This design comes from an exercise in tuning for small area and a short achievable clock period on the open sky130 flow, not from production work.
Where RTL was checked, it was by simulation tests only, not by an equivalence proof against the original.
The series may have gaps, and a smaller design here may also do less where the tests do not look.
The RTL of runs 2 and 4 to 7 was laid out without a check of its function.
Power figures rest on the tool's default switching activity, not on a simulated workload.

<file path="design/flow/design.v">
module CPU (
    input clk,
    input reset,
    input [18:0] instruction, 
    input [15:0] data_in,     
    output reg [15:0] data_out, 
    output reg [15:0] address,  
    output reg mem_read,       
    output reg mem_write       
);
    reg [15:0] registers [0:15]; 
    reg [18:0] IF_ID_instruction;
    reg [15:0] ID_EX_A, ID_EX_B;
    reg [3:0] ID_EX_opcode;
    reg [3:0] EX_MEM_dest;
    reg [15:0] EX_MEM_result;
    reg [15:0] MEM_WB_result;
    reg [3:0] MEM_WB_dest;
    wire [3:0] opcode = instruction[18:15];
    wire [3:0] rs = instruction[14:11];
    wire [3:0] rt = instruction[10:7];
    wire [3:0] rd = instruction[6:3];
    wire [2:0] func = instruction[2:0];
    wire [11:0] addr = instruction[14:3];  
    reg [15:0] ALU_result;
    always @(*) begin
        case (ID_EX_opcode)
            4'b0000: ALU_result = ID_EX_A + ID_EX_B;     
            4'b0001: ALU_result = ID_EX_A - ID_EX_B;     
            4'b0010: ALU_result = ID_EX_A * ID_EX_B;     
            4'b0011: ALU_result = (ID_EX_B == 16'b0) ? 16'hFFFF : ID_EX_A / ID_EX_B;     
            4'b0100: ALU_result = ID_EX_A + 1;           
            4'b0101: ALU_result = ID_EX_A - 1;           
            4'b0110: ALU_result = ID_EX_A & ID_EX_B;     
            4'b0111: ALU_result = ID_EX_A | ID_EX_B;     
            4'b1000: ALU_result = ID_EX_A ^ ID_EX_B;     
            4'b1001: ALU_result = ~ID_EX_A;              
            default: ALU_result = 16'b0; 
        endcase
    end
    reg [15:0] PC;
    always @(posedge clk or posedge reset) begin
        if (reset) begin
            IF_ID_instruction <= 19'b0;
            ID_EX_A <= 16'b0;
            ID_EX_B <= 16'b0;
            ID_EX_opcode <= 4'b0;
            EX_MEM_dest <= 4'b0;
            EX_MEM_result <= 16'b0;
            MEM_WB_result <= 16'b0;
            MEM_WB_dest <= 4'b0;
            PC <= 16'b0;
        end else begin
            IF_ID_instruction <= instruction;
            ID_EX_A <= registers[rs];
            ID_EX_B <= registers[rt];
            ID_EX_opcode <= opcode;
            EX_MEM_result <= ALU_result;
            EX_MEM_dest <= rd;
            case (opcode)
                4'b1100: PC <= addr;  
                4'b1101: if (registers[rs] == registers[rt]) PC <= addr;  
                4'b1110: if (registers[rs] != registers[rt]) PC <= addr;  
                4'b1111: PC <= addr;  
                default: PC <= PC + 1;  
            endcase
            MEM_WB_result <= EX_MEM_result;
            MEM_WB_dest <= EX_MEM_dest;
        end
    end
    always @(posedge clk) begin
        if (!reset) begin
            if (opcode == 4'b1010) begin  
                mem_read <= 1;
                address <= ALU_result;
            end else if (opcode == 4'b1011) begin  
                mem_write <= 1;
                address <= ALU_result;
                data_out <= registers[rt];
            end else begin
                mem_read <= 0;
                mem_write <= 0;
            end
            if (opcode == 4'b1111)  
                registers[15] <= PC + 1;  
            if (opcode != 4'b1011) begin  
                registers[MEM_WB_dest] <= MEM_WB_result;
            end
        end
    end
endmodule
</file>
<file path="design/flow/run.sh">
#!/bin/bash
# synth_recipe.tcl (not shown) runs the flow's synth.tcl, then flattens the netlist and writes it again
# the make line also repeats each setting of config.mk as NAME=value (left out here)
make -C /OpenROAD-flow-scripts/flow DESIGN_CONFIG=/design/flow/config.mk WORK_HOME=/design/flow/orfs CLKGATE_MAP_FILE= SYNTH_SCRIPT=/design/flow/synth_recipe.tcl finish
</file>
<file path="design/flow/config.mk">
export PLATFORM = sky130hd
export DESIGN_NAME = CPU
export DESIGN_NICKNAME = CPU
export VERILOG_FILES = /design/flow/design.v
export SDC_FILE = /design/flow/constraint.sdc
export NUM_CORES = 4
export LEC_CHECK = 0
export CAP_MARGIN = 20
export CORE_MARGIN = 2
export CORE_UTILIZATION = 40
export SLEW_MARGIN = 20
</file>
<file path="design/flow/constraint.sdc">
create_clock -name core_clock -period 28.0 [get_ports {clk}]
set_input_delay 5.6000 -clock core_clock [delete_from_list [all_inputs] [get_ports {clk}]]
set_output_delay 5.6000 -clock core_clock [all_outputs]
set_load 0.01 [all_outputs]
</file>
run_1/floorplan.png
Scale bar: 100 um. Pins as bars on the die edge. Tap cells in grey.
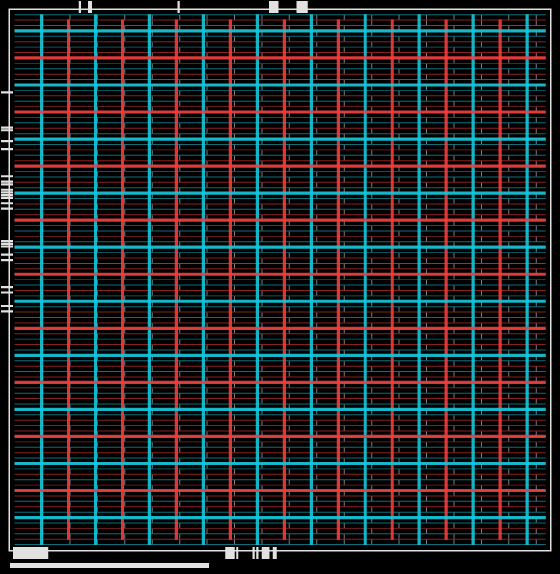
colour	net
cyan	VSS
red	VDD
signal pins	71
met4 straps	19
met1 rails	99

run_1/class_map.png
Scale bar: 100 um.
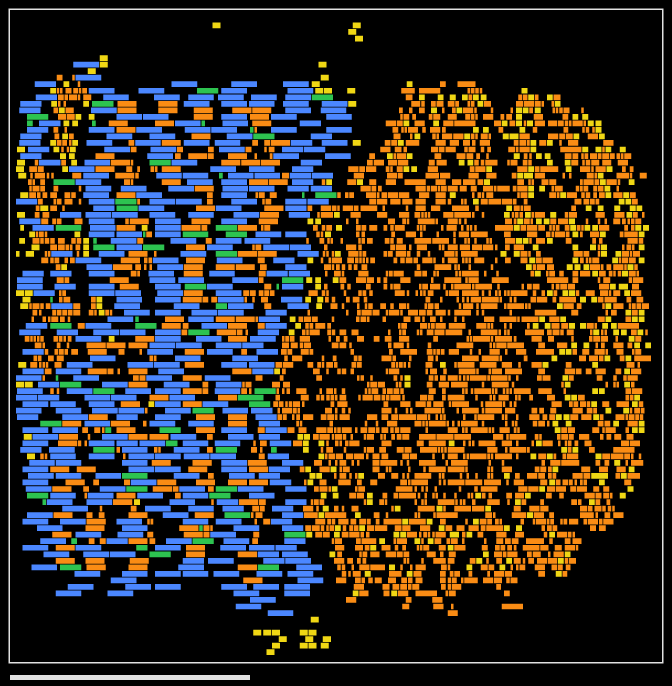
colour	class	cells	share of their area
yellow	remaining buffers and delay cells	370	8.8%
green	clock drivers and dummy loads	63	3.7%
blue	registers	382	33%
orange	remaining logic cells	2110	54%
fraction of area in registers: 0.322
final cell area excluding filler cells: 34200 um^2
num rows: 98
core area: 71200 um^2

==> impl_metrics.yaml, run 1 <==
synthesis:
  synth_edf_count: 290
  synth_top_area_frac: 0.304
  yosysMostFrequentCell: "edfxtp_1"
  syn_area_um2: 28700
  synth.area.top_cells: "edfxtp_1 30%, ha_1 10%, mux4_2 10%"
  seq_area_frac_synth: 0.384
  syn_area_per_cell_um2: 11.0
  async_reset_ff_frac: 0.241
  yosys.area.top_type: "edfxtp_1"
  synth_commonest_cells: "290 x edfxtp_1, 238 x ha_1, 232 x nand2_1"
  ys_types: 92
  syn_inst: 2609
  synthFlopType: "edfxtp_1"
  syn-num-nets: 2965
  synth-seq-cells: 382
  yosys_warnings: 1
run:
  maxCapViolations: 0
final_layout:
  fill_cells: 6445
  antenna_cells: 0
  syn_to_final_growth_pct: 19.4
  drive_above_1_share: 0.241
  multi_input_area_um2: 17200
  fin_nets: 3255
  seq_area_um2: 11000
  final_util: 0.480
grt:
  antenna_found_initial: 1
  grt_pass1_wl_mm: 138
  grt_pass1_vias: 23276
  grt_overflow: 0
  grt_usage: 0.246
  grt_max_degree: 54
placement:
  gp_congestion: 0.956
  io_buffer_count: 51
  dpl_cell_area_um2: 32200
  dp_hpwl_mm: 64.8
timing:
  hold_violations: 0
  finalSetupViolCount: 0
  setup_tns_ns: 0
  finalCritPeriodShare: 0.960
  fmax_ghz: 0.0372
  slew_headroom: 0.323
  worstMarginPinSlew_ns: 1.02
  slew_viol_final: 0
  min_period_ns: 26.87
clock_network:
  cts_max_level: 2
  clkTransAtPathRegs_ns: 0.06
  clock_path_buffers: 3
  cts_made_buffers: 35
  cts_hold_buf: 0
  cts_tree: "yes"
  clkLatencyLatePin_ns: 0.53
  root_buffer: "clkbuf_16"
  clkSinkCount: 382
route:
  wl_per_cell_um: 23.9
  wl_mm: 92.7
  antenna_left: 0
  drt_iter0_markers: 1909
  viasPerCell: 5.92
  via_count: 22947
  drc: 0
  dr.pass1.iters: 6
worst_setup_path:
  crit_top_cell: "buf_4"
  critPathSlowestCell: "or4_4"
  critical_path.max_stage_delay_ns: 0.59
  cp-start-kind: "register"
  cp-end-kind: "register"
  criticalPathCategory: "register to register"
  cp_max_fo: 9
  cp.required_ns: 28.27
  cp.arrival_ns: 27.14
status:
  status: "complete, no violations"
pwr:
  p_leak_nw: 13.8
  finalPower_w: 0.00279
  power_density_nw_per_um2: 81.5
  vdd_drop_max_uv: 73.3
floorplanning:
  dieWidth_um: 272
  start_util: 0.402
  dieArea_um2: 73800
  die_y_um: 272
  io_pins: 71
hold_path:
  min_path_type: "register to register"
run_1/clock_wires.png
Scale bar: 100 um.
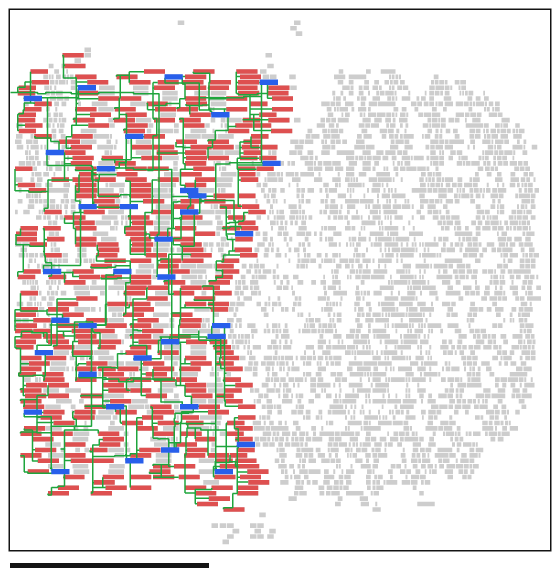
[blue] clock-net drivers | count: 35
[green] clock wires | length: 4330 um
[red] flip-flops | count: 382
routed clock nets	36
Clk pwr share: 0.183
clk pwr: 0.000509 W
clock skew: 0.0141 ns

==> run 1: report_power, final <==
part	internal, W	switching, W	leakage, nW
Combinational	0.000694	0.000837	9.39
Clock	0.000301	0.000208	0.600
Sequential	0.000689	0.0000586	3.78
Total	0.00168	0.00110	13.8
==> run 1: state kept, by name, indices dropped and copies added (netlist names) <==
name and flops:
EX_MEM_result 16, address 16, ID_EX_B 16, PC 16
MEM_WB_result 16, data_out 16, ID_EX_opcode 4, ID_EX_A 16
mem_read 1, MEM_WB_dest 4, mem_write 1, EX_MEM_dest 4
registers 256
==> run 1: cells by family (layout without fill, tap and decap cells) <==
group / Yosys count / after routing / synth area share
compound gates: 577 / 577 / 0.139
xor+xnor: 139 / 139 / 0.0425
mux: 167 / 167 / 0.116
simple gates: 731 / 731 / 0.119
fa+ha+maj: 319 / 319 / 0.161
buf+inv: 294 / 610 / 0.0397
flops: 382 / 382 / 0.384
==> run 1: metal layers <==
metal / global-route usage / wire length [um]
met2: 0.428 / 46100
met3: 0.0284 / 5480
met4: 0.111 / 4470
met5: 0 / 0
met1: 0.306 / 36700
==> run 1: repair_timing <==
action | CTS | global route
setup buffers | 0 | 22
pin swaps | 0 | 46
endpoints found under the setup margin | 2 | 4
resized for setup | 14 | 122
==> run 1: layout by cell type, fill, tap and decap left out, drive strengths merged, types with 69 or more instances in the layout <==
cell type / n
ha: 238
edfxtp: 290
a21oi: 126
xnor2: 88
buf: 323
o21ai: 111
dfrtp: 92
inv: 174
nor3: 69
nand2: 232
nor2: 215
fa: 81
mux4: 128
==> run 1: worst max-delay path, delay by kind of cell, from the launching register on <==
family,cells,cell delay [ns]
flops,1,0.39
simple gates,32,6.68
buf+inv,18,2.55
compound gates,53,11.48
mux,4,1.41
fa+ha+maj,15,4.09
==> run 1: area by class of cell <==
class,count,share of cell area
Multi-Input combinational cell,1933,0.503
Sequential cell,382,0.322
Timing Repair Buffer,370,0.0853
Tap cell,950,0.0347
Clock buffer,42,0.0291
Inverter,177,0.0195
Clock inverter,21,0.00687
==> run 1: through the flow <==
stage               worst slack, ns  instances  hold WS, ns
global route                 -0.194       3875        0.357
global placement             -0.190       3790        0.334
floorplan                    0.0497       2609        0.331
detailed placement           -0.602       3790        0.335
CTS                          0.0185       3853        0.352
finish                         1.13       3875        0.350
==> run 1: worst paths after layout <==
path / startpoint / end / slack, ns / depth (start not counted)
max: ID_EX_B[6]$_DFF_PP0_ / address[0]$_DFFE_PP_ / 1.13 / 122
min: EX_MEM_dest[2]$_DFF_PP0_ / MEM_WB_dest[2]$_DFF_PP0_ / 0.35 / 0
max reg2reg: ID_EX_B[6]$_DFF_PP0_ / address[0]$_DFFE_PP_ / 1.13 / 122
min reg2reg: EX_MEM_dest[2]$_DFF_PP0_ / MEM_WB_dest[2]$_DFF_PP0_ / 0.35 / 0
max in group asynchronous: reset / MEM_WB_result[7]$_DFF_PP0_ / 21.21 / 3
min in group asynchronous: reset / MEM_WB_dest[1]$_DFF_PP0_ / 5.64 / 2
run_1/congestion_map.png
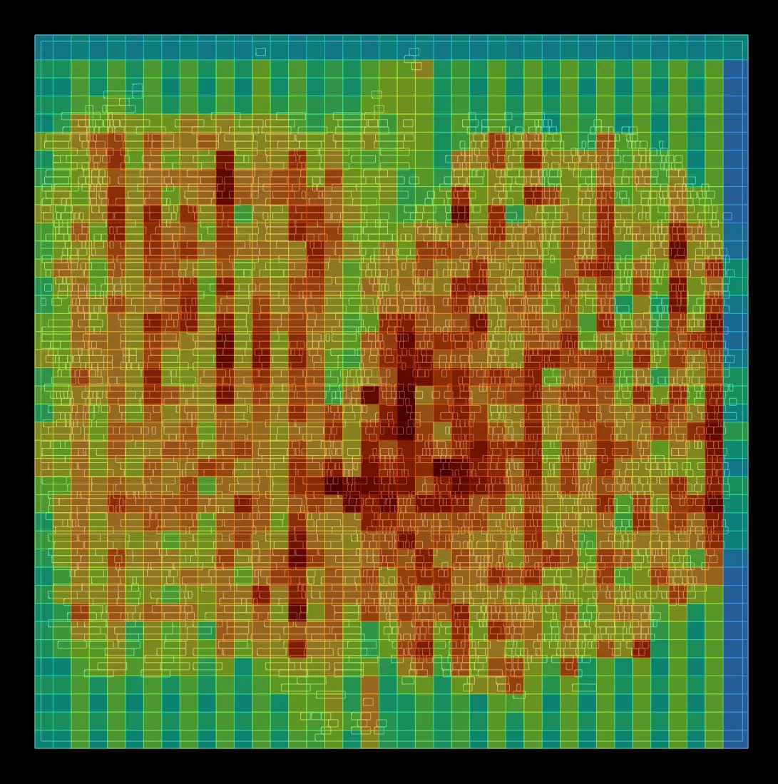

==> run 2: a larger rewrite; changed files in full <==
==> design/flow/design.v <==
module CPU_divrow #(parameter J = 1) (
    input  [15:0] rin,
    input         abit,
    input  [15:0] b,
    input         bz,       
    output        q,
    output [15:0] rout
);
    wire [J-1:0] x;
    generate
        if (J == 1) begin : g1
            assign x = abit;
        end else begin : gn
            assign x = {rin[J-2:0], abit};
        end
    endgenerate
    wire [J:0] d = {1'b0, x} - {1'b0, b[J-1:0]};
    assign q = bz & ~d[J];
    generate
        if (J < 16) begin : gz
            assign rout[15:J] = {(16-J){1'b0}};
        end
    endgenerate
    assign rout[J-1:0] = q ? d[J-1:0] : x;
endmodule
module CPU (
    input clk,
    input reset,
    input [18:0] instruction,
    input [15:0] data_in,
    output reg [15:0] data_out,
    output [15:0] address,
    output reg mem_read,
    output reg mem_write
);
    localparam K1 = 4;
    localparam K2 = 11;
    reg [15:0] registers [0:15];
    wire [3:0] opcode = instruction[18:15];
    wire [3:0] rs = instruction[14:11];
    wire [3:0] rt = instruction[10:7];
    wire [3:0] rd = instruction[6:3];
    wire [11:0] addr = instruction[14:3];
    wire op_load  = opcode == 4'b1010;
    wire op_store = opcode == 4'b1011;
    wire op_call  = opcode == 4'b1111;
    wire [15:0] ra = registers[rs];
    wire [15:0] rb = registers[rt];
    wire [15:0] rem1 [0:K1];
    wire [K1-1:0] q1;
    assign rem1[0] = 16'b0;
    genvar j;
    generate
        for (j = 1; j <= K1; j = j + 1) begin : s1
            CPU_divrow #(.J(j)) row (.rin(rem1[j-1]), .abit(ra[16-j]), .b(rb),
                .bz(~|rb[15:j]), .q(q1[K1-j]), .rout(rem1[j]));
        end
    endgenerate
    reg [15:0] A2, B2;
    reg [K1-1:0] r2, q2;
    reg [3:0] op2;
    wire [15:0] rem2 [K1:K2];
    wire [K2-K1-1:0] qm;
    assign rem2[K1] = {{(16-K1){1'b0}}, r2};
    generate
        for (j = K1 + 1; j <= K2; j = j + 1) begin : s2
            CPU_divrow #(.J(j)) row (.rin(rem2[j-1]), .abit(A2[16-j]), .b(B2),
                .bz(~|B2[15:j]), .q(qm[K2-j]), .rout(rem2[j]));
        end
    endgenerate
    wire is_add = op2 == 4'd0;
    wire is_sub = op2 == 4'd1;
    wire is_mul = op2 == 4'd2;
    wire is_div = op2 == 4'd3;
    wire is_inc = op2 == 4'd4;
    wire is_dec = op2 == 4'd5;
    wire is_and = op2 == 4'd6;
    wire is_or  = op2 == 4'd7;
    wire is_xor = op2 == 4'd8;
    wire is_not = op2 == 4'd9;
    wire [15:0] addend = is_sub ? ~B2 : is_inc ? 16'h0000 : is_dec ? 16'hFFFF : B2;
    wire [15:0] sum = A2 + addend + {15'b0, is_sub | is_inc};
    wire [15:0] prod = A2 * B2;
    wire [15:0] res2 =
          ({16{is_add | is_sub | is_inc | is_dec}} & sum)
        | ({16{is_mul}} & prod)
        | ({16{is_div}} & {q2, qm, A2[15-K2:0]})
        | ({16{is_and}} & (A2 & B2))
        | ({16{is_or}}  & (A2 | B2))
        | ({16{is_xor}} & (A2 ^ B2))
        | ({16{is_not}} & ~A2);
    reg [15:0] qa3, b3;
    reg [K2-1:0] r3;
    reg div3;
    reg sel3;            
    reg [15:0] addr_hold;
    reg ex_zero;         
    wire [15:0] rem3 [K2:16];
    wire [15-K2:0] ql;
    assign rem3[K2] = {{(16-K2){1'b0}}, r3};
    generate
        for (j = K2 + 1; j <= 16; j = j + 1) begin : s3
            CPU_divrow #(.J(j)) row (.rin(rem3[j-1]), .abit(qa3[16-j]), .b(b3),
                .bz(j == 16 ? 1'b1 : ~|b3[15:(j == 16 ? 15 : j)]), .q(ql[16-j]), .rout(rem3[j]));
        end
    endgenerate
    wire [15:0] ex_res = div3 ? {qa3[15:16-K2], ql} : qa3;
    assign address = sel3 ? ex_res : addr_hold;
    reg [3:0] EXdst, WBdst;
    reg [15:0] WBres;
    reg [15:0] pc_base;
    reg [11:0] pc_tgt;
    reg [1:0] pc_mode;   
    wire eq2 = A2 == B2;
    wire pc_taken = pc_mode == 2'd1 | (pc_mode == 2'd2 & eq2) | (pc_mode == 2'd3 & ~eq2);
    wire [15:0] pc = pc_taken ? {4'b0, pc_tgt} : pc_base;
    wire [15:0] pc_inc = pc + 16'd1;
    always @(posedge clk or posedge reset) begin
        if (reset) begin
            op2 <= 4'b1010;
            EXdst <= 4'b0;
            WBdst <= 4'b0;
            WBres <= 16'b0;
            pc_base <= 16'b0;
            pc_mode <= 2'd0;
        end else begin
            op2 <= opcode;
            EXdst <= rd;
            WBdst <= EXdst;
            WBres <= ex_zero ? 16'b0 : ex_res;
            pc_base <= (opcode == 4'b1101 || opcode == 4'b1110) ? pc : pc_inc;
            case (opcode)
                4'b1100, 4'b1111: pc_mode <= 2'd1;
                4'b1101: pc_mode <= 2'd2;
                4'b1110: pc_mode <= 2'd3;
                default: pc_mode <= 2'd0;
            endcase
        end
    end
    always @(posedge clk or posedge reset) begin
        if (reset)
            ex_zero <= 1'b1;
        else
            ex_zero <= 1'b0;
    end
    always @(posedge clk) begin
        A2 <= ra;
        B2 <= rb;
        r2 <= rem1[K1][K1-1:0];
        q2 <= q1;
        pc_tgt <= addr;
        qa3 <= res2;
        b3 <= B2;
        r3 <= rem2[K2][K2-1:0];
        div3 <= is_div;
        sel3 <= ~reset & (op_load | op_store);
        addr_hold <= address;
    end
    always @(posedge clk) begin
        if (!reset) begin
            if (op_load) begin
                mem_read <= 1'b1;
            end else if (op_store) begin
                mem_write <= 1'b1;
                data_out <= rb;
            end else begin
                mem_read <= 1'b0;
                mem_write <= 1'b0;
            end
            if (op_call)
                registers[15] <= pc_inc;
            if (!op_store)
                registers[WBdst] <= WBres;
        end
    end
endmodule
run_2/congestion_map.png
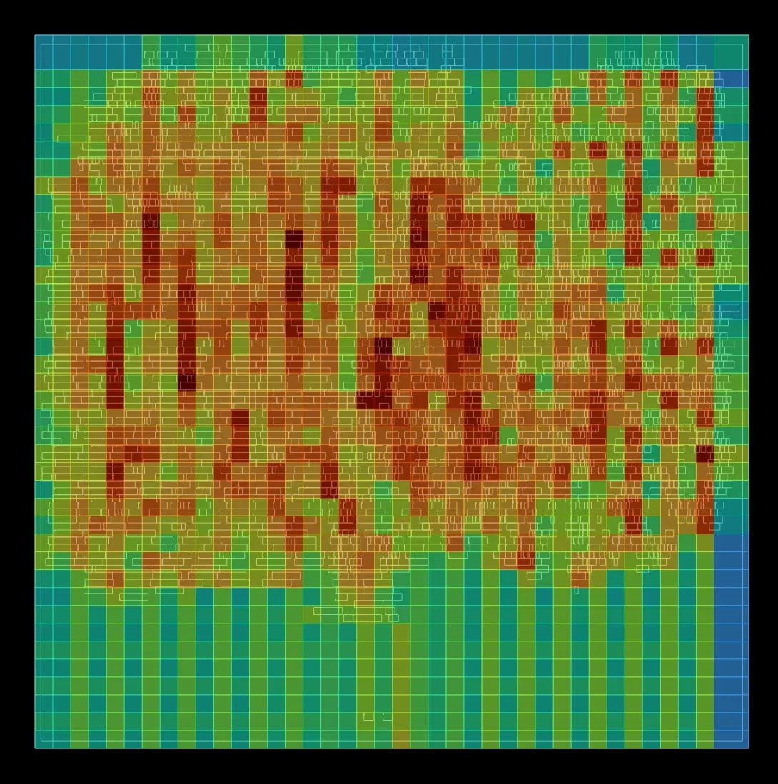
busiest grt layer: met2
Total Routing Usage GR: 0.224
Final Core Density: 0.449

run_2/floorplan.png
Scale bar: 100 um. Pins as bars on the die edge. Tap cells in grey.
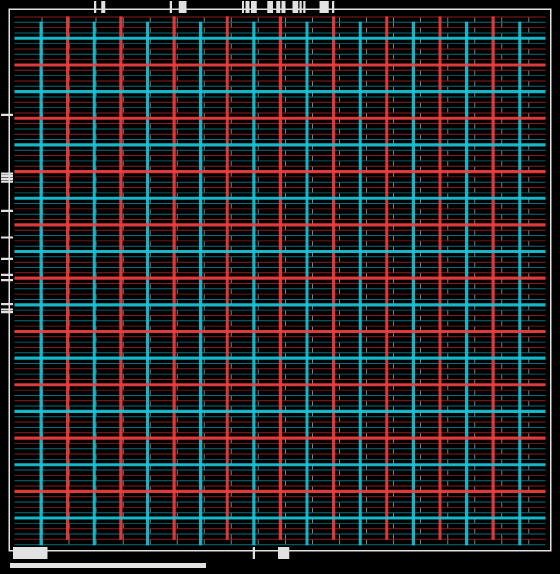
colour	net
red	VDD
cyan	VSS
met5 straps	19
tap cells	959
met1 rails	100
Max VDD drop: 92.2 uV
Die Wd: 276 um

run_2/layers.png
Scale bar: 100 um. Only two layers are drawn.
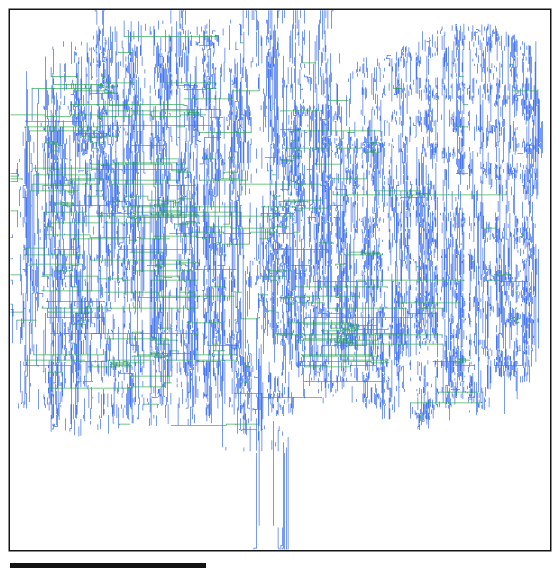
colour	layer	wire length
green	M3	5450 um
blue	M2	41.9 mm
Post-Route WL: 85.1 mm
total number of vias: 21082
drt wl/cell: 23.4 um

==> run 2 against run 1 <==
Effect of this change: final cell count decreased by 6.1%; core utilization fell by 3.1 points; count of clock-buffer cells in the layout up 15; clock power grew 19%; critical path depth shrank 75; synthesized cell count fell by 0.92%; cell area down 4.2%; wire length down 8.2%; still clean on timing, DRC and antenna; die area rose by 2.9%; flip-flop and latch count up 52.
==> impl_metrics.yaml, run 2 <==
floorplanning:
  core_area_um2: 73000
  io_pins: 71
  dieArea_um2: 75900
hold_path:
  min_path_type: "register to register"
synthesis:
  synth.area.top_cells: "edfxtp_1 28%, mux4_2 11%, ha_1 10%"
  synth-seq-cells: 434
  syn_area_um2: 29500
  syn-num-nets: 2955
  synth_edf_count: 274
  yosys_warnings: 1
  syn_inst: 2585
  syn_area_per_cell_um2: 11.4
  ys_types: 78
  synthFlopType: "edfxtp_1"
final_layout:
  largest-register: "registers"
  seq_area_um2: 11700
  layout_common_cells: "274 x edfxtp_1, 237 x ha_1, 226 x inv_1"
  drive_above_1_share: 0.145
  multi_input_area_um2: 16700
  fin_nets: 3013
  antenna_cells: 0
  fill_cells: 6634
placement:
  gp_congestion: 0.896
  dp_hpwl_mm: 60.4
  dpl_cell_area_um2: 31300
worst_setup_path:
  crit_top_cell: "a21o_1"
  cp.arrival_ns: 13.13
  critPathSlowestCell: "a311o_1"
  criticalPathCategory: "register to output pin"
  critical_path.max_stage_delay_ns: 0.75
  cp-end-kind: "output pin"
grt:
  grt_pass1_wl_mm: 129
  grt_overflow: 0
  grt_max_degree: 54
  antenna_found_initial: 4
clock_network:
  clkSinkCount: 434
  cts_post_setup_buffers_inserted: 0
  cts_resized: 0
  clock_path_buffers: 3
  clkTransAtPathRegs_ns: 0.06
  cts_hold_buf: 0
  cts_max_level: 2
  clkLatencyLatePin_ns: 0.61
status:
  status: "complete, no violations"
pwr:
  power_density_nw_per_um2: 95.1
timing:
  worst_clock_skew_ns: 0.0437
  fmax_ghz: 0.0534
  finalCritPeriodShare: 0.669
  setup_tns_ns: 0
  worstMarginPinSlew_ns: 1.05
  min_period_ns: 18.73
  fin_ws_ns: 9.27
route:
  viasPerCell: 5.79
  antenna_left: 0
## run 2: changes by cell type in the layout (fill, tap and decap cells not counted), sizes merged, moves of 19 or more
cell	previous run	this run
nor2b	18	40
dfxtp	0	113
o21ai	111	84
mux2i	12	33
mux4	128	147
nand2	232	195
mux2	27	71
dfrtp	92	44
nor3	69	48
a22oi	66	23
inv	174	230
buf	323	57
## run 2: through the flow
| step | cells | total power, W |
|---|---|---|
| 6_report | 3638 | 0.00312 |
| 2_1_floorplan | 2585 | 0.00209 |
| 4_1_cts | 3637 | 0.00312 |
| 3_5_place_dp | 3554 | 0.00249 |
| 5_1_grt | 3638 | 0.00337 |
| 3_3_place_gp | 3553 | 0.00246 |
## run 2: area by class of cell
type,count,share of cell area
Tap cell,959,0.0366
Clock inverter,26,0.00748
Sequential cell,434,0.356
Multi-Input combinational cell,1826,0.508
Timing Repair Buffer,105,0.0275
Inverter,231,0.0265
Clock buffer,57,0.0377
## run 2: logic make-up (layout without fill, tap and decap cells)
logic type      after synthesis  in the layout  synth area share
simple gates                633            633            0.0997
compound gates              459            459             0.102
flops                       434            434             0.396
fa+ha+maj                   333            333             0.166
buf+inv                     325            419            0.0416
mux                         251            251             0.151
xor+xnor                    149            149            0.0442
other cells                   1              1          0.000127
## run 2: per-layer routing
layer,vias to the layer above,wire length [um],global-route usage
met5,-,21,0
met3,195,5450,0.0301
met2,765,41900,0.388
met4,4,3400,0.0841
met1,10538,34400,0.287
li1,9580,-,-
## run 2: worst paths after layout
kind                                    startpoint                  to  slack (ns)  cells past startpoint
worst max-delay path                 b3[1]$_DFF_P_          address[0]        9.27                     47
worst min-delay path            EXdst[2]$_DFF_PP0_  WBdst[2]$_DFF_PP0_        0.35                      0
min in group asynchronous                    reset  EXdst[0]$_DFF_PP0_        5.73                      2
max in group asynchronous                    reset  WBres[7]$_DFF_PP0_       21.72                      2
worst min register to register  EXdst[2]$_DFF_PP0_  WBdst[2]$_DFF_PP0_        0.35                      0
worst max register to register       B2[1]$_DFF_P_       r3[1]$_DFF_P_       11.77                     54
## run 2: critical path, delay by kind of cell, from the launching register on
| kind | cells | cell delay [ns] |
|---|---|---|
| buffers and inverters | 6 | 1.40 |
| and+or+nand+nor | 9 | 1.31 |
| DFF | 1 | 0.46 |
| adders and majority gates | 5 | 1.83 |
| muxes | 1 | 0.40 |
| AOI/OAI and AO/OA | 26 | 7.12 |
## run 2: report_power, final
part	leakage, nW	internal, W	switching [W]
logic	8.28	0.000762	0.000941
registers	4.06	0.000750	0.0000591
clock network	0.724	0.000344	0.000262
run_2/clock_wires.png
Scale bar: 100 um.
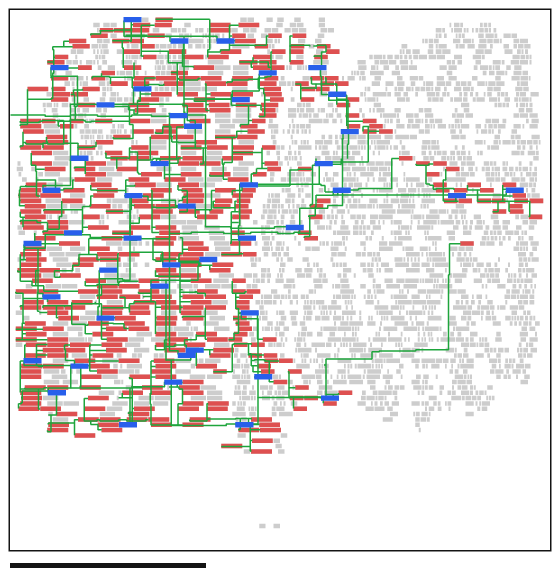

## Run 3: files that changed since run 2, shown whole
==> design/flow/design.v <==
module CPU_div4 #(parameter W = 2) (
    input  [15:0] rin,
    input  [1:0]  abits,
    input  [15:0] b,
    input  [17:0] b3,
    output [1:0]  q,
    output [15:0] rout
);
    wire [W-1:0] x;
    generate
        if (W == 2) begin : g2
            assign x = abits;
        end else begin : gn
            assign x = {rin[W-3:0], abits};
        end
    endgenerate
    wire bz1, bz2;
    generate
        if (W < 16) begin : gb
            assign bz1 = ~|b[15:W];
        end else begin : gb16
            assign bz1 = 1'b1;
        end
    endgenerate
    assign bz2 = ~|b[15:W-1];
    wire bz3 = ~|b3[17:W];
    wire [W:0] d1 = {1'b0, x} - {1'b0, b[W-1:0]};
    wire [W:0] d2 = {1'b0, x} - {1'b0, b[W-2:0], 1'b0};
    wire [W:0] d3 = {1'b0, x} - {1'b0, b3[W-1:0]};
    wire ge1 = bz1 & ~d1[W];
    wire ge2 = bz2 & ~d2[W];
    wire ge3 = bz3 & ~d3[W];
    assign q = {ge2, ge3 | (ge1 & ~ge2)};
    wire [W-1:0] mhi = ge3 ? d3[W-1:0] : d2[W-1:0];
    wire [W-1:0] mlo = ge1 ? d1[W-1:0] : x;
    generate
        if (W < 16) begin : gz
            assign rout[15:W] = {(16-W){1'b0}};
        end
    endgenerate
    assign rout[W-1:0] = ge2 ? mhi : mlo;
endmodule
module CPU (
    input clk,
    input reset,
    input [18:0] instruction,
    input [15:0] data_in,
    output reg [15:0] data_out,
    output [15:0] address,
    output reg mem_read,
    output reg mem_write
);
    localparam N1 = 1;
    localparam N2 = 6;
    localparam K1 = 2 * N1;
    localparam K2 = 2 * N2;
    reg [15:0] registers [0:15];
    wire [3:0] opcode = instruction[18:15];
    wire [3:0] rs = instruction[14:11];
    wire [3:0] rt = instruction[10:7];
    wire [3:0] rd = instruction[6:3];
    wire [11:0] addr = instruction[14:3];
    wire op_load  = opcode == 4'b1010;
    wire op_store = opcode == 4'b1011;
    wire op_call  = opcode == 4'b1111;
    wire [15:0] ra = registers[rs];
    wire [15:0] rb = registers[rt];
    wire [17:0] rb3 = {2'b0, rb} + {1'b0, rb, 1'b0};
    wire [15:0] rem1 [0:N1];
    wire [K1-1:0] q1;
    assign rem1[0] = 16'b0;
    genvar j;
    generate
        for (j = 1; j <= N1; j = j + 1) begin : s1
            CPU_div4 #(.W(2*j)) st (.rin(rem1[j-1]), .abits(ra[17-2*j:16-2*j]), .b(rb), .b3(rb3),
                .q(q1[K1-2*j+1:K1-2*j]), .rout(rem1[j]));
        end
    endgenerate
    reg [15:0] A2, B2;
    reg [17:0] B3_2;
    reg [K1-1:0] r2, q2;
    reg [3:0] op2;
    wire [15:0] rem2 [N1:N2];
    wire [K2-K1-1:0] qm;
    assign rem2[N1] = {{(16-K1){1'b0}}, r2};
    generate
        for (j = N1 + 1; j <= N2; j = j + 1) begin : s2
            CPU_div4 #(.W(2*j)) st (.rin(rem2[j-1]), .abits(A2[17-2*j:16-2*j]), .b(B2), .b3(B3_2),
                .q(qm[K2-2*j+1:K2-2*j]), .rout(rem2[j]));
        end
    endgenerate
    wire is_add = op2 == 4'd0;
    wire is_sub = op2 == 4'd1;
    wire is_mul = op2 == 4'd2;
    wire is_div = op2 == 4'd3;
    wire is_inc = op2 == 4'd4;
    wire is_dec = op2 == 4'd5;
    wire is_and = op2 == 4'd6;
    wire is_or  = op2 == 4'd7;
    wire is_xor = op2 == 4'd8;
    wire is_not = op2 == 4'd9;
    wire [15:0] addend = is_sub ? ~B2 : is_inc ? 16'h0000 : is_dec ? 16'hFFFF : B2;
    wire [15:0] sum = A2 + addend + {15'b0, is_sub | is_inc};
    wire [15:0] prod = A2 * B2;
    wire [15:0] res2 =
          ({16{is_add | is_sub | is_inc | is_dec}} & sum)
        | ({16{is_mul}} & prod)
        | ({16{is_div}} & {q2, qm, A2[15-K2:0]})
        | ({16{is_and}} & (A2 & B2))
        | ({16{is_or}}  & (A2 | B2))
        | ({16{is_xor}} & (A2 ^ B2))
        | ({16{is_not}} & ~A2);
    reg [15:0] qa3, b3;
    reg [17:0] b3x3;
    reg [K2-1:0] r3;
    reg div3;
    reg sel3;            
    reg [15:0] addr_hold;
    reg ex_zero;         
    wire [15:0] rem3 [N2:8];
    wire [15-K2:0] ql;
    assign rem3[N2] = {{(16-K2){1'b0}}, r3};
    generate
        for (j = N2 + 1; j <= 8; j = j + 1) begin : s3
            CPU_div4 #(.W(2*j)) st (.rin(rem3[j-1]), .abits(qa3[17-2*j:16-2*j]), .b(b3), .b3(b3x3),
                .q(ql[17-2*j:16-2*j]), .rout(rem3[j]));
        end
    endgenerate
    wire [15:0] ex_res = div3 ? {qa3[15:16-K2], ql} : qa3;
    assign address = sel3 ? ex_res : addr_hold;
    reg [3:0] EXdst, WBdst;
    reg [15:0] WBres;
    reg [15:0] pc_base;
    reg [11:0] pc_tgt;
    reg [1:0] pc_mode;   
    wire eq2 = A2 == B2;
    wire pc_taken = pc_mode == 2'd1 | (pc_mode == 2'd2 & eq2) | (pc_mode == 2'd3 & ~eq2);
    wire [15:0] pc = pc_taken ? {4'b0, pc_tgt} : pc_base;
    wire [15:0] pc_inc = pc + 16'd1;
    always @(posedge clk or posedge reset) begin
        if (reset) begin
            op2 <= 4'b1010;
            EXdst <= 4'b0;
            WBdst <= 4'b0;
            WBres <= 16'b0;
            pc_base <= 16'b0;
            pc_mode <= 2'd0;
        end else begin
            op2 <= opcode;
            EXdst <= rd;
            WBdst <= EXdst;
            WBres <= ex_zero ? 16'b0 : ex_res;
            pc_base <= (opcode == 4'b1101 || opcode == 4'b1110) ? pc : pc_inc;
            case (opcode)
                4'b1100, 4'b1111: pc_mode <= 2'd1;
                4'b1101: pc_mode <= 2'd2;
                4'b1110: pc_mode <= 2'd3;
                default: pc_mode <= 2'd0;
            endcase
        end
    end
    always @(posedge clk or posedge reset) begin
        if (reset)
            ex_zero <= 1'b1;
        else
            ex_zero <= 1'b0;
    end
    always @(posedge clk) begin
        A2 <= ra;
        B2 <= rb;
        B3_2 <= rb3;
        r2 <= rem1[N1][K1-1:0];
        q2 <= q1;
        pc_tgt <= addr;
        qa3 <= res2;
        b3 <= B2;
        b3x3 <= B3_2;
        r3 <= rem2[N2][K2-1:0];
        div3 <= is_div;
        sel3 <= ~reset & (op_load | op_store);
        addr_hold <= address;
    end
    always @(posedge clk) begin
        if (!reset) begin
            if (op_load) begin
                mem_read <= 1'b1;
            end else if (op_store) begin
                mem_write <= 1'b1;
                data_out <= rb;
            end else begin
                mem_read <= 1'b0;
                mem_write <= 1'b0;
            end
            if (op_call)
                registers[15] <= pc_inc;
            if (!op_store)
                registers[WBdst] <= WBres;
        end
    end
endmodule
run_3/clock_wires.png
Scale bar: 100 um.
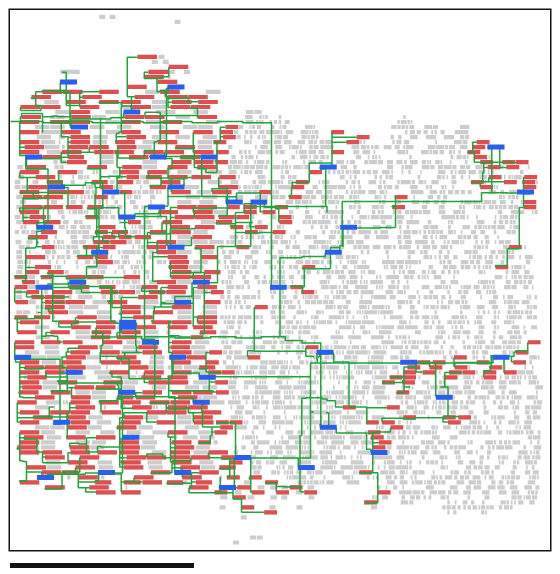
[red] flip-flops | count: 465
[blue] clock-net drivers | count: 50
[green] clock wires | length: 6320 um
routed clock nets	51

run_3/congestion_map.png
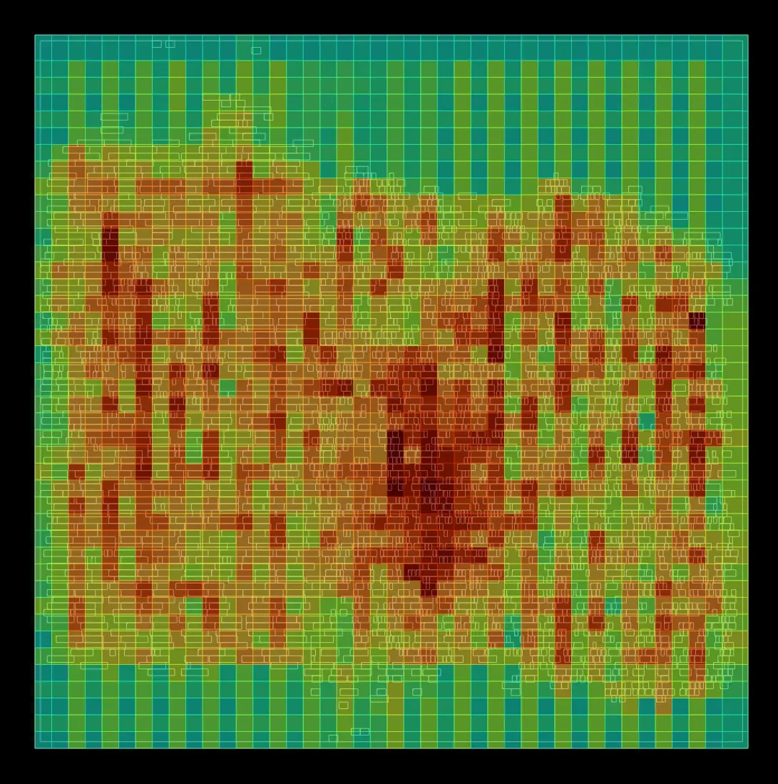
M2 GR Usage: 0.386
Final Core Density: 0.448
met1 usage: 0.310
Total Routing Usage GR: 0.236

run_3/layers.png
Scale bar: 100 um. Only two layers are drawn.
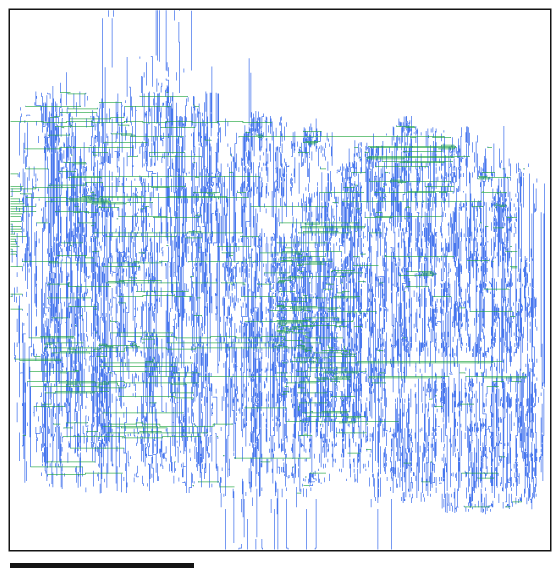
colour	layer	wire length
green	M3	6850 um
blue	M2	47.2 mm

==> run 3 against run 2 <==
Effect of this change: area after synthesis increased by 14%; core utilization decreased by 0.17 points; total power increased by 16%; flip-flop and latch count increased by 31; die area increased by 13%; combinational power increased by 16%; sequential share of layout area decreased by 2.6 points; critical path type is now register to register; largest cell class unchanged; non-clock buffer count increased by 1; wire length increased by 19%; via count increased by 17%.
==> impl_metrics.yaml, run 3 <==
pwr:
  finalPower_w: 0.00360
  vdd_drop_max_uv: 187
  p_switching_w: 0.00157
  p_sw_frac: 0.436
  p_clk_frac: 0.200
  combPwrFrac: 0.549
clock_network:
  clkTransAtPathRegs_ns: 0.06
  clkSinkCount: 465
  cts_hold_buf: 0
  cts_resized: 0
  cts_max_level: 2
worst_setup_path:
  cp-end-kind: "register"
  cp.arrival_ns: 13.28
  critPathSlowestCell: "o31ai_4"
  criticalPathCategory: "register to register"
  critical_path.max_stage_delay_ns: 0.66
  cp.required_ns: 28.44
synthesis:
  syn_area_um2: 33500
  synth.area.top_cells: "edfxtp_1 25%, ha_1 13%, mux4_2 11%"
  seq_area_frac_synth: 0.367
  syn-num-nets: 3519
  syn_inst: 3040
  ys_types: 87
  syn_area_per_cell_um2: 11.0
  synth-seq-cells: 465
  yosys_warnings: 1
floorplanning:
  core_area_um2: 83300
  dieWidth_um: 293
  io_pins: 71
  dieArea_um2: 86100
route:
  wl_mm: 101
  antenna_left: 0
  viasPerCell: 5.82
  wl_per_cell_um: 24.0
  dr.pass1.iters: 7
  via_count: 24579
final_layout:
  fin_nets: 3579
  layout_common_cells: "339 x ha_1, 274 x edfxtp_1, 258 x inv_1"
  largest-register: "registers"
  drive_above_1_share: 0.124
  largest_registers: "registers: 256 flops, B3_2: 18 flops, b3x3: 18 flops"
timing:
  setup_tns_ns: 0
  worstMarginPinSlew_ns: 1.13
  fmax_ghz: 0.0779
  finalCritPeriodShare: 0.458
  worst_clock_skew_ns: 0.0547
status:
  status: "complete, no violations"
placement:
  dp_hpwl_mm: 72.1
  dpl_cell_area_um2: 35500
  gp_congestion: 0.907
hold_path:
  min_path_type: "register to register"
grt:
  grt_max_degree: 49
  grt_overflow: 0
  grt_pass1_wl_mm: 152
  antenna_found_initial: 6
run 3: kinds of logic (layout without fill, tap and decap cells):
group,count (synthesis),after routing,share of synthesized area
compound gates,618,618,0.122
other cells,1,3,0.000112
mux,221,221,0.126
simple gates,746,746,0.107
buf+inv,360,462,0.0408
flops,465,465,0.367
fa+ha+maj,442,442,0.188
xor+xnor,187,187,0.0489
run 3: area by class of cell:
cell class	count	area (um^2)
well taps	1080	1350
fillers	7824	46000
multi-input cells	2215	20000
repair buffers	106	903
inverters	262	983
diodes	2	5.00
clock inverters	32	450
flip-flops and latches	465	12300
clock buffers	62	1330
run 3: worst max-delay path: cells and delay by family (launching register included):
kind / cells / cell delay [ns]
muxes: 5 / 1.80
and+or+nand+nor: 7 / 0.96
DFF: 1 / 0.29
adders and majority gates: 5 / 1.31
buffers and inverters: 7 / 1.48
AOI/OAI and AO/OA: 24 / 6.75
run 3: layer usage:
| layer | global-route usage | vias up | part of all wire |
|---|---|---|---|
| li1 | - | 11296 | - |
| met1 | 0.310 | 12184 | 0.42 |
| met2 | 0.386 | 866 | 0.47 |
| met3 | 0.0356 | 231 | 0.068 |
| met4 | 0.105 | 2 | 0.049 |
| met5 | 0 | - | 0.00013 |
run 3: worst paths after layout:
path | start | end | slack, ns | cells past startpoint
min in group asynchronous | reset | WBres[14]$_DFF_PP0_ | 5.64 | 3
max reg2reg | B2[2]$_DFF_P_ | qa3[4]$_DFF_P_ | 15.17 | 48
max in group asynchronous | reset | WBres[11]$_DFF_PP0_ | 21.82 | 3
max | B2[2]$_DFF_P_ | qa3[4]$_DFF_P_ | 15.17 | 48
min reg2reg | EXdst[0]$_DFF_PP0_ | WBdst[0]$_DFF_PP0_ | 0.35 | 0
min | EXdst[0]$_DFF_PP0_ | WBdst[0]$_DFF_PP0_ | 0.35 | 0
run 3: per-stage QoR:
step / worst slack [ns] / cells / hold slack (ns)
finish: 15.17 / 4224 / 0.348
floorplan: 16.91 / 3040 / 0.331
global placement: 15.45 / 4128 / 0.332
CTS: 15.36 / 4222 / 0.350
global route: 14.42 / 4222 / 0.367
detailed placement: 15.43 / 4128 / 0.336
run 3: power by group through the flow:
stage	combinational (W)	clock (W)	sequential (W)
6_report	0.00198	0.000719	0.000906
5_1_grt	0.00218	0.000758	0.000915
4_1_cts	0.00197	0.000729	0.000907
3_5_place_dp	0.00196	0	0.000920
3_3_place_gp	0.00195	0	0.000920
2_1_floorplan	0.00136	0	0.000874
run_3/floorplan.png
Scale bar: 100 um. Pins as bars on the die edge. Tap cells in grey.
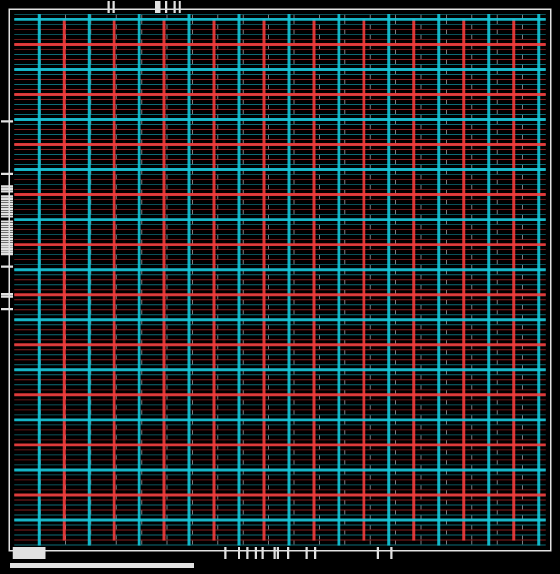

==> run 4, diff against run 3 <==
--- a/design/flow/design.v
+++ b/design/flow/design.v
@@ -23,7 +23,7 @@
         end
     endgenerate
     assign bz2 = ~|b[15:W-1];
-    wire bz3 = ~|b3[17:W];
+    wire bz3 = b <= ((1 << W) - 1) / 3;
     wire [W:0] d1 = {1'b0, x} - {1'b0, b[W-1:0]};
     wire [W:0] d2 = {1'b0, x} - {1'b0, b[W-2:0], 1'b0};
     wire [W:0] d3 = {1'b0, x} - {1'b0, b3[W-1:0]};
@@ -50,7 +50,7 @@
     output reg mem_read,
     output reg mem_write
 );
-    localparam N1 = 1;
+    localparam N1 = 2;
     localparam N2 = 6;
     localparam K1 = 2 * N1;
     localparam K2 = 2 * N2;
@@ -77,9 +77,9 @@
         end
     endgenerate
     reg [15:0] A2, B2;
-    reg [17:0] B3_2;
     reg [K1-1:0] r2, q2;
     reg [3:0] op2;
+    wire [17:0] B3_2 = {2'b0, B2} + {1'b0, B2, 1'b0};
     wire [15:0] rem2 [N1:N2];
     wire [K2-K1-1:0] qm;
     assign rem2[N1] = {{(16-K1){1'b0}}, r2};
@@ -130,32 +130,25 @@
     assign address = sel3 ? ex_res : addr_hold;
     reg [3:0] EXdst, WBdst;
     reg [15:0] WBres;
-    reg [15:0] pc_base;
-    reg [11:0] pc_tgt;
-    reg [1:0] pc_mode;   
-    wire eq2 = A2 == B2;
-    wire pc_taken = pc_mode == 2'd1 | (pc_mode == 2'd2 & eq2) | (pc_mode == 2'd3 & ~eq2);
-    wire [15:0] pc = pc_taken ? {4'b0, pc_tgt} : pc_base;
-    wire [15:0] pc_inc = pc + 16'd1;
+    reg [15:0] PC;
+    wire [15:0] pc_inc = PC + 16'd1;
     always @(posedge clk or posedge reset) begin
         if (reset) begin
             op2 <= 4'b1010;
             EXdst <= 4'b0;
             WBdst <= 4'b0;
             WBres <= 16'b0;
-            pc_base <= 16'b0;
-            pc_mode <= 2'd0;
+            PC <= 16'b0;
         end else begin
             op2 <= opcode;
             EXdst <= rd;
             WBdst <= EXdst;
             WBres <= ex_zero ? 16'b0 : ex_res;
-            pc_base <= (opcode == 4'b1101 || opcode == 4'b1110) ? pc : pc_inc;
             case (opcode)
-                4'b1100, 4'b1111: pc_mode <= 2'd1;
-                4'b1101: pc_mode <= 2'd2;
-                4'b1110: pc_mode <= 2'd3;
-                default: pc_mode <= 2'd0;
+                4'b1100, 4'b1111: PC <= {4'b0, addr};
+                4'b1101: if (ra == rb) PC <= {4'b0, addr};
+                4'b1110: if (ra != rb) PC <= {4'b0, addr};
+                default: PC <= pc_inc;
             endcase
         end
     end
@@ -168,10 +161,8 @@
     always @(posedge clk) begin
         A2 <= ra;
         B2 <= rb;
-        B3_2 <= rb3;
         r2 <= rem1[N1][K1-1:0];
         q2 <= q1;
-        pc_tgt <= addr;
         qa3 <= res2;
         b3 <= B2;
         b3x3 <= B3_2;
run_4/floorplan.png
Scale bar: 100 um. Pins as bars on the die edge. Tap cells in grey.
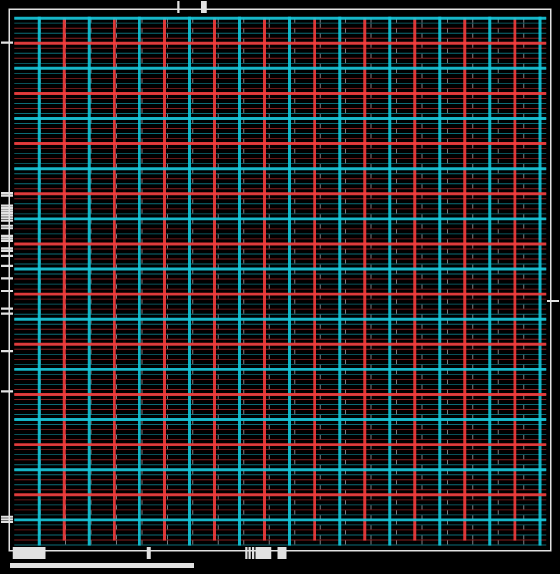
colour	net
red	VDD
cyan	VSS
met4 straps	21
rows	105
met1 rails	106
tap cells	1070

run_4/layers.png
Scale bar: 100 um. Only two layers are drawn.
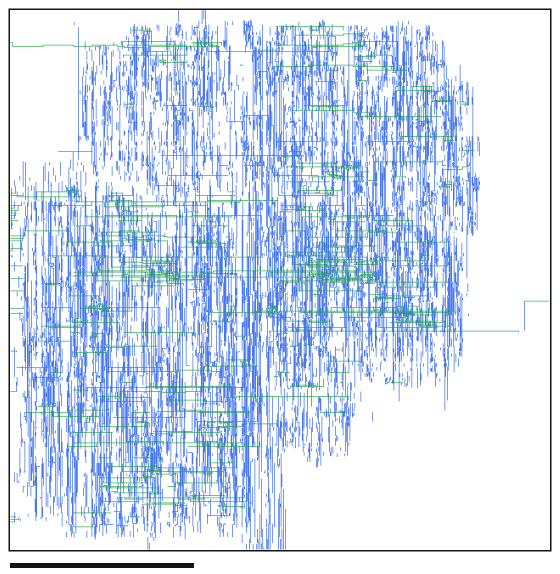
drt wl/cell: 23.7 um
total number of vias: 24947

run_4/top_view.png
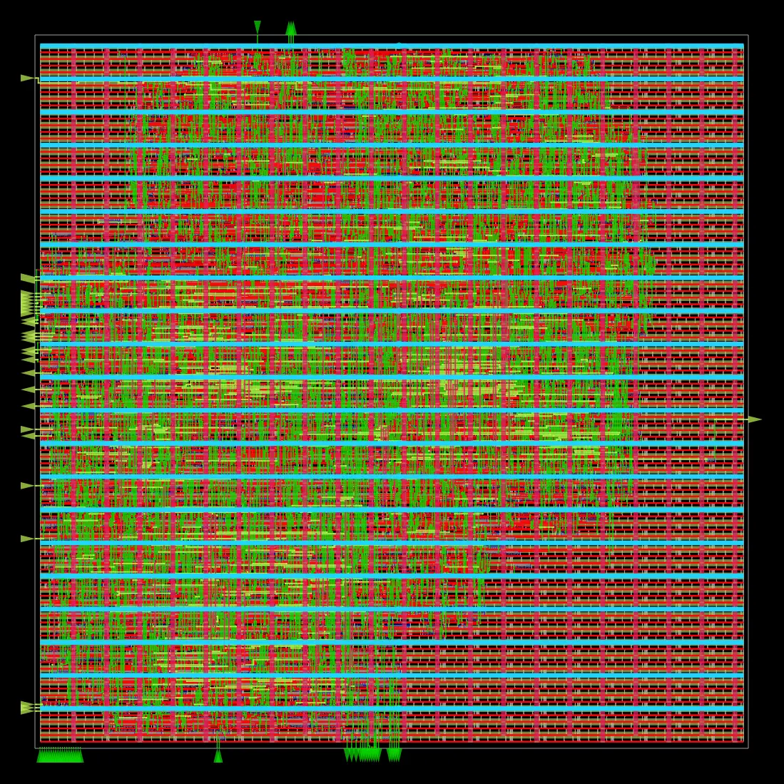
Die ar.: 85700 um^2
Die Wd: 293 um
num rows: 105
final cell area excluding filler cells: 36800 um^2
# IOs: 71

==> run 4 against run 3 <==
Effect of this change: sequential power shrank 8.1%; critical path depth shrank 25; flip-flop and latch count shrank 29; die area shrank 0.46%; clock skew shrank 0.020 ns; fmax grew 0.48%; combinational power shrank 12%; final cell count grew 1.3%; largest cell class unchanged; highest routed layer is now met4.
==> impl_metrics.yaml, run 4 <==
final_layout:
  drive_above_1_share: 0.111
  fill_cells: 7694
  syn_to_final_growth_pct: 10.3
  largest_reg_flops: 256
  largest-register: "registers"
  layout_common_cells: "344 x ha_1, 274 x edfxtp_1, 267 x inv_1"
  mostFrequentLayoutCell: "ha_1"
  final_util: 0.446
  fin_nets: 3661
pwr:
  internal_power_w: 0.00188
  vdd_drop_max_uv: 164
  p_switching_w: 0.00133
  p_sw_frac: 0.415
  p_leak_nw: 15.0
  power_density_nw_per_um2: 87.3
  combPwrFrac: 0.545
  p_clk_frac: 0.195
  seqPwrFrac: 0.259
placement:
  gp_congestion: 0.918
  dpl_cell_area_um2: 35200
  dp_hpwl_mm: 72.5
  io_buffer_count: 51
worst_setup_path:
  cp.required_ns: 22.40
  critical_path.max_stage_delay_ns: 0.66
  path_cells: "ha_1 > inv_1 > fa_1 > a21o_1 > a21oi_1 > o21ai_0 > nor3b_1 > nor3_1 > nor4_1 > o21a_1 > o211ai_1 > buf_4 > mux2_2 > o21ai_0 > ha_1 > o21a_1 > o21a_1 > o221ai_1 > o21ai_0 > nand2_1 > a21oi_1 > o31ai_1 > clkdlybuf4s50_1"
  cp-end-kind: "output pin"
  criticalPathCategory: "register to output pin"
  cp-start-kind: "register"
  cp_max_fo: 18
  critPathSlowestCell: "clkdlybuf4s50_1"
  cp.arrival_ns: 7.17
route:
  drt_iter0_markers: 2082
  antenna_left: 0
  viasPerCell: 5.83
  dr.pass1.iters: 6
  wl_mm: 101
  drc: 0
synthesis:
  synth_commonest_cells: "344 x ha_1, 274 x edfxtp_1, 268 x inv_1"
  syn_area_per_cell_um2: 10.7
  synth-seq-cells: 436
  yosys.area.top_type: "edfxtp_1"
  syn-num-nets: 3611
  yosysMostFrequentCell: "ha_1"
  synth_edf_count: 274
  yosys_warnings: 1
  seq_area_frac_synth: 0.351
  synthFlopType: "edfxtp_1"
  ys_types: 94
  synth.area.top_cells: "edfxtp_1 25%, ha_1 13%, mux4_2 8.9%"
  async_reset_ff_frac: 0.103
  syn_inst: 3126
  synth_top_area_frac: 0.247
  syn_area_um2: 33300
clock_network:
  clkLatencyLatePin_ns: 0.59
  clock_path_buffers: 3
  cts_resized: 0
  cts_made_buffers: 43
  root_buffer: "clkbuf_16"
  clkSinkCount: 436
  cts_tree: "yes"
  clkTransAtPathRegs_ns: 0.06
  cts_hold_buf: 0
  cts_post_setup_buffers_inserted: 0
  cts_max_level: 2
timing:
  worstMarginPinSlew_ns: 1.09
  slew_viol_final: 0
  fin_hold_ws_ns: 0.345
  fmax_ghz: 0.0783
  rsz0062_at_grt: "no"
  finalSetupViolCount: 0
  finalCritPeriodShare: 0.456
  worst_clock_skew_ns: 0.0343
  slew_headroom: 0.275
  hold_violations: 0
  min_period_ns: 12.77
  setup_tns_ns: 0
grt:
  grt_max_degree: 60
  grt_usage: 0.235
  antenna_found_initial: 3
  grt_pass1_wl_mm: 153
  grt_pass1_vias: 24479
  grt_overflow: 0
floorplanning:
  core_area_um2: 82400
  start_util: 0.405
status:
  status: "complete, no violations"
run:
  maxCapViolations: 0
hold_path:
  min_path_type: "register to register"
## run 4: cell types whose count changed in the layout (fill, tap and decap cells not counted), sizes merged, moves of 12 or more
cell,change
dfxtp,-27
nand3,+13
nor2,+12
mux4,-27
a22oi,+32
mux2i,+14
a21boi,+17
## run 4: layout make-up
class	instances	area, um^2	share of cell area
Multi-Input combinational cell	2312	20200	0.550
Clock buffer	52	1210	0.0330
Inverter	274	1030	0.0280
Clock inverter	27	334	0.00908
Antenna cell	1	2.50	0.0000680
Tap cell	1070	1340	0.0364
Sequential cell	436	11700	0.318
Timing Repair Buffer	109	931	0.0253
## run 4: per-stage QoR
stage / setup WS (ns) / total power, W / instances
finish: 15.23 / 0.00321 / 4281
global route: 14.70 / 0.00346 / 4280
CTS: 15.23 / 0.00322 / 4280
detailed placement: 15.81 / 0.00258 / 4201
global placement: 15.87 / 0.00257 / 4201
floorplan: 17.26 / 0.00209 / 3126
## run 4: power groups by stage
stage	sequential, W	combinational [W]	clock, W
after detailed placement	0.000844	0.00173	0
after global placement	0.000844	0.00172	0
after global routing	0.000842	0.00196	0.000658
after floorplan	0.000814	0.00128	0
after CTS	0.000832	0.00175	0.000636
final	0.000833	0.00175	0.000627
## run 4: kinds of logic (layout without fill, tap and decap cells)
kind of cell / after synthesis / count (layout) / share of synthesized area
other: 1 / 2 / 0.000112
AOI/OAI and AO/OA: 674 / 674 / 0.134
DFF: 436 / 436 / 0.351
muxes: 217 / 217 / 0.116
xor gates and xnor gates: 184 / 184 / 0.0483
and+or+nand+nor: 787 / 787 / 0.112
adders and majority gates: 449 / 449 / 0.192
buffers and inverters: 378 / 462 / 0.0463
## run 4: worst max-delay path, delay by kind of cell (launching register included)
kind	cells	cell delay, ns
DFF	1	0.51
and+or+nand+nor	4	0.83
muxes	1	0.37
AOI/OAI and AO/OA	12	2.82
buffers and inverters	3	1.06
adders and majority gates	3	1.01
## run 4: path summary, 6_finish.rpt
path | startpoint | to | slack [ns] | cells after the start
max in group asynchronous | reset | WBres[6]$_DFF_PP0_ | 21.78 | 3
min in group asynchronous | reset | PC[1]$_DFFE_PP0P_ | 5.74 | 3
hold reg to reg | EXdst[1]$_DFF_PP0_ | WBdst[1]$_DFF_PP0_ | 0.34 | 0
setup / recovery | b3x3[0]$_DFF_P_ | address[0] | 15.23 | 23
hold / removal | EXdst[1]$_DFF_PP0_ | WBdst[1]$_DFF_PP0_ | 0.34 | 0
setup reg to reg | B2[0]$_DFF_P_ | r3[0]$_DFF_P_ | 15.60 | 41
## run 4: routing by layer
metal  track usage  share of wire  wire (um)
met5             0              0          0
met4        0.0732          0.032       3240
met3        0.0329          0.072       7340
met2         0.389           0.47      47200
met1         0.320           0.43      43600
run_4/congestion_map.png
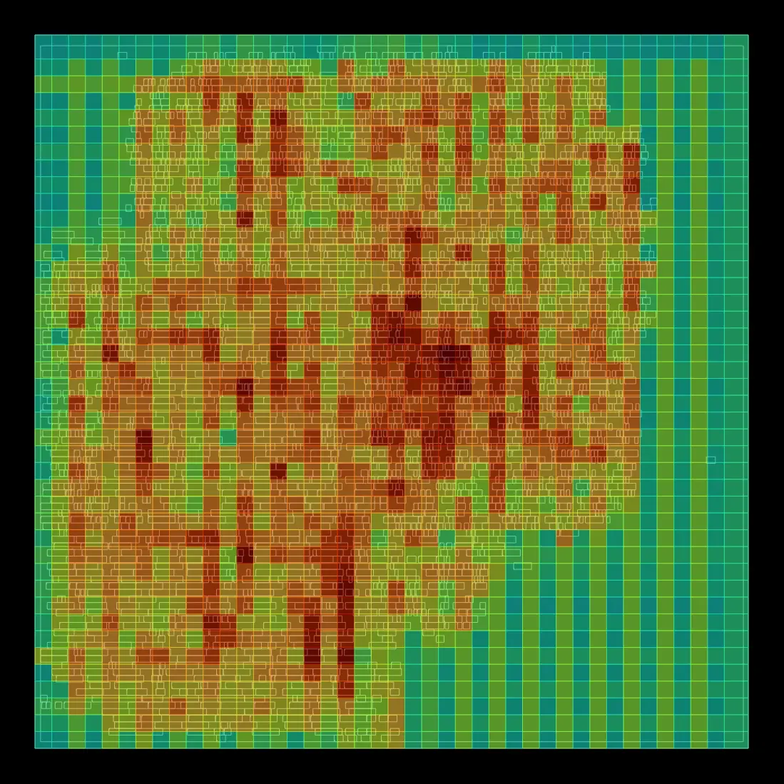

==> run 5, diff against run 4 <==
--- a/design/flow/config.mk
+++ b/design/flow/config.mk
@@ -7,5 +7,6 @@
 export LEC_CHECK = 0
 export CAP_MARGIN = 20
 export CORE_MARGIN = 2
-export CORE_UTILIZATION = 40
+export CORE_UTILIZATION = 60
+export PLACE_DENSITY = 0.75
 export SLEW_MARGIN = 20
run_5/congestion_map.png
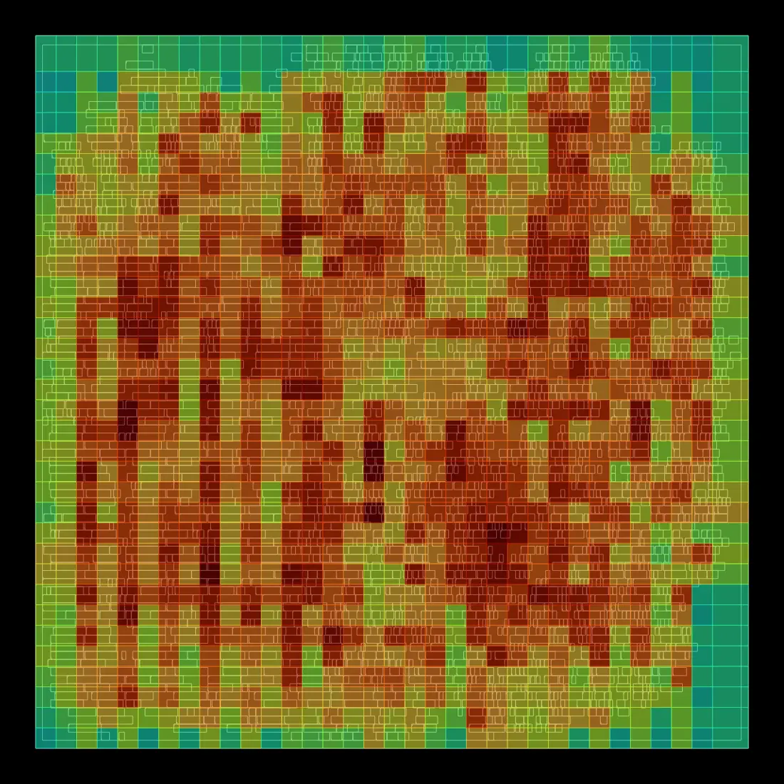
Total Routing Usage GR: 0.358
met3 Usage GRT: 0.0536
Final Core Density: 0.658
met1 usage: 0.429
drt wl/cell: 25.7 um

run_5/top_view.png
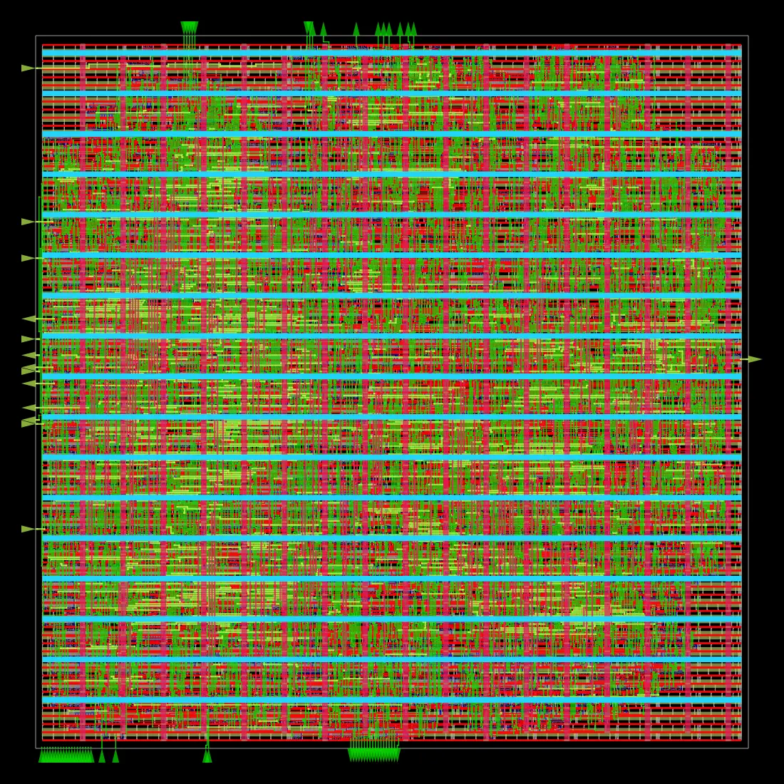
num rows: 86
Post-Route WL: 102 mm
Die ar.: 57500 um^2
fin cells: 3963
final cell area excluding filler cells: 36200 um^2

run_5/layers.png
Scale bar: 50 um. Only two layers are drawn.
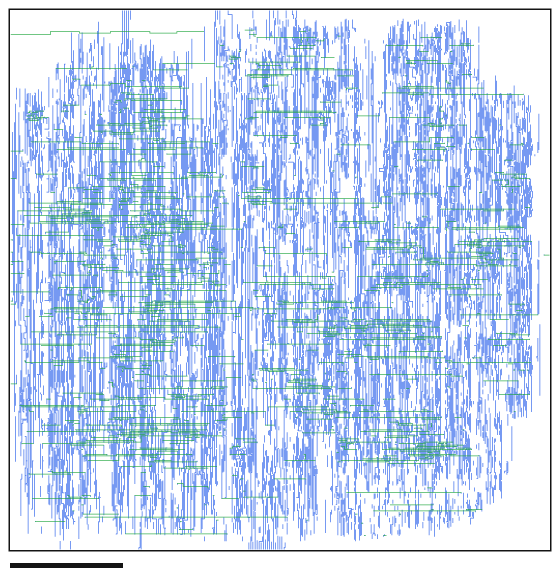
total number of vias: 26206

==> run 5 against run 4 <==
Effect of this change: clock power down 8.0%; sequential share of layout area up 0.50 points; global-route usage grew 12 points; synthesized cell count stayed put; combinational power grew 3%; flip-flop and latch count stayed put; worst hold slack better by 0.0077 ns; die area fell by 33%; critical endpoint unchanged; largest cell class unchanged; highest routed layer unchanged.
==> impl_metrics.yaml, run 5 <==
synthesis:
  ys_types: 94
  syn_area_per_cell_um2: 10.7
  yosysMostFrequentCell: "ha_1"
  async_reset_ff_frac: 0.103
  yosys.area_share.xor_xnor: 0.0483
  synthFlopType: "edfxtp_1"
  seq_area_frac_synth: 0.351
pwr:
  vdd_drop_max_uv: 172
  p_sw_frac: 0.429
  p_switching_w: 0.00138
clock_network:
  cts_post_setup_buffers_inserted: 0
  clock_path_buffers: 3
  cts_max_level: 2
  cts_tree: "yes"
  cts_hold_buf: 0
  cts_resized: 0
  clkTransAtPathRegs_ns: 0.06
  clkSinkCount: 436
  root_buffer: "clkbuf_16"
final_layout:
  seq_area_um2: 11700
  largest_reg_flops: 256
  largest-register: "registers"
  syn_to_final_growth_pct: 8.57
  drive_above_1_share: 0.108
route:
  drt_iter0_markers: 2702
  drc: 0
timing:
  min_period_ns: 12.75
  rsz0062_at_grt: "no"
  fin_ws_ns: 15.25
  fmax_ghz: 0.0784
  worst_clock_skew_ns: 0.0273
  setup_tns_ns: 0
  finalCritPeriodShare: 0.455
worst_setup_path:
  cp.required_ns: 22.40
  r2r_end: "qa3[4]$_DFF_P_"
  cp-end-kind: "output pin"
  reg2reg_from: "B2[2]$_DFF_P_"
  rrSetupSlack_ns: 15.36
grt:
  grt_overflow: 0
  grtUsageMet2: 0.607
hold_path:
  min_path_type: "register to register"
run:
  maxCapViolations: 0
placement:
  dp_hpwl_mm: 73.2
  io_buffer_count: 51
  gp_congestion: 0.992
status:
  status: "complete, no violations"
floorplanning:
  core_area_um2: 55000
  io_pins: 71
run 5: cell type report:
type / instances / area share
clock buffer: 54 / 0.0318
inverter: 274 / 0.0284
sequential: 436 / 0.323
antenna: 2 / 0.000138
clock inverter: 22 / 0.00636
tap: 748 / 0.0258
multi-input combinational: 2312 / 0.557
timing repair buffer: 115 / 0.0270
run 5: through the flow:
stage	cell area [um^2]	total power [W]	cells	util	hold slack, ns
2_1_floorplan	33300	0.00209	3126	-	0.331
3_3_place_gp	34800	0.00257	3885	0.633	0.333
3_5_place_dp	34800	0.00262	3885	0.633	0.343
4_1_cts	36200	0.00321	3961	0.658	0.358
5_1_grt	36200	0.00344	3961	0.658	0.360
6_report	36200	0.00322	3963	0.658	0.352
run 5: kinds of logic (layout without fill, tap and decap cells):
family	Yosys count	count (layout)
simple gates	787	787
compound gates	674	674
fa+ha+maj	449	449
flops	436	436
buf+inv	378	465
mux	217	217
xor+xnor	184	184
other cells	1	3
run 5: power groups by stage:
stage	Clock, W	Sequential, W	Combinational [W]
3_3_place_gp	0	0.000842	0.00173
2_1_floorplan	0	0.000814	0.00128
4_1_cts	0.000580	0.000834	0.00180
6_report	0.000577	0.000836	0.00181
3_5_place_dp	0	0.000845	0.00178
5_1_grt	0.000604	0.000844	0.00199
run 5: layer usage:
layer	share of wire	vias up
met5	0	-
met4	0.070	0
met3	0.086	384
met2	0.48	1497
met1	0.36	12759
li1	-	11566
run 5: how the worst max path moves through the flow:
stage,start,to,slack (ns),cells after the start
after floorplan,b3x3[0]$_DFF_P_,address[0],17.26,23
after global routing,B2[2]$_DFF_P_,qa3[4]$_DFF_P_,14.61,40
after global placement,B2[0]$_DFF_P_,qa3[4]$_DFF_P_,15.77,41
after CTS,b3x3[0]$_DFF_P_,address[0],15.37,25
final,b3x3[0]$_DFF_P_,address[0],15.25,23
after detailed placement,B2[0]$_DFF_P_,qa3[4]$_DFF_P_,15.62,42
run 5: worst max-delay path, delay by kind of cell (launching register included):
kind                     cells  cell delay, ns
AO/OA/AOI/OAI               12            2.90
buffers and inverters        3            1.07
adder cells (fa/ha/maj)      3            1.03
AND/OR/NAND/NOR              4            0.72
flip-flops                   1            0.46
multiplexers                 1            0.36
run_5/class_map.png
Scale bar: 50 um.
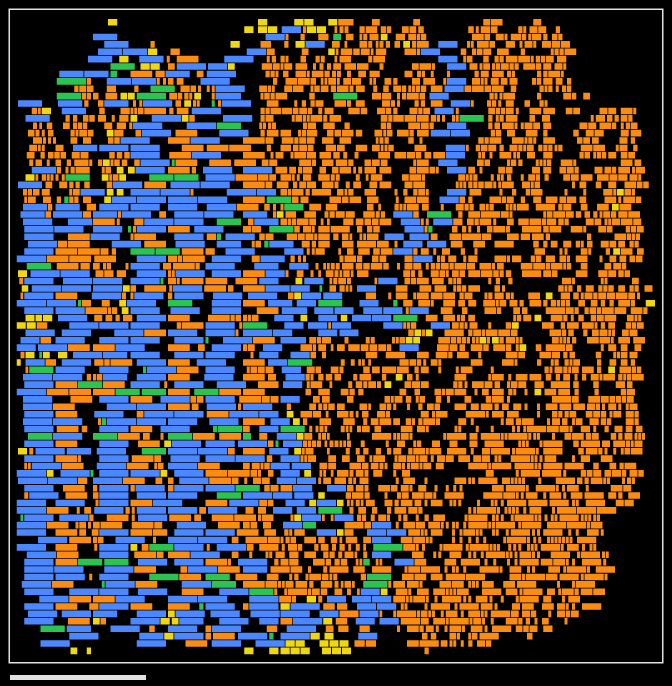

==> run 6, diff against run 5 <==
==> design/flow/flow/run.sh (new file) <==
#!/bin/bash
# Standard ORFS flow (standard.sh) with faster port buffers and a
# setup-repair margin, so that repair_timing works towards a shorter period
# than the design's clock. Constraints (SDC) are the design's, unchanged.
set -euo pipefail
export BUFFER_PORTS_ARGS="-buffer_cell sky130_fd_sc_hd__buf_4"
export SETUP_SLACK_MARGIN=16
bash standard.sh > standard.log 2>&1
==> design/flow/standard.sh (new file) <==
#!/bin/bash
# synth_recipe.tcl (not shown) runs the flow's synth.tcl, then flattens the netlist and writes it again
# the make line also repeats each setting of config.mk as NAME=value (left out here)
make -C /OpenROAD-flow-scripts/flow DESIGN_CONFIG=/design/flow/config.mk WORK_HOME=/design/flow/orfs CLKGATE_MAP_FILE= SYNTH_SCRIPT=/design/flow/synth_recipe.tcl "${@:-finish}"
--- a/design/flow/config.mk
+++ b/design/flow/config.mk
@@ -7,6 +7,5 @@
 export LEC_CHECK = 0
 export CAP_MARGIN = 20
 export CORE_MARGIN = 2
-export CORE_UTILIZATION = 60
-export PLACE_DENSITY = 0.75
+export CORE_UTILIZATION = 40
 export SLEW_MARGIN = 20
removed: design/flow/run.sh
run_6/class_map.png
Scale bar: 100 um.
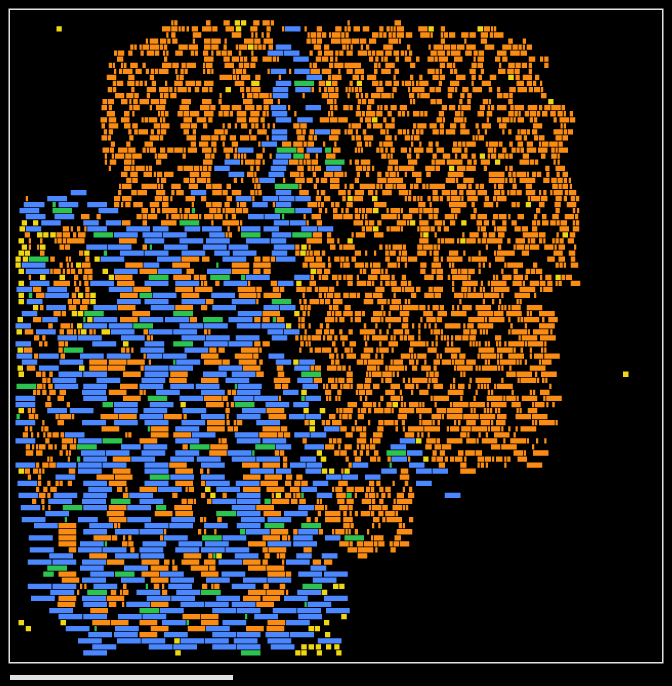
final cell area excluding filler cells: 36600 um^2
Final Core Density: 0.445
fraction of area in registers: 0.319
num rows: 105

run_6/congestion_map.png
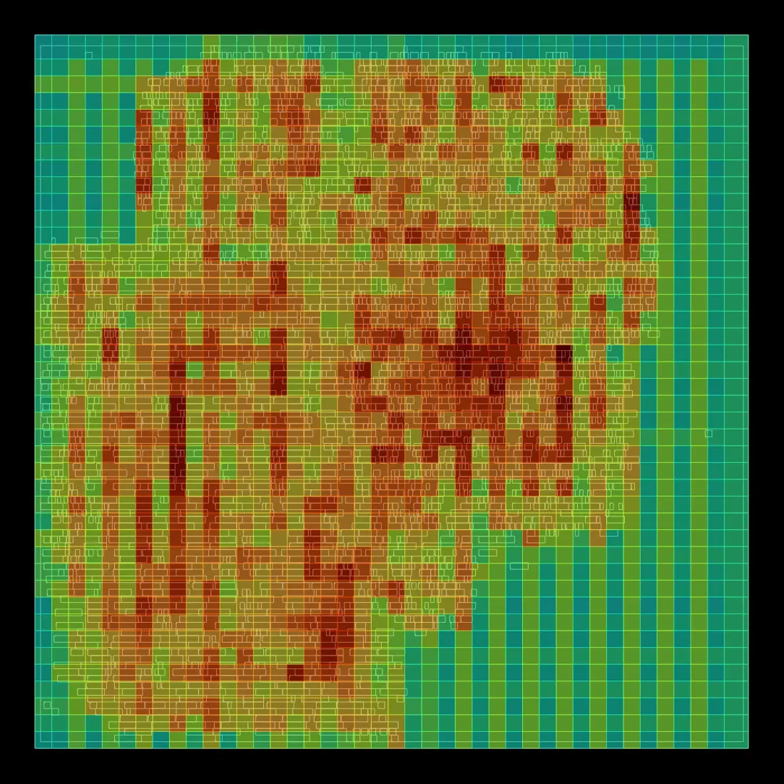
drt wl/cell: 23.5 um
M2 GR Usage: 0.382
Total Routing Usage GR: 0.232
met3 Usage GRT: 0.0351

==> run 6 against run 5 <==
Effect of this change: core utilization shrank 21 points; wire length shrank 0.87%; combinational power is essentially flat; synthesized cell count is the same; largest power group unchanged; highest routed layer is now met5; register-to-register slack gained 1.2 ns; global-route usage shrank 13 points; non-clock buffer count grew 6; sequential share of layout area shrank 0.38 points; fmax grew 9.1%.
==> impl_metrics.yaml, run 6 <==
worst_setup_path:
  crit_family: "compound AO/OA/AOI/OAI gates"
  cp-start-kind: "register"
  crit_end: "address[0]"
  reg2reg_from: "B2[3]$_DFF_P_"
  critPathSlowestCell: "fa_1"
  cp.required_ns: 22.40
  cp-startpoint: "b3x3[0]$_DFF_P_"
  r2r_end: "r3[10]$_DFF_P_"
  cp.depth: 25
  cp_max_fo: 18
  cp-end-kind: "output pin"
  critPathBufInv: 3
  cp.arrival_ns: 6.08
  critical_path.max_stage_delay_ns: 0.42
  criticalPathCategory: "register to output pin"
  rrSetupSlack_ns: 16.59
  reg2reg_depth: 44
placement:
  io_buffer_count: 51
  dpl_cell_area_um2: 35100
  pre_cts_ws_ns: 15.83
  dp_hpwl_mm: 72.5
  gp_congestion: 0.928
timing:
  hold_violations: 0
  rsz0062_at_grt: "no"
  worstMarginPinSlew_ns: 1.04
  fin_ws_ns: 16.32
  fmax_ghz: 0.0856
  finalSetupViolCount: 0
  slew_viol_final: 0
  min_period_ns: 11.68
  finalCritPeriodShare: 0.417
  setup_tns_ns: 0
synthesis:
  synth_top_family_by_area: "adder cells"
  synth_fa_ha_area_frac: 0.192
  synth-seq-cells: 436
  synth.area.top_cells: "edfxtp_1 25%, ha_1 13%, mux4_2 8.9%"
  syn-num-nets: 3611
  syn_area_um2: 33300
  synthFlopType: "edfxtp_1"
  yosys_warnings: 1
  yosysMostFrequentCell: "ha_1"
  ys_types: 94
  yosys.area_share.xor_xnor: 0.0483
  async_reset_ff_frac: 0.103
  synthMuxAreaShare: 0.116
  synth-simple-area-share: 0.112
  synth_compound_area_frac: 0.134
  seq_area_frac_synth: 0.351
  synth_top_area_frac: 0.247
  syn_area_per_cell_um2: 10.7
clock_network:
  cts_tree: "yes"
  cts_max_level: 2
  clkLatencyLatePin_ns: 0.59
  clkTransAtPathRegs_ns: 0.06
  cts_made_buffers: 43
  root_buffer: "clkbuf_16"
  clkSinkCount: 436
  clock_path_buffers: 3
status:
  status: "complete, no violations"
route:
  dr.pass1.iters: 5
  drt_iter0_markers: 2044
  drc: 0
  wl_mm: 101
  via_count: 25153
  viasPerCell: 5.86
final_layout:
  antenna_cells: 0
  largest-register: "registers"
  syn_to_final_growth_pct: 9.87
  seq_area_um2: 11700
  mostFrequentLayoutCell: "ha_1"
  layout_common_cells: "344 x ha_1, 274 x edfxtp_1, 267 x inv_1"
  drive_above_1_share: 0.131
  fin_nets: 3673
  largest_reg_flops: 256
  fill_cells: 7650
floorplanning:
  dieWidth_um: 293
  dieArea_um2: 85700
  die_y_um: 293
  core_area_um2: 82400
  io_pins: 71
  start_util: 0.405
grt:
  grt_max_degree: 60
  grt_pass1_vias: 24326
  antenna_found_initial: 1
  grt_overflow: 0
  grt_pass1_wl_mm: 151
run:
  maxCapViolations: 0
pwr:
  internal_power_w: 0.00181
  p_switching_w: 0.00136
  combPwrFrac: 0.564
  seqPwrFrac: 0.263
  p_leak_nw: 15.0
  p_sw_frac: 0.430
  vdd_drop_max_uv: 154
hold_path:
  min_path_type: "register to register"
run_6/clock_wires.png
Scale bar: 100 um.
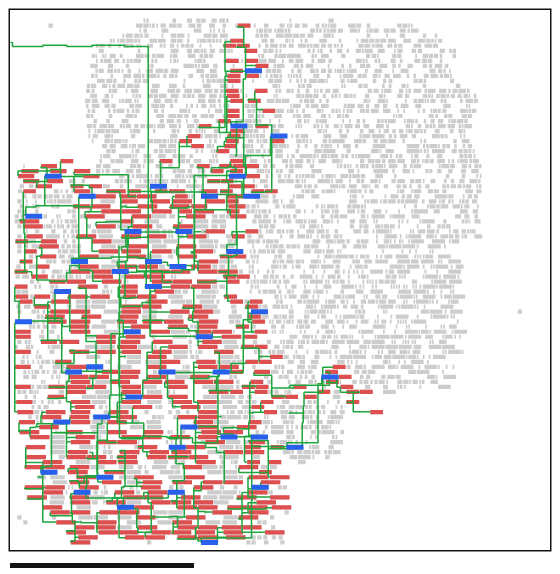
[blue] clock-net drivers | count: 43
[red] flip-flops | count: 436
[green] clock wires | length: 5270 um
routed clock nets	44
clock skew: 0.0291 ns
Clk pwr share: 0.174

-- run 6: cell count changes in the layout (fill, tap and decap cells not counted), sizes merged --
cell	previous run	this run
diode	2	0
buf	68	121
clkinvlp	2	3
clkinv	19	21
clkbuf	54	59
clkdlybuf4s50	47	0
bufinv	4	0
-- run 6: cell type report --
type | instances | share of cell area
multi-input combinational | 2312 | 0.555
sequential | 436 | 0.319
tap | 1070 | 0.0365
clock buffer | 59 | 0.0321
inverter | 274 | 0.0281
timing repair buffer | 121 | 0.0250
clock inverter | 21 | 0.00403
-- run 6: how the worst min path moves through the flow --
stage	cells after the start	from	endpoint	slack [ns]
2_1_floorplan	0	EXdst[0]$_DFF_PP0_	WBdst[0]$_DFF_PP0_	0.33
3_3_place_gp	0	EXdst[3]$_DFF_PP0_	WBdst[3]$_DFF_PP0_	0.33
3_5_place_dp	0	EXdst[3]$_DFF_PP0_	WBdst[3]$_DFF_PP0_	0.34
4_1_cts	0	EXdst[3]$_DFF_PP0_	WBdst[3]$_DFF_PP0_	0.35
5_1_grt	0	EXdst[3]$_DFF_PP0_	WBdst[3]$_DFF_PP0_	0.35
6_report	0	EXdst[3]$_DFF_PP0_	WBdst[3]$_DFF_PP0_	0.35
-- run 6: cells by family (layout without fill, tap and decap cells) --
kind of cell               Yosys count  count (layout)
and+or+nand+nor                    787             787
AOI/OAI and AO/OA                  674             674
adders and majority gates          449             449
DFF                                436             436
buffers and inverters              378             475
muxes                              217             217
xor gates and xnor gates           184             184
other                                1               1
-- run 6: what timing repair did --
action,4_1_cts,5_1_grt
setup buffers,0,7
resized for setup,10,21
setup endpoints to repair,16,16
cloned,0,0
pin swaps,0,1
hold buffers,0,0
-- run 6: stage by stage --
step | cells | total power [W] | hold WS [ns]
floorplan | 3126 | 0.00209 | 0.331
global placement | 4205 | 0.00258 | 0.332
detailed placement | 4206 | 0.00260 | 0.336
CTS | 4286 | 0.00316 | 0.350
global route | 4293 | 0.00341 | 0.353
finish | 4293 | 0.00317 | 0.348
-- run 6: power groups by stage --
stage	clock network (W)	registers, W	logic, W
finish	0.000550	0.000834	0.00179
global route	0.000584	0.000841	0.00198
CTS	0.000558	0.000833	0.00177
detailed placement	0	0.000845	0.00175
global placement	0	0.000844	0.00174
floorplan	0	0.000814	0.00128
-- run 6: worst reg2reg max path, delay by kind of cell, from the launching register on --
family                   cells  cell delay [ns]
buffers and inverters        6             1.28
AND/OR/NAND/NOR              5             0.55
multiplexers                 5             1.71
flip-flops                   1             0.30
AO/OA/AOI/OAI               21             4.98
adder cells (fa/ha/maj)      6             2.13
XOR/XNOR                     1             0.28
-- run 6: routing by layer --
layer  up-vias  track usage  wire, um
met1     12428        0.315     43500
met3       194       0.0351      7310
li1      11567            -         -
met5         -            0         9
met4         2       0.0734      3380
met2       962        0.382     46800
run_6/top_view.png
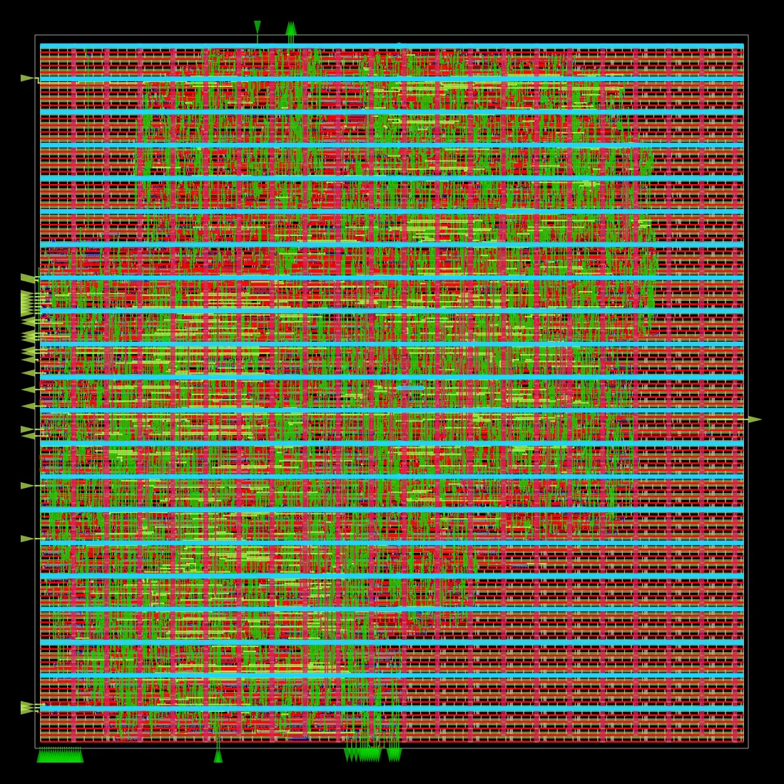

## Run 7: files that changed since run 6, shown whole
removed: design/flow/flow/run.sh
removed: design/flow/standard.sh
==> design/flow/design.v <==
module CPU_cmpsub #(parameter W = 2) (
    input  [W-1:0] x,
    input  [W-1:0] m,
    output         ge,
    output [W-1:0] d
);
    reg [W-1:0] g, t;
    integer i, k;
    always @* begin
        g = x & ~m;
        t = x | ~m;
        g[0] = t[0];
        for (k = 1; k < W; k = k * 2)
            for (i = W - 1; i >= k; i = i - 1) begin
                g[i] = g[i] | (t[i] & g[i-k]);
                t[i] = t[i] & t[i-k];
            end
    end
    assign ge = g[W-1];
    wire [W-1:0] cin = {g[W-2:0], 1'b1};
    assign d = ~(x ^ m) ^ cin;
endmodule
module CPU_div4 #(parameter W = 2) (
    input  [15:0] rin,
    input  [1:0]  abits,
    input  [15:0] b,
    input  [17:0] b3,
    output [1:0]  q,
    output [15:0] rout
);
    wire [W-1:0] x;
    generate
        if (W == 2) begin : g2
            assign x = abits;
        end else begin : gn
            assign x = {rin[W-3:0], abits};
        end
    endgenerate
    wire bz1, bz2;
    generate
        if (W < 16) begin : gb
            assign bz1 = ~|b[15:W];
        end else begin : gb16
            assign bz1 = 1'b1;
        end
    endgenerate
    assign bz2 = ~|b[15:W-1];
    wire bz3 = b <= ((1 << W) - 1) / 3;
    wire c1, c2, c3;
    wire [W-1:0] d1, d2, d3;
    CPU_cmpsub #(.W(W)) k1 (.x(x), .m(b[W-1:0]), .ge(c1), .d(d1));
    CPU_cmpsub #(.W(W)) k2 (.x(x), .m({b[W-2:0], 1'b0}), .ge(c2), .d(d2));
    CPU_cmpsub #(.W(W)) k3 (.x(x), .m(b3[W-1:0]), .ge(c3), .d(d3));
    wire ge1 = bz1 & c1;
    wire ge2 = bz2 & c2;
    wire ge3 = bz3 & c3;
    assign q = {ge2, ge3 | (ge1 & ~ge2)};
    wire s3 = ge3;
    wire s2 = ge2 & ~ge3;
    wire s1 = ge1 & ~ge2;
    wire s0 = ~ge1;
    generate
        if (W < 16) begin : gz
            assign rout[15:W] = {(16-W){1'b0}};
        end
    endgenerate
    assign rout[W-1:0] = ({W{s0}} & x) | ({W{s1}} & d1) | ({W{s2}} & d2) | ({W{s3}} & d3);
endmodule
module CPU (
    input clk,
    input reset,
    input [18:0] instruction,
    input [15:0] data_in,
    output reg [15:0] data_out,
    output [15:0] address,
    output reg mem_read,
    output reg mem_write
);
    localparam N1 = 1;
    localparam N2 = 6;
    localparam K1 = 2 * N1;
    localparam K2 = 2 * N2;
    reg [15:0] registers [0:15];
    wire [3:0] opcode = instruction[18:15];
    wire [3:0] rs = instruction[14:11];
    wire [3:0] rt = instruction[10:7];
    wire [3:0] rd = instruction[6:3];
    wire [11:0] addr = instruction[14:3];
    wire op_load  = opcode == 4'b1010;
    wire op_store = opcode == 4'b1011;
    wire op_call  = opcode == 4'b1111;
    wire [15:0] ra = registers[rs];
    wire [15:0] rb = registers[rt];
    wire [17:0] rb3 = {2'b0, rb} + {1'b0, rb, 1'b0};
    wire [15:0] rem1 [0:N1];
    wire [K1-1:0] q1;
    assign rem1[0] = 16'b0;
    genvar j;
    generate
        for (j = 1; j <= N1; j = j + 1) begin : s1
            CPU_div4 #(.W(2*j)) st (.rin(rem1[j-1]), .abits(ra[17-2*j:16-2*j]), .b(rb), .b3(rb3),
                .q(q1[K1-2*j+1:K1-2*j]), .rout(rem1[j]));
        end
    endgenerate
    reg [15:0] A2, B2;
    reg [17:0] B3_2;
    reg [K1-1:0] r2, q2;
    reg [3:0] op2;
    wire [15:0] rem2 [N1:N2];
    wire [K2-K1-1:0] qm;
    assign rem2[N1] = {{(16-K1){1'b0}}, r2};
    generate
        for (j = N1 + 1; j <= N2; j = j + 1) begin : s2
            CPU_div4 #(.W(2*j)) st (.rin(rem2[j-1]), .abits(A2[17-2*j:16-2*j]), .b(B2), .b3(B3_2),
                .q(qm[K2-2*j+1:K2-2*j]), .rout(rem2[j]));
        end
    endgenerate
    wire is_add = op2 == 4'd0;
    wire is_sub = op2 == 4'd1;
    wire is_mul = op2 == 4'd2;
    wire is_div = op2 == 4'd3;
    wire is_inc = op2 == 4'd4;
    wire is_dec = op2 == 4'd5;
    wire is_and = op2 == 4'd6;
    wire is_or  = op2 == 4'd7;
    wire is_xor = op2 == 4'd8;
    wire is_not = op2 == 4'd9;
    wire [15:0] addend = is_sub ? ~B2 : is_inc ? 16'h0000 : is_dec ? 16'hFFFF : B2;
    wire [15:0] sum = A2 + addend + {15'b0, is_sub | is_inc};
    wire [15:0] prod = A2 * B2;
    wire [15:0] res2 =
          ({16{is_add | is_sub | is_inc | is_dec}} & sum)
        | ({16{is_mul}} & prod)
        | ({16{is_div}} & {q2, qm, A2[15-K2:0]})
        | ({16{is_and}} & (A2 & B2))
        | ({16{is_or}}  & (A2 | B2))
        | ({16{is_xor}} & (A2 ^ B2))
        | ({16{is_not}} & ~A2);
    reg [15:0] qa3, b3;
    reg [17:0] b3x3;
    reg [K2-1:0] r3;
    reg div3;
    reg sel3;            
    reg [15:0] addr_hold;
    reg ex_zero;         
    wire [15:0] rem3 [N2:8];
    wire [15-K2:0] ql;
    assign rem3[N2] = {{(16-K2){1'b0}}, r3};
    generate
        for (j = N2 + 1; j <= 8; j = j + 1) begin : s3
            CPU_div4 #(.W(2*j)) st (.rin(rem3[j-1]), .abits(qa3[17-2*j:16-2*j]), .b(b3), .b3(b3x3),
                .q(ql[17-2*j:16-2*j]), .rout(rem3[j]));
        end
    endgenerate
    wire [15:0] ex_res = div3 ? {qa3[15:16-K2], ql} : qa3;
    assign address = sel3 ? ex_res : addr_hold;
    reg [3:0] EXdst, WBdst;
    reg [15:0] WBres;
    reg [15:0] pc_base;
    reg [11:0] pc_tgt;
    reg [1:0] pc_mode;   
    wire eq2 = A2 == B2;
    wire pc_taken = pc_mode == 2'd1 | (pc_mode == 2'd2 & eq2) | (pc_mode == 2'd3 & ~eq2);
    wire [15:0] pc = pc_taken ? {4'b0, pc_tgt} : pc_base;
    wire [15:0] pc_inc = pc + 16'd1;
    always @(posedge clk or posedge reset) begin
        if (reset) begin
            op2 <= 4'b1010;
            EXdst <= 4'b0;
            WBdst <= 4'b0;
            WBres <= 16'b0;
            pc_base <= 16'b0;
            pc_mode <= 2'd0;
        end else begin
            op2 <= opcode;
            EXdst <= rd;
            WBdst <= EXdst;
            WBres <= ex_zero ? 16'b0 : ex_res;
            pc_base <= (opcode == 4'b1101 || opcode == 4'b1110) ? pc : pc_inc;
            case (opcode)
                4'b1100, 4'b1111: pc_mode <= 2'd1;
                4'b1101: pc_mode <= 2'd2;
                4'b1110: pc_mode <= 2'd3;
                default: pc_mode <= 2'd0;
            endcase
        end
    end
    always @(posedge clk or posedge reset) begin
        if (reset)
            ex_zero <= 1'b1;
        else
            ex_zero <= 1'b0;
    end
    always @(posedge clk) begin
        A2 <= ra;
        B2 <= rb;
        B3_2 <= rb3;
        r2 <= rem1[N1][K1-1:0];
        q2 <= q1;
        pc_tgt <= addr;
        qa3 <= res2;
        b3 <= B2;
        b3x3 <= B3_2;
        r3 <= rem2[N2][K2-1:0];
        div3 <= is_div;
        sel3 <= ~reset & (op_load | op_store);
        addr_hold <= address;
    end
    always @(posedge clk) begin
        if (!reset) begin
            if (op_load) begin
                mem_read <= 1'b1;
            end else if (op_store) begin
                mem_write <= 1'b1;
                data_out <= rb;
            end else begin
                mem_read <= 1'b0;
                mem_write <= 1'b0;
            end
            if (op_call)
                registers[15] <= pc_inc;
            if (!op_store)
                registers[WBdst] <= WBres;
        end
    end
endmodule
==> design/flow/run.sh <==
#!/bin/bash
# synth_recipe.tcl (not shown) runs the flow's synth.tcl, then flattens the netlist and writes it again
# the make line also repeats each setting of config.mk as NAME=value (left out here)
make -C /OpenROAD-flow-scripts/flow DESIGN_CONFIG=/design/flow/config.mk WORK_HOME=/design/flow/orfs CLKGATE_MAP_FILE= SYNTH_SCRIPT=/design/flow/synth_recipe.tcl finish
run_7/top_view.png
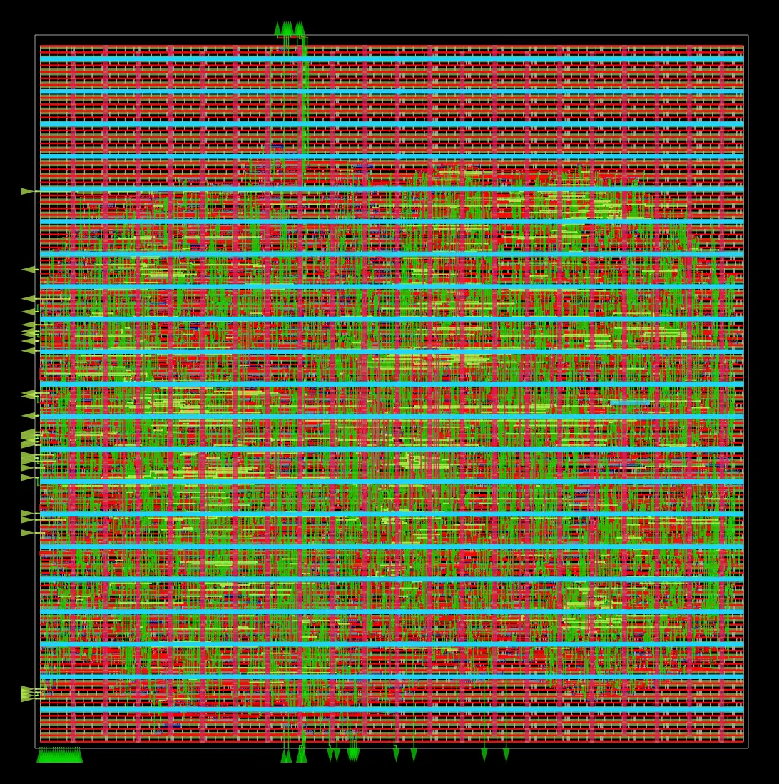
num rows: 107
Post-Route WL: 105 mm
Die Wd: 298 um

run_7/class_map.png
Scale bar: 100 um.
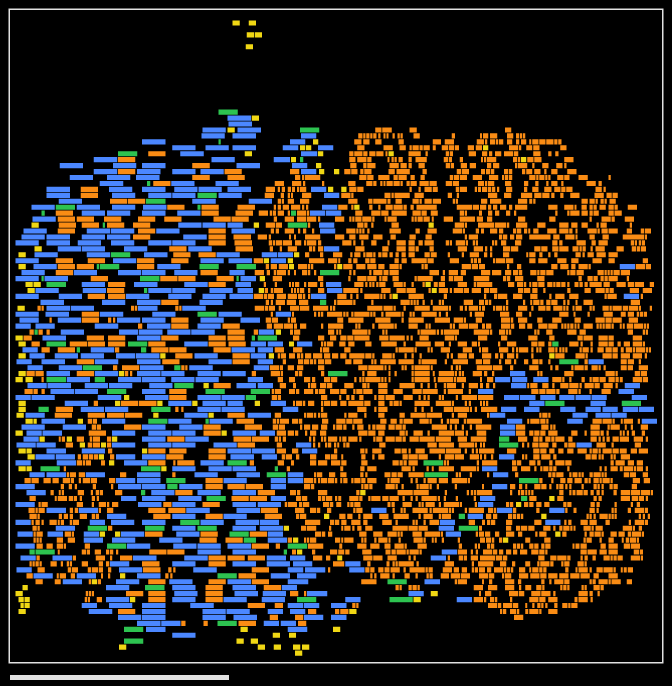
colour	class	cells	share of their area
yellow	remaining buffers and delay cells	122	2.8%
orange	remaining logic cells	2592	60%
green	clock drivers and dummy loads	88	4.5%
blue	registers	461	33%
final cell area excluding filler cells: 38400 um^2
core area: 85500 um^2

==> run 7 against run 6 <==
Effect of this change: still clean; sequential share of layout area fell by 0.12 points; clock power rose by 21%; flip-flop and latch count rose by 25; largest power group unchanged; highest routed layer unchanged.
==> impl_metrics.yaml, run 7 <==
status:
  status: "complete, no violations"
worst_setup_path:
  cp_max_fo: 34
  cp-end-kind: "register"
  cp.required_ns: 28.48
  cp.arrival_ns: 14.64
  crit_top_cell: "nor2_1"
  criticalPathCategory: "register to register"
  cp-start-kind: "register"
  critical_path.max_stage_delay_ns: 0.77
  critPathSlowestCell: "a21oi_1"
placement:
  dpl_cell_area_um2: 36700
  pre_cts_ws_ns: 13.82
  io_buffer_count: 51
  gp_congestion: 0.932
  dp_hpwl_mm: 75.4
clock_network:
  cts_max_level: 2
  root_buffer: "clkbuf_16"
  cts_made_buffers: 48
  cts_hold_buf: 0
  cts_resized: 0
  clkTransAtPathRegs_ns: 0.06
  cts_post_setup_buffers_inserted: 0
  clkLatencyLatePin_ns: 0.63
  cts_tree: "yes"
  clock_path_buffers: 3
  clkSinkCount: 461
final_layout:
  mostFrequentLayoutCell: "ha_1"
  largest-register: "registers"
  fin_nets: 3743
  drive_above_1_share: 0.131
  layout_common_cells: "384 x ha_1, 342 x inv_1, 274 x edfxtp_1"
  largest_reg_flops: 256
  fill_cells: 7917
  syn_to_final_growth_pct: 10.8
route:
  drt_iter0_markers: 2371
  antenna_left: 0
  wl_met2_mm: 50.2
  wl_met3_mm: 6.88
  viasPerCell: 5.71
  top_layer: "met5"
  dr.pass1.iters: 6
  wl_met1_mm: 44.2
  drc: 0
pwr:
  power_density_nw_per_um2: 87.7
  p_leak_nw: 15.6
  vdd_drop_max_uv: 131
timing:
  hold_violations: 0
  fin_ws_ns: 13.84
  finalSetupViolCount: 0
  worst_clock_skew_ns: 0.0784
  fmax_ghz: 0.0706
  slew_headroom: 0.252
  finalCritPeriodShare: 0.506
  min_period_ns: 14.16
  slew_viol_final: 0
  fin_hold_ws_ns: 0.328
  setup_tns_ns: 0
  worstMarginPinSlew_ns: 1.12
  rsz0062_at_grt: "no"
synthesis:
  ys_types: 112
  synthFlopType: "edfxtp_1"
  syn-num-nets: 3682
  seq_area_frac_synth: 0.352
  syn_inst: 3164
  synth_edf_count: 274
  synth_top_area_frac: 0.237
  async_reset_ff_frac: 0.102
  yosys.area.top_type: "edfxtp_1"
  synth_commonest_cells: "384 x ha_1, 343 x inv_1, 274 x edfxtp_1, 274 x nor2_1, 188 x nand2_1"
  yosysMostFrequentCell: "ha_1"
  yosys_warnings: 9
  syn_area_um2: 34700
  syn_area_per_cell_um2: 11.0
  synth-seq-cells: 461
  synth.area.top_cells: "edfxtp_1 24%, ha_1 14%, mux4_2 10%"
grt:
  antenna_found_initial: 5
  grt_overflow: 0
  grt_max_degree: 66
  grt_pass1_vias: 25160
  grt_pass1_wl_mm: 158
hold_path:
  min_path_type: "register to register"
floorplanning:
  io_pins: 71
  start_util: 0.405
  dieArea_um2: 89000
run:
  maxCapViolations: 0
run_7/layers.png
Scale bar: 100 um. Only two layers are drawn.
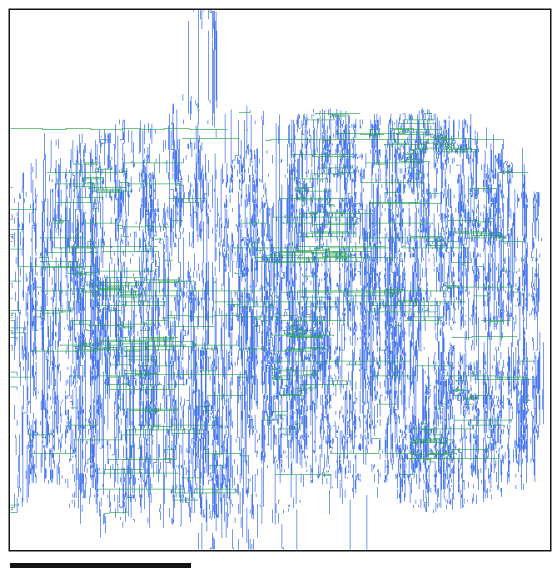
Total Routing Usage GR: 0.233
drt wl/cell: 23.8 um
total number of vias: 25178

## run 7: cell types whose count changed after synthesis, sizes merged, moves of 36 or more
cell | previous run | this run
o21bai | 11 | 60
mux2i | 55 | 19
o21ai | 135 | 92
inv | 268 | 346
nor2 | 238 | 275
a21o | 50 | 14
maj3 | 1 | 42
nor2b | 68 | 27
ha | 344 | 384
## run 7: logic make-up after synthesis
kind of cell,synth area share
other cells,0.000108
fa+ha+maj,0.207
xor+xnor,0.0571
mux,0.115
simple gates,0.0924
compound gates,0.125
buf+inv,0.0514
flops,0.352
## run 7: worst max-delay path: cells and delay by family (launching register included)
kind                     cells  cell delay (ns)
AO/OA/AOI/OAI               20             5.29
AND/OR/NAND/NOR             24             4.73
buffers and inverters        7             2.14
adder cells (fa/ha/maj)      5             1.53
flip-flops                   1             0.31
## run 7: per-layer routing
metal	up-vias	track usage
met4	2	0.0745
met5	-	0
li1	11506	-
met2	952	0.392
met1	12505	0.311
met3	213	0.0309
## run 7: stage by stage
stage	cells	utilization	power, W
5_1_grt	4407	0.449	0.00362
3_5_place_dp	4319	0.429	0.00269
6_report	4409	0.449	0.00337
3_3_place_gp	4319	0.429	0.00268
2_1_floorplan	3164	-	0.00219
4_1_cts	4407	0.449	0.00337
## run 7: path summary, 6_finish.rpt
path	to	slack, ns	cells past startpoint	start
max	r3[5]$_DFF_P_	13.84	56	B2[2]$_DFF_P_
min	b3x3[14]$_DFF_P_	0.33	0	B3_2[14]$_DFF_P_
max reg2reg	r3[5]$_DFF_P_	13.84	56	B2[2]$_DFF_P_
min reg2reg	b3x3[14]$_DFF_P_	0.33	0	B3_2[14]$_DFF_P_
max in group asynchronous	op2[0]$_DFF_PP0_	21.79	3	reset
min in group asynchronous	pc_base[1]$_DFF_PP0_	5.72	3	reset
## run 7: layout make-up
| cell class | count | area (um^2) | area share |
|---|---|---|---|
| repair buffers | 122 | 1030 | 0.0268 |
| clock buffers | 65 | 1470 | 0.0382 |
| diodes | 2 | 5.00 | 0.000130 |
| clock inverters | 23 | 200 | 0.00521 |
| flip-flops and latches | 461 | 12200 | 0.318 |
| inverters | 350 | 1310 | 0.0342 |
| multi-input cells | 2242 | 20700 | 0.540 |
| well taps | 1144 | 1430 | 0.0373 |
## run 7: power by group
group / total [W] / switching, W / leakage, nW / internal [W]
registers: 0.000909 / 0.0000995 / 4.29 / 0.000810
logic: 0.00179 / 0.00104 / 10.4 / 0.000755
clock network: 0.000665 / 0.000284 / 0.823 / 0.000381
run_7/congestion_map.png
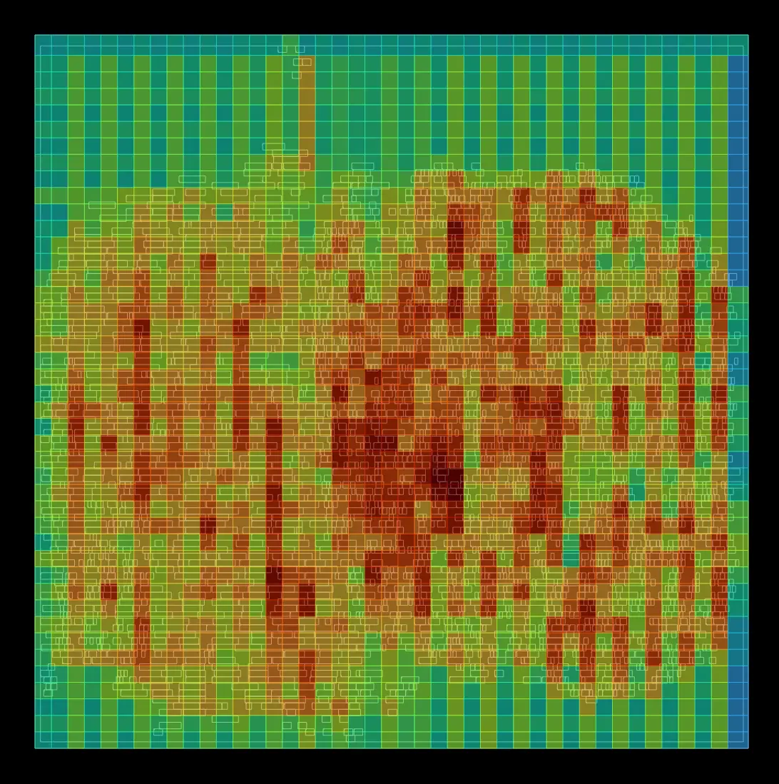

--- run 8: outline of the changes from run 7 ---
design/flow/design.v: 226 -> 411 lines; modules unchanged: 0
  CPU_div4: edited, 46 -> 42 lines
  CPU_mul16lo: new, 219 lines
  CPU: edited, 158 -> 150 lines
  removed: CPU_cmpsub
==> module CPU as of run 8 <==
module CPU (
    input clk,
    input reset,
    input [18:0] instruction,
    input [15:0] data_in,
    output reg [15:0] data_out,
    output [15:0] address,
    output reg mem_read,
    output reg mem_write
);
    localparam N1 = 2;
    localparam N2 = 6;
    localparam K1 = 2 * N1;
    localparam K2 = 2 * N2;
    reg [15:0] registers [0:15];
    wire [3:0] opcode = instruction[18:15];
    wire [3:0] rs = instruction[14:11];
    wire [3:0] rt = instruction[10:7];
    wire [3:0] rd = instruction[6:3];
    wire [11:0] addr = instruction[14:3];
    wire op_load  = opcode == 4'b1010;
    wire op_store = opcode == 4'b1011;
    wire op_call  = opcode == 4'b1111;
    wire [15:0] ra = registers[rs];
    wire [15:0] rb = registers[rt];
    wire [17:0] rb3 = {2'b0, rb} + {1'b0, rb, 1'b0};
    wire [15:0] rem1 [0:N1];
    wire [K1-1:0] q1;
    assign rem1[0] = 16'b0;
    genvar j;
    generate
        for (j = 1; j <= N1; j = j + 1) begin : s1
            CPU_div4 #(.W(2*j)) st (.rin(rem1[j-1]), .abits(ra[17-2*j:16-2*j]), .b(rb), .b3(rb3),
                .q(q1[K1-2*j+1:K1-2*j]), .rout(rem1[j]));
        end
    endgenerate
    reg [15:0] A2, B2;
    reg [K1-1:0] r2, q2;
    reg [3:0] op2;
    wire [17:0] B3_2 = {2'b0, B2} + {1'b0, B2, 1'b0};
    wire [15:0] rem2 [N1:N2];
    wire [K2-K1-1:0] qm;
    assign rem2[N1] = {{(16-K1){1'b0}}, r2};
    generate
        for (j = N1 + 1; j <= N2; j = j + 1) begin : s2
            CPU_div4 #(.W(2*j)) st (.rin(rem2[j-1]), .abits(A2[17-2*j:16-2*j]), .b(B2), .b3(B3_2),
                .q(qm[K2-2*j+1:K2-2*j]), .rout(rem2[j]));
        end
    endgenerate
    wire is_add = op2 == 4'd0;
    wire is_sub = op2 == 4'd1;
    wire is_mul = op2 == 4'd2;
    wire is_div = op2 == 4'd3;
    wire is_inc = op2 == 4'd4;
    wire is_dec = op2 == 4'd5;
    wire is_and = op2 == 4'd6;
    wire is_or  = op2 == 4'd7;
    wire is_xor = op2 == 4'd8;
    wire is_not = op2 == 4'd9;
    wire [15:0] addend = is_sub ? ~B2 : is_inc ? 16'h0000 : is_dec ? 16'hFFFF : B2;
    wire [15:0] sum = A2 + addend + {15'b0, is_sub | is_inc};
    wire [15:0] prod;
    CPU_mul16lo mul (.a(A2), .b(B2), .p(prod));
    wire [15:0] res2 =
          ({16{is_add | is_sub | is_inc | is_dec}} & sum)
        | ({16{is_mul}} & prod)
        | ({16{is_div}} & {q2, qm, A2[15-K2:0]})
        | ({16{is_and}} & (A2 & B2))
        | ({16{is_or}}  & (A2 | B2))
        | ({16{is_xor}} & (A2 ^ B2))
        | ({16{is_not}} & ~A2);
    reg [15:0] qa3, b3;
    reg [17:0] b3x3;
    reg [K2-1:0] r3;
    reg div3;
    reg sel3;            
    reg [15:0] addr_hold;
    reg ex_zero;         
    wire [15:0] rem3 [N2:8];
    wire [15-K2:0] ql;
    assign rem3[N2] = {{(16-K2){1'b0}}, r3};
    generate
        for (j = N2 + 1; j <= 8; j = j + 1) begin : s3
            CPU_div4 #(.W(2*j)) st (.rin(rem3[j-1]), .abits(qa3[17-2*j:16-2*j]), .b(b3), .b3(b3x3),
                .q(ql[17-2*j:16-2*j]), .rout(rem3[j]));
        end
    endgenerate
    wire [15:0] ex_res = div3 ? {qa3[15:16-K2], ql} : qa3;
    assign address = sel3 ? ex_res : addr_hold;
    reg [3:0] EXdst, WBdst;
    reg [15:0] WBres;
    reg [15:0] PC;
    wire [15:0] pc_inc = PC + 16'd1;
    always @(posedge clk or posedge reset) begin
        if (reset) begin
            op2 <= 4'b1010;
            EXdst <= 4'b0;
            WBdst <= 4'b0;
            WBres <= 16'b0;
            PC <= 16'b0;
        end else begin
            op2 <= opcode;
            EXdst <= rd;
            WBdst <= EXdst;
            WBres <= ex_zero ? 16'b0 : ex_res;
            case (opcode)
                4'b1100, 4'b1111: PC <= {4'b0, addr};
                4'b1101: if (ra == rb) PC <= {4'b0, addr};
                4'b1110: if (ra != rb) PC <= {4'b0, addr};
                default: PC <= pc_inc;
            endcase
        end
    end
    always @(posedge clk or posedge reset) begin
        if (reset)
            ex_zero <= 1'b1;
        else
            ex_zero <= 1'b0;
    end
    always @(posedge clk) begin
        A2 <= ra;
        B2 <= rb;
        r2 <= rem1[N1][K1-1:0];
        q2 <= q1;
        qa3 <= res2;
        b3 <= B2;
        b3x3 <= B3_2;
        r3 <= rem2[N2][K2-1:0];
        div3 <= is_div;
        sel3 <= ~reset & (op_load | op_store);
        addr_hold <= address;
    end
    always @(posedge clk) begin
        if (!reset) begin
            if (op_load) begin
                mem_read <= 1'b1;
            end else if (op_store) begin
                mem_write <= 1'b1;
                data_out <= rb;
            end else begin
                mem_read <= 1'b0;
                mem_write <= 1'b0;
            end
            if (op_call)
                registers[15] <= pc_inc;
            if (!op_store)
                registers[WBdst] <= WBres;
        end
    end
endmodule
==> module CPU_div4 as of run 8 <==
module CPU_div4 #(parameter W = 2) (
    input  [15:0] rin,
    input  [1:0]  abits,
    input  [15:0] b,
    input  [17:0] b3,
    output [1:0]  q,
    output [15:0] rout
);
    wire [W-1:0] x;
    generate
        if (W == 2) begin : g2
            assign x = abits;
        end else begin : gn
            assign x = {rin[W-3:0], abits};
        end
    endgenerate
    wire bz1, bz2;
    generate
        if (W < 16) begin : gb
            assign bz1 = ~|b[15:W];
        end else begin : gb16
            assign bz1 = 1'b1;
        end
    endgenerate
    assign bz2 = ~|b[15:W-1];
    wire bz3 = b <= ((1 << W) - 1) / 3;
    wire [W:0] d1 = {1'b0, x} - {1'b0, b[W-1:0]};
    wire [W:0] d2 = {1'b0, x} - {1'b0, b[W-2:0], 1'b0};
    wire [W:0] d3 = {1'b0, x} - {1'b0, b3[W-1:0]};
    wire ge1 = bz1 & ~d1[W];
    wire ge2 = bz2 & ~d2[W];
    wire ge3 = bz3 & ~d3[W];
    assign q = {ge2, ge3 | (ge1 & ~ge2)};
    wire [W-1:0] mhi = ge3 ? d3[W-1:0] : d2[W-1:0];
    wire [W-1:0] mlo = ge1 ? d1[W-1:0] : x;
    generate
        if (W < 16) begin : gz
            assign rout[15:W] = {(16-W){1'b0}};
        end
    endgenerate
    assign rout[W-1:0] = ge2 ? mhi : mlo;
endmodule
run_8/congestion_map.png
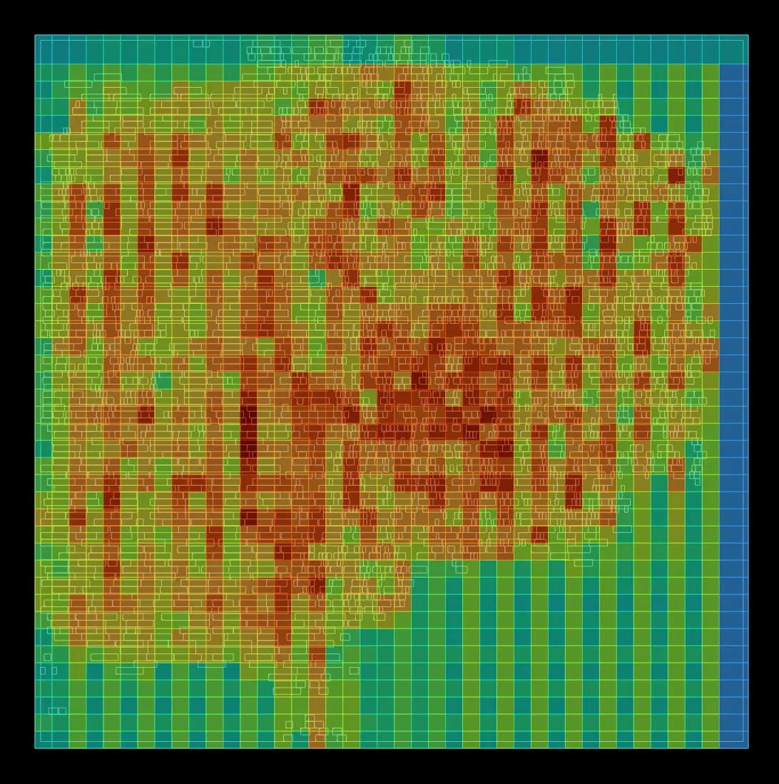
met1 usage: 0.318
M2 GR Usage: 0.396

run_8/top_view.png
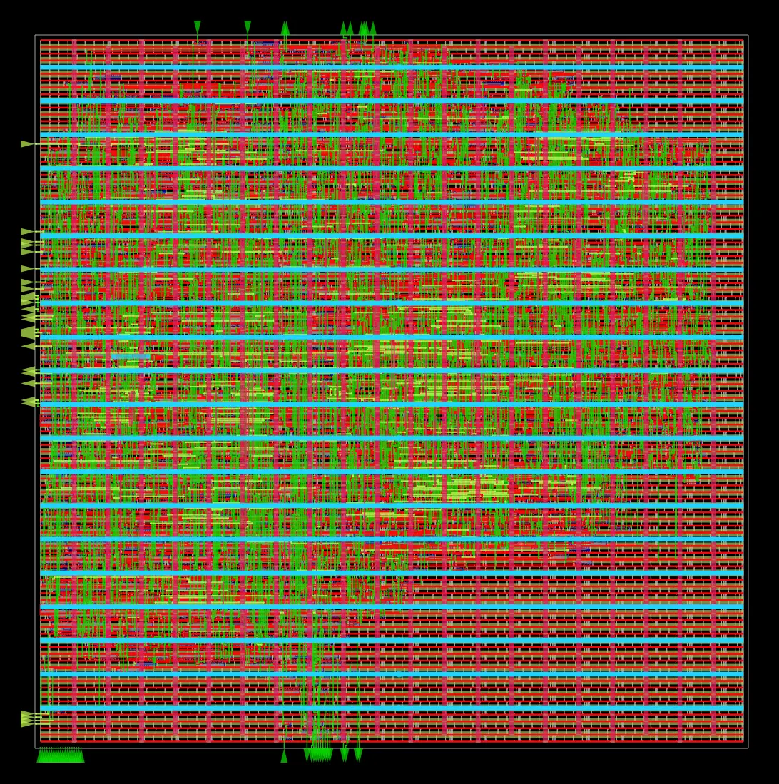
Final Core Density: 0.447
Die Wd: 288 um

==> run 8 against run 7 <==
Effect of this change: die area shrank 7.0%; final cell count down 6.7%; first-iteration DRC count decreased by 21%; still clean on timing, DRC and antenna; global-route usage increased by 0.15 points; worst hold slack better by 0.023 ns; sequential share of layout area is 0.84 points higher; clock skew down 0.047 ns; synthesized cell count is 6.8% lower; count of clock-buffer cells in the layout fell by 1; highest routed layer unchanged; area after synthesis shrank 7.1%.
==> impl_metrics.yaml, run 8 <==
status:
  status: "complete, no violations"
synthesis:
  synth_top_family_by_area: "adder cells"
  async_reset_ff_frac: 0.103
  synth-seq-cells: 436
  syn_area_per_cell_um2: 10.9
  synth.area.top_cells: "edfxtp_1 26%, ha_1 12%, mux4_2 11%"
  synth-simple-area-share: 0.104
  syn_inst: 2948
  synth_compound_area_frac: 0.126
grt:
  grt_max_degree: 48
  grt_overflow: 0
  grt_pass1_wl_mm: 146
hold_path:
  min_path_type: "register to register"
pwr:
  p_leak_nw: 14.1
  power_density_nw_per_um2: 89.6
timing:
  finalCritPeriodShare: 0.457
  worst_clock_skew_ns: 0.0317
  min_period_ns: 12.80
  hold_violations: 0
  setup_tns_ns: 0
  slew_headroom: 0.272
clock_network:
  cts_resized: 0
  clock_path_buffers: 3
  cts_hold_buf: 0
  cts_made_buffers: 47
  clkTransAtPathRegs_ns: 0.06
  root_buffer: "clkbuf_16"
worst_setup_path:
  reg2reg_depth: 43
  reg2reg_from: "B2[2]$_DFF_P_"
  rrSetupSlack_ns: 15.35
  r2r_end: "r3[11]$_DFF_P_"
  cp.arrival_ns: 7.20
  crit_end: "address[0]"
  crit_top_cell: "o21ai_0"
  critPathSlowestCell: "clkdlybuf4s50_1"
  cp_max_fo: 26
floorplanning:
  start_util: 0.402
  dieArea_um2: 82800
route:
  drt_iter0_markers: 1870
final_layout:
  mostFrequentLayoutCell: "ha_1"
  drive_above_1_share: 0.120
  largest-register: "registers"
  antenna_cells: 0
run_8/layers.png
Scale bar: 100 um. Only two layers are drawn.
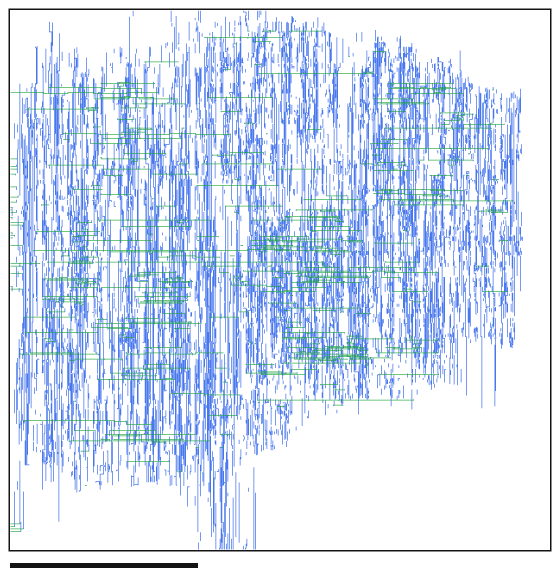
drt wl/cell: 23.3 um
total number of vias: 23545
Total Routing Usage GR: 0.234
Post-Route WL: 95.8 mm

-- run 8: worst register-to-register path, delay by kind of cell (launching register included) --
kind,cells,cell delay [ns]
and+or+nand+nor,8,1.83
adders and majority gates,6,2.11
muxes,2,0.89
AOI/OAI and AO/OA,22,5.61
buffers and inverters,4,0.89
xor gates and xnor gates,1,0.37
DFF,1,0.84
-- run 8: how the worst min path moves through the flow --
stage                             from                  to  slack (ns)  cells past startpoint
finish              EXdst[2]$_DFF_PP0_  WBdst[2]$_DFF_PP0_        0.35                      0
floorplan           EXdst[0]$_DFF_PP0_  WBdst[0]$_DFF_PP0_        0.33                      0
global placement    EXdst[3]$_DFF_PP0_  WBdst[3]$_DFF_PP0_        0.33                      0
detailed placement  EXdst[2]$_DFF_PP0_  WBdst[2]$_DFF_PP0_        0.34                      0
CTS                 EXdst[2]$_DFF_PP0_  WBdst[2]$_DFF_PP0_        0.35                      0
global route        EXdst[1]$_DFF_PP0_  WBdst[1]$_DFF_PP0_        0.37                      0
-- run 8: stage by stage --
stage | utilization | instances | setup slack, ns | hold slack (ns) | instance area [um^2]
after floorplan | - | 2948 | 17.52 | 0.331 | 32200
after global placement | 0.426 | 4030 | 15.60 | 0.332 | 34200
after detailed placement | 0.426 | 4030 | 15.57 | 0.341 | 34200
after CTS | 0.447 | 4115 | 15.16 | 0.354 | 35800
after global routing | 0.447 | 4115 | 14.44 | 0.368 | 35800
final | 0.447 | 4115 | 15.20 | 0.351 | 35800
-- run 8: area by class of cell --
cell class | instances | area (um^2) | share of cell area
clock buffers | 64 | 1330 | 0.0371
clock inverters | 21 | 323 | 0.00901
inverters | 241 | 905 | 0.0252
well taps | 1060 | 1330 | 0.0370
flip-flops and latches | 436 | 11700 | 0.326
multi-input cells | 2178 | 19300 | 0.538
repair buffers | 115 | 971 | 0.0271
-- run 8: cells by family (layout without fill, tap and decap cells) --
logic type,after synthesis,in the layout
flip-flops,436,436
AND/OR/NAND/NOR,722,722
XOR/XNOR,188,188
other,1,1
multiplexers,210,210
adder cells (fa/ha/maj),412,412
AO/OA/AOI/OAI,645,645
buffers and inverters,334,441
-- run 8: where the power goes --
group | leakage, nW | internal, W | switching [W]
clock | 0.811 | 0.000392 | 0.000265
sequential | 4.06 | 0.000763 | 0.0000714
combinational | 9.28 | 0.000737 | 0.000985
total | 14.1 | 0.00189 | 0.00132
-- run 8: per-layer routing --
metal  GRT usage  part of all wire  wire (um)  vias up
met3      0.0292             0.062       5950      150
met1       0.318              0.43      41200    11704
met4      0.0631             0.027       2600        2
li1            -                 -          -    10933
met5           0           0.00014         13        -
met2       0.396              0.48      46100      756
run_8/clock_wires.png
Scale bar: 100 um.
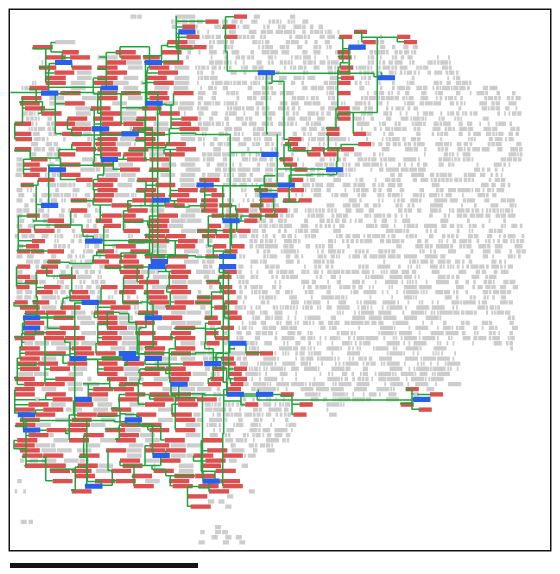

==> run 9, diff against run 8 <==
==> design/flow/flow/run.sh (new file) <==
#!/bin/bash
# Standard ORFS flow (standard.sh) with faster port buffers and a
# setup-repair margin, so that repair_timing works towards a shorter period
# than the design's clock. The constraints (SDC) are the design's, unchanged.
set -euo pipefail
export BUFFER_PORTS_ARGS="-buffer_cell sky130_fd_sc_hd__buf_4"
export SETUP_SLACK_MARGIN=18.5
export MATCH_CELL_FOOTPRINT=0
bash standard.sh > standard.log 2>&1
==> design/flow/standard.sh (new file) <==
#!/bin/bash
# synth_recipe.tcl (not shown) runs the flow's synth.tcl, then flattens the netlist and writes it again
# the make line also repeats each setting of config.mk as NAME=value (left out here)
make -C /OpenROAD-flow-scripts/flow DESIGN_CONFIG=/design/flow/config.mk WORK_HOME=/design/flow/orfs CLKGATE_MAP_FILE= SYNTH_SCRIPT=/design/flow/synth_recipe.tcl "${@:-finish}"
removed: design/flow/run.sh
run_9/clock_wires.png
Scale bar: 100 um.
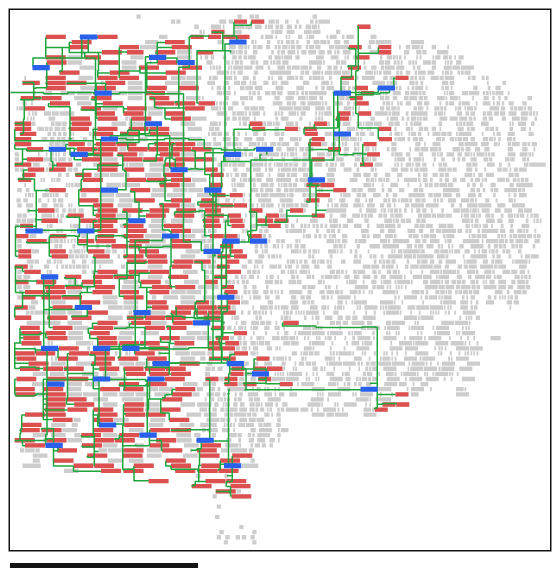
Clk pwr share: 0.185
Skew-Pair Late Insertion Delay: 0.60 ns
clock skew: 0.0247 ns
clk pwr: 0.000620 W

run_9/congestion_map.png
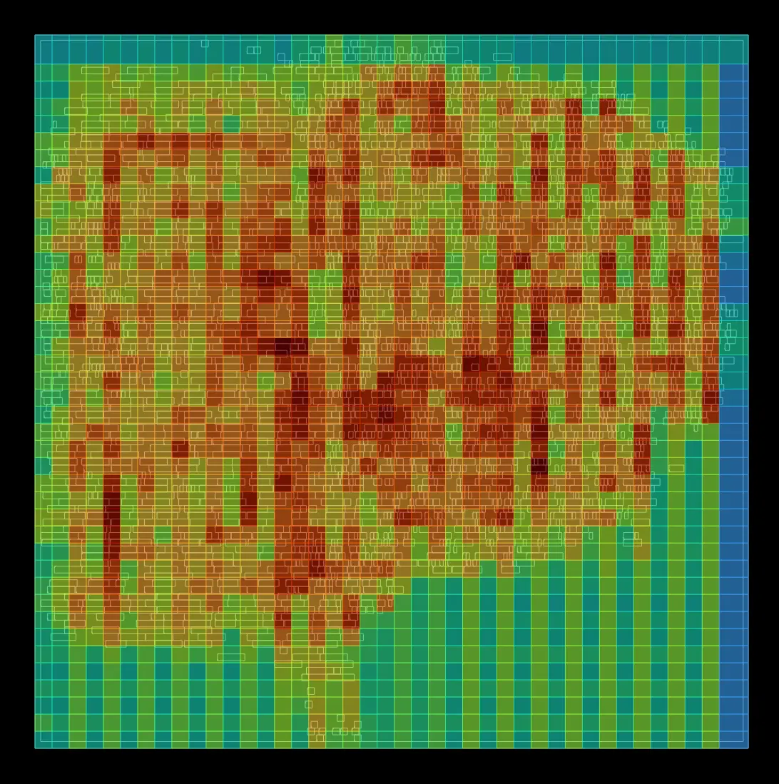
M2 GR Usage: 0.407
met1 usage: 0.324
Final Core Density: 0.475
drt wl/cell: 24.1 um
met3 Usage GRT: 0.0292

==> run 9 against run 8 <==
Effect of this change: clock power shrank 5.6%; synthesized cell count is the same; core utilization grew 2.8 points; flip-flop and latch count is the same; cell area grew 6.2%; fmax grew 13%; total power grew 4.5%; register-to-register slack gained 3.3 ns; global-route usage grew 0.80 points; sequential share of layout area shrank 1.8 points; worst hold slack gained 0.0074 ns; count of clock-buffer cells in the layout grew 1.
==> impl_metrics.yaml, run 9 <==
synthesis:
  syn_inst: 2948
  yosys_warnings: 1
  async_reset_ff_frac: 0.103
  synth_edf_count: 274
  synth-seq-cells: 436
  synthFlopType: "edfxtp_1"
  yosys.area.top_type: "edfxtp_1"
  synth.area.top_cells: "edfxtp_1 26%, ha_1 12%, mux4_2 11%"
  syn_area_per_cell_um2: 10.9
timing:
  slew_headroom: 0.263
  rsz0062_at_grt: "yes"
  fin_ws_ns: 16.63
  slew_viol_final: 0
  hold_violations: 0
  setup_tns_ns: 0
  min_period_ns: 11.37
  finalCritPeriodShare: 0.406
worst_setup_path:
  criticalPathCategory: "register to output pin"
  cp-end-kind: "output pin"
  critPathSlowestCell: "fa_2"
  reg2reg_from: "B2[1]$_DFF_P_"
  crit_top_cell: "a21o_1"
  cp-startpoint: "qa3[2]$_DFF_P_"
  cp_max_fo: 5
  cp.arrival_ns: 5.77
status:
  status: "complete, no violations"
final_layout:
  layoutNonFillerInstCount: 4245
  mostFrequentLayoutCell: "ha_1"
  drive_above_1_share: 0.222
  antenna_cells: 0
  largest-register: "registers"
hold_path:
  hp-start: "EXdst[3]$_DFF_PP0_"
  min_path_type: "register to register"
route:
  dr.pass1.iters: 5
  wl_mm: 102
  via_count: 24654
  drt_iter0_markers: 2059
placement:
  placed_cells: 4022
  pre_cts_ws_ns: 15.75
  gp_congestion: 0.929
grt:
  grt_pass1_wl_mm: 150
  grt_usage: 0.242
  grt_overflow: 0
  grt_max_degree: 48
floorplanning:
  dieWidth_um: 288
  start_util: 0.402
  dieArea_um2: 82800
pwr:
  power_density_nw_per_um2: 88.2
  p_leak_nw: 15.1
clock_network:
  clkTransAtPathRegs_ns: 0.06
  clock_path_buffers: 3
  root_buffer: "clkbuf_16"
  cts_made_buffers: 46
run_9/class_map.png
Scale bar: 100 um.
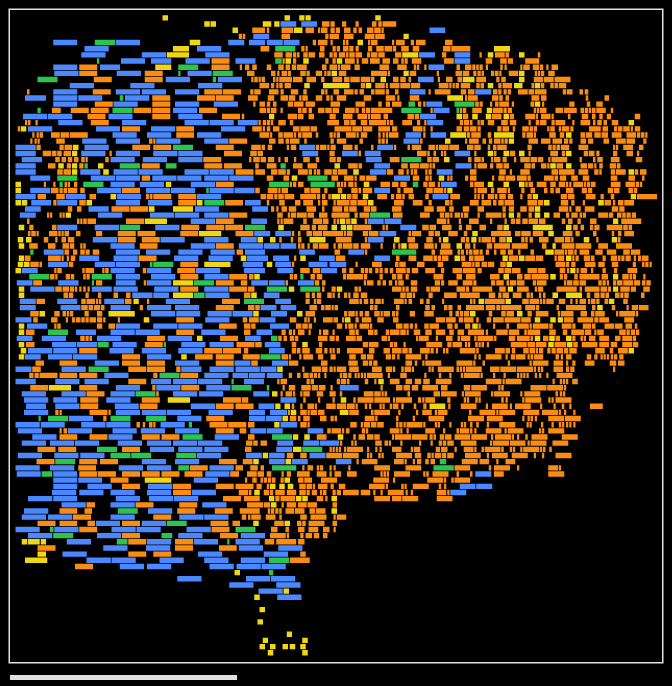
colour	class	cells	share of their area
yellow	remaining buffers and delay cells	243	6.2%
orange	remaining logic cells	2420	58%
blue	registers	436	32%
green	clock drivers and dummy loads	86	4.2%
core area: 80200 um^2
final cell area excluding filler cells: 38100 um^2
num rows: 104
fraction of area in registers: 0.308

[run 9: cell counts after synthesis]
Identical to the previous run, type by type.
[run 9: worst max-delay path, delay by kind of cell, from the launching register on]
kind	cells	cell delay, ns
flops	1	0.33
fa+ha+maj	3	0.75
compound gates	17	3.06
mux	2	0.49
simple gates	2	0.17
buf+inv	4	0.37
[run 9: metal layers]
layer,global-route usage,wire [um],share of wire,up-vias
li1,-,-,-,11192
met1,0.324,42700,0.42,12262
met2,0.407,48800,0.48,956
met3,0.0292,6790,0.066,242
met4,0.0858,4020,0.039,2
met5,0,11,0.00011,-
[run 9: cell families (layout without fill, tap and decap cells)]
logic type                 Yosys count  after routing  synth area share
adders and majority gates          412            412             0.187
other                                1              1          0.000116
buffers and inverters              334            570            0.0410
muxes                              210            210             0.127
AOI/OAI and AO/OA                  645            645             0.126
DFF                                436            436             0.363
xor gates and xnor gates           188            188            0.0511
and+or+nand+nor                    722            723             0.104
[run 9: what timing repair did]
item	4_1_cts	5_1_grt
gates resized for setup	134	137
cloned	7	4
pin swaps	36	72
endpoints found under the setup margin	41	23
setup buffers	52	74
hold buffers	0	0
[run 9: final timing paths]
kind / end / cells after the start / slack, ns
min: WBdst[3]$_DFF_PP0_ / 0 / 0.36
max reg2reg: r3[5]$_DFF_P_ / 47 / 18.68
max: address[0] / 28 / 16.63
min reg2reg: WBdst[3]$_DFF_PP0_ / 0 / 0.36
max in group asynchronous: WBres[3]$_DFF_PP0_ / 3 / 22.26
min in group asynchronous: EXdst[1]$_DFF_PP0_ / 3 / 5.23
[run 9: power by group]
part | switching (W) | internal, W
Sequential | 0.0000755 | 0.000763
Combinational | 0.00108 | 0.000820
Clock | 0.000268 | 0.000352
Total | 0.00142 | 0.00194
[run 9: stage by stage]
stage | hold WS [ns] | util | instance area, um^2
2_1_floorplan | 0.331 | - | 32400
3_3_place_gp | 0.334 | 0.426 | 34100
3_5_place_dp | 0.338 | 0.426 | 34100
4_1_cts | 0.360 | 0.459 | 36800
5_1_grt | 0.362 | 0.475 | 38100
6_report | 0.358 | 0.475 | 38100
[run 9: cell type report]
class | count | area [um^2] | share of cell area
flip-flops and latches | 436 | 11700 | 0.308
well taps | 1060 | 1330 | 0.0349
clock buffers | 65 | 1360 | 0.0357
repair buffers | 243 | 2290 | 0.0603
inverters | 241 | 938 | 0.0247
multi-input cells | 2179 | 20200 | 0.531
clock inverters | 21 | 198 | 0.00520

-- separate check: timing with driven ports --
The flow's constraints put no driver on any port. The routed layouts listed below were extracted and timed again, unchanged, in two steps.
Step 1 sets driving cells, clkbuf_16 on the clock port and buf_2 on the other inputs (assumed; they add their load-dependent delay and slew).
Step 2, shift: input delay + t, output delay - t, t = (earliest + latest rising clock arrival at the registers) / 2. This alone moves slack from input paths to output paths.
a / b / c = ideal / step 1 / step 2; a / b = the first two.
run | t, ns | setup WS [ns] | worst register clock-pin slew, ns
run 1 | 0.579 | 1.127 / 1.127 / 1.127 | 0.07 / 0.07
run 2 | 0.647 | 9.275 / 9.215 / 9.862 | 0.07 / 0.07
run 3 | 0.678 | 15.167 / 15.167 / 15.167 | 0.07 / 0.07
run 4 | 0.631 | 15.228 / 15.166 / 15.597 | 0.08 / 0.08
run 5 | 0.609 | 15.251 / 15.195 / 15.360 | 0.07 / 0.07
run 6 | 0.633 | 16.319 / 16.261 / 16.492 | 0.07 / 0.07
run 7 | 0.652 | 13.840 / 13.840 / 13.840 | 0.07 / 0.07
run 8 | 0.635 | 15.195 / 15.139 / 15.350 | 0.07 / 0.07
run 9 | 0.640 | 16.625 / 16.569 / 17.209 | 0.07 / 0.07
After both steps every run listed still meets setup and hold.
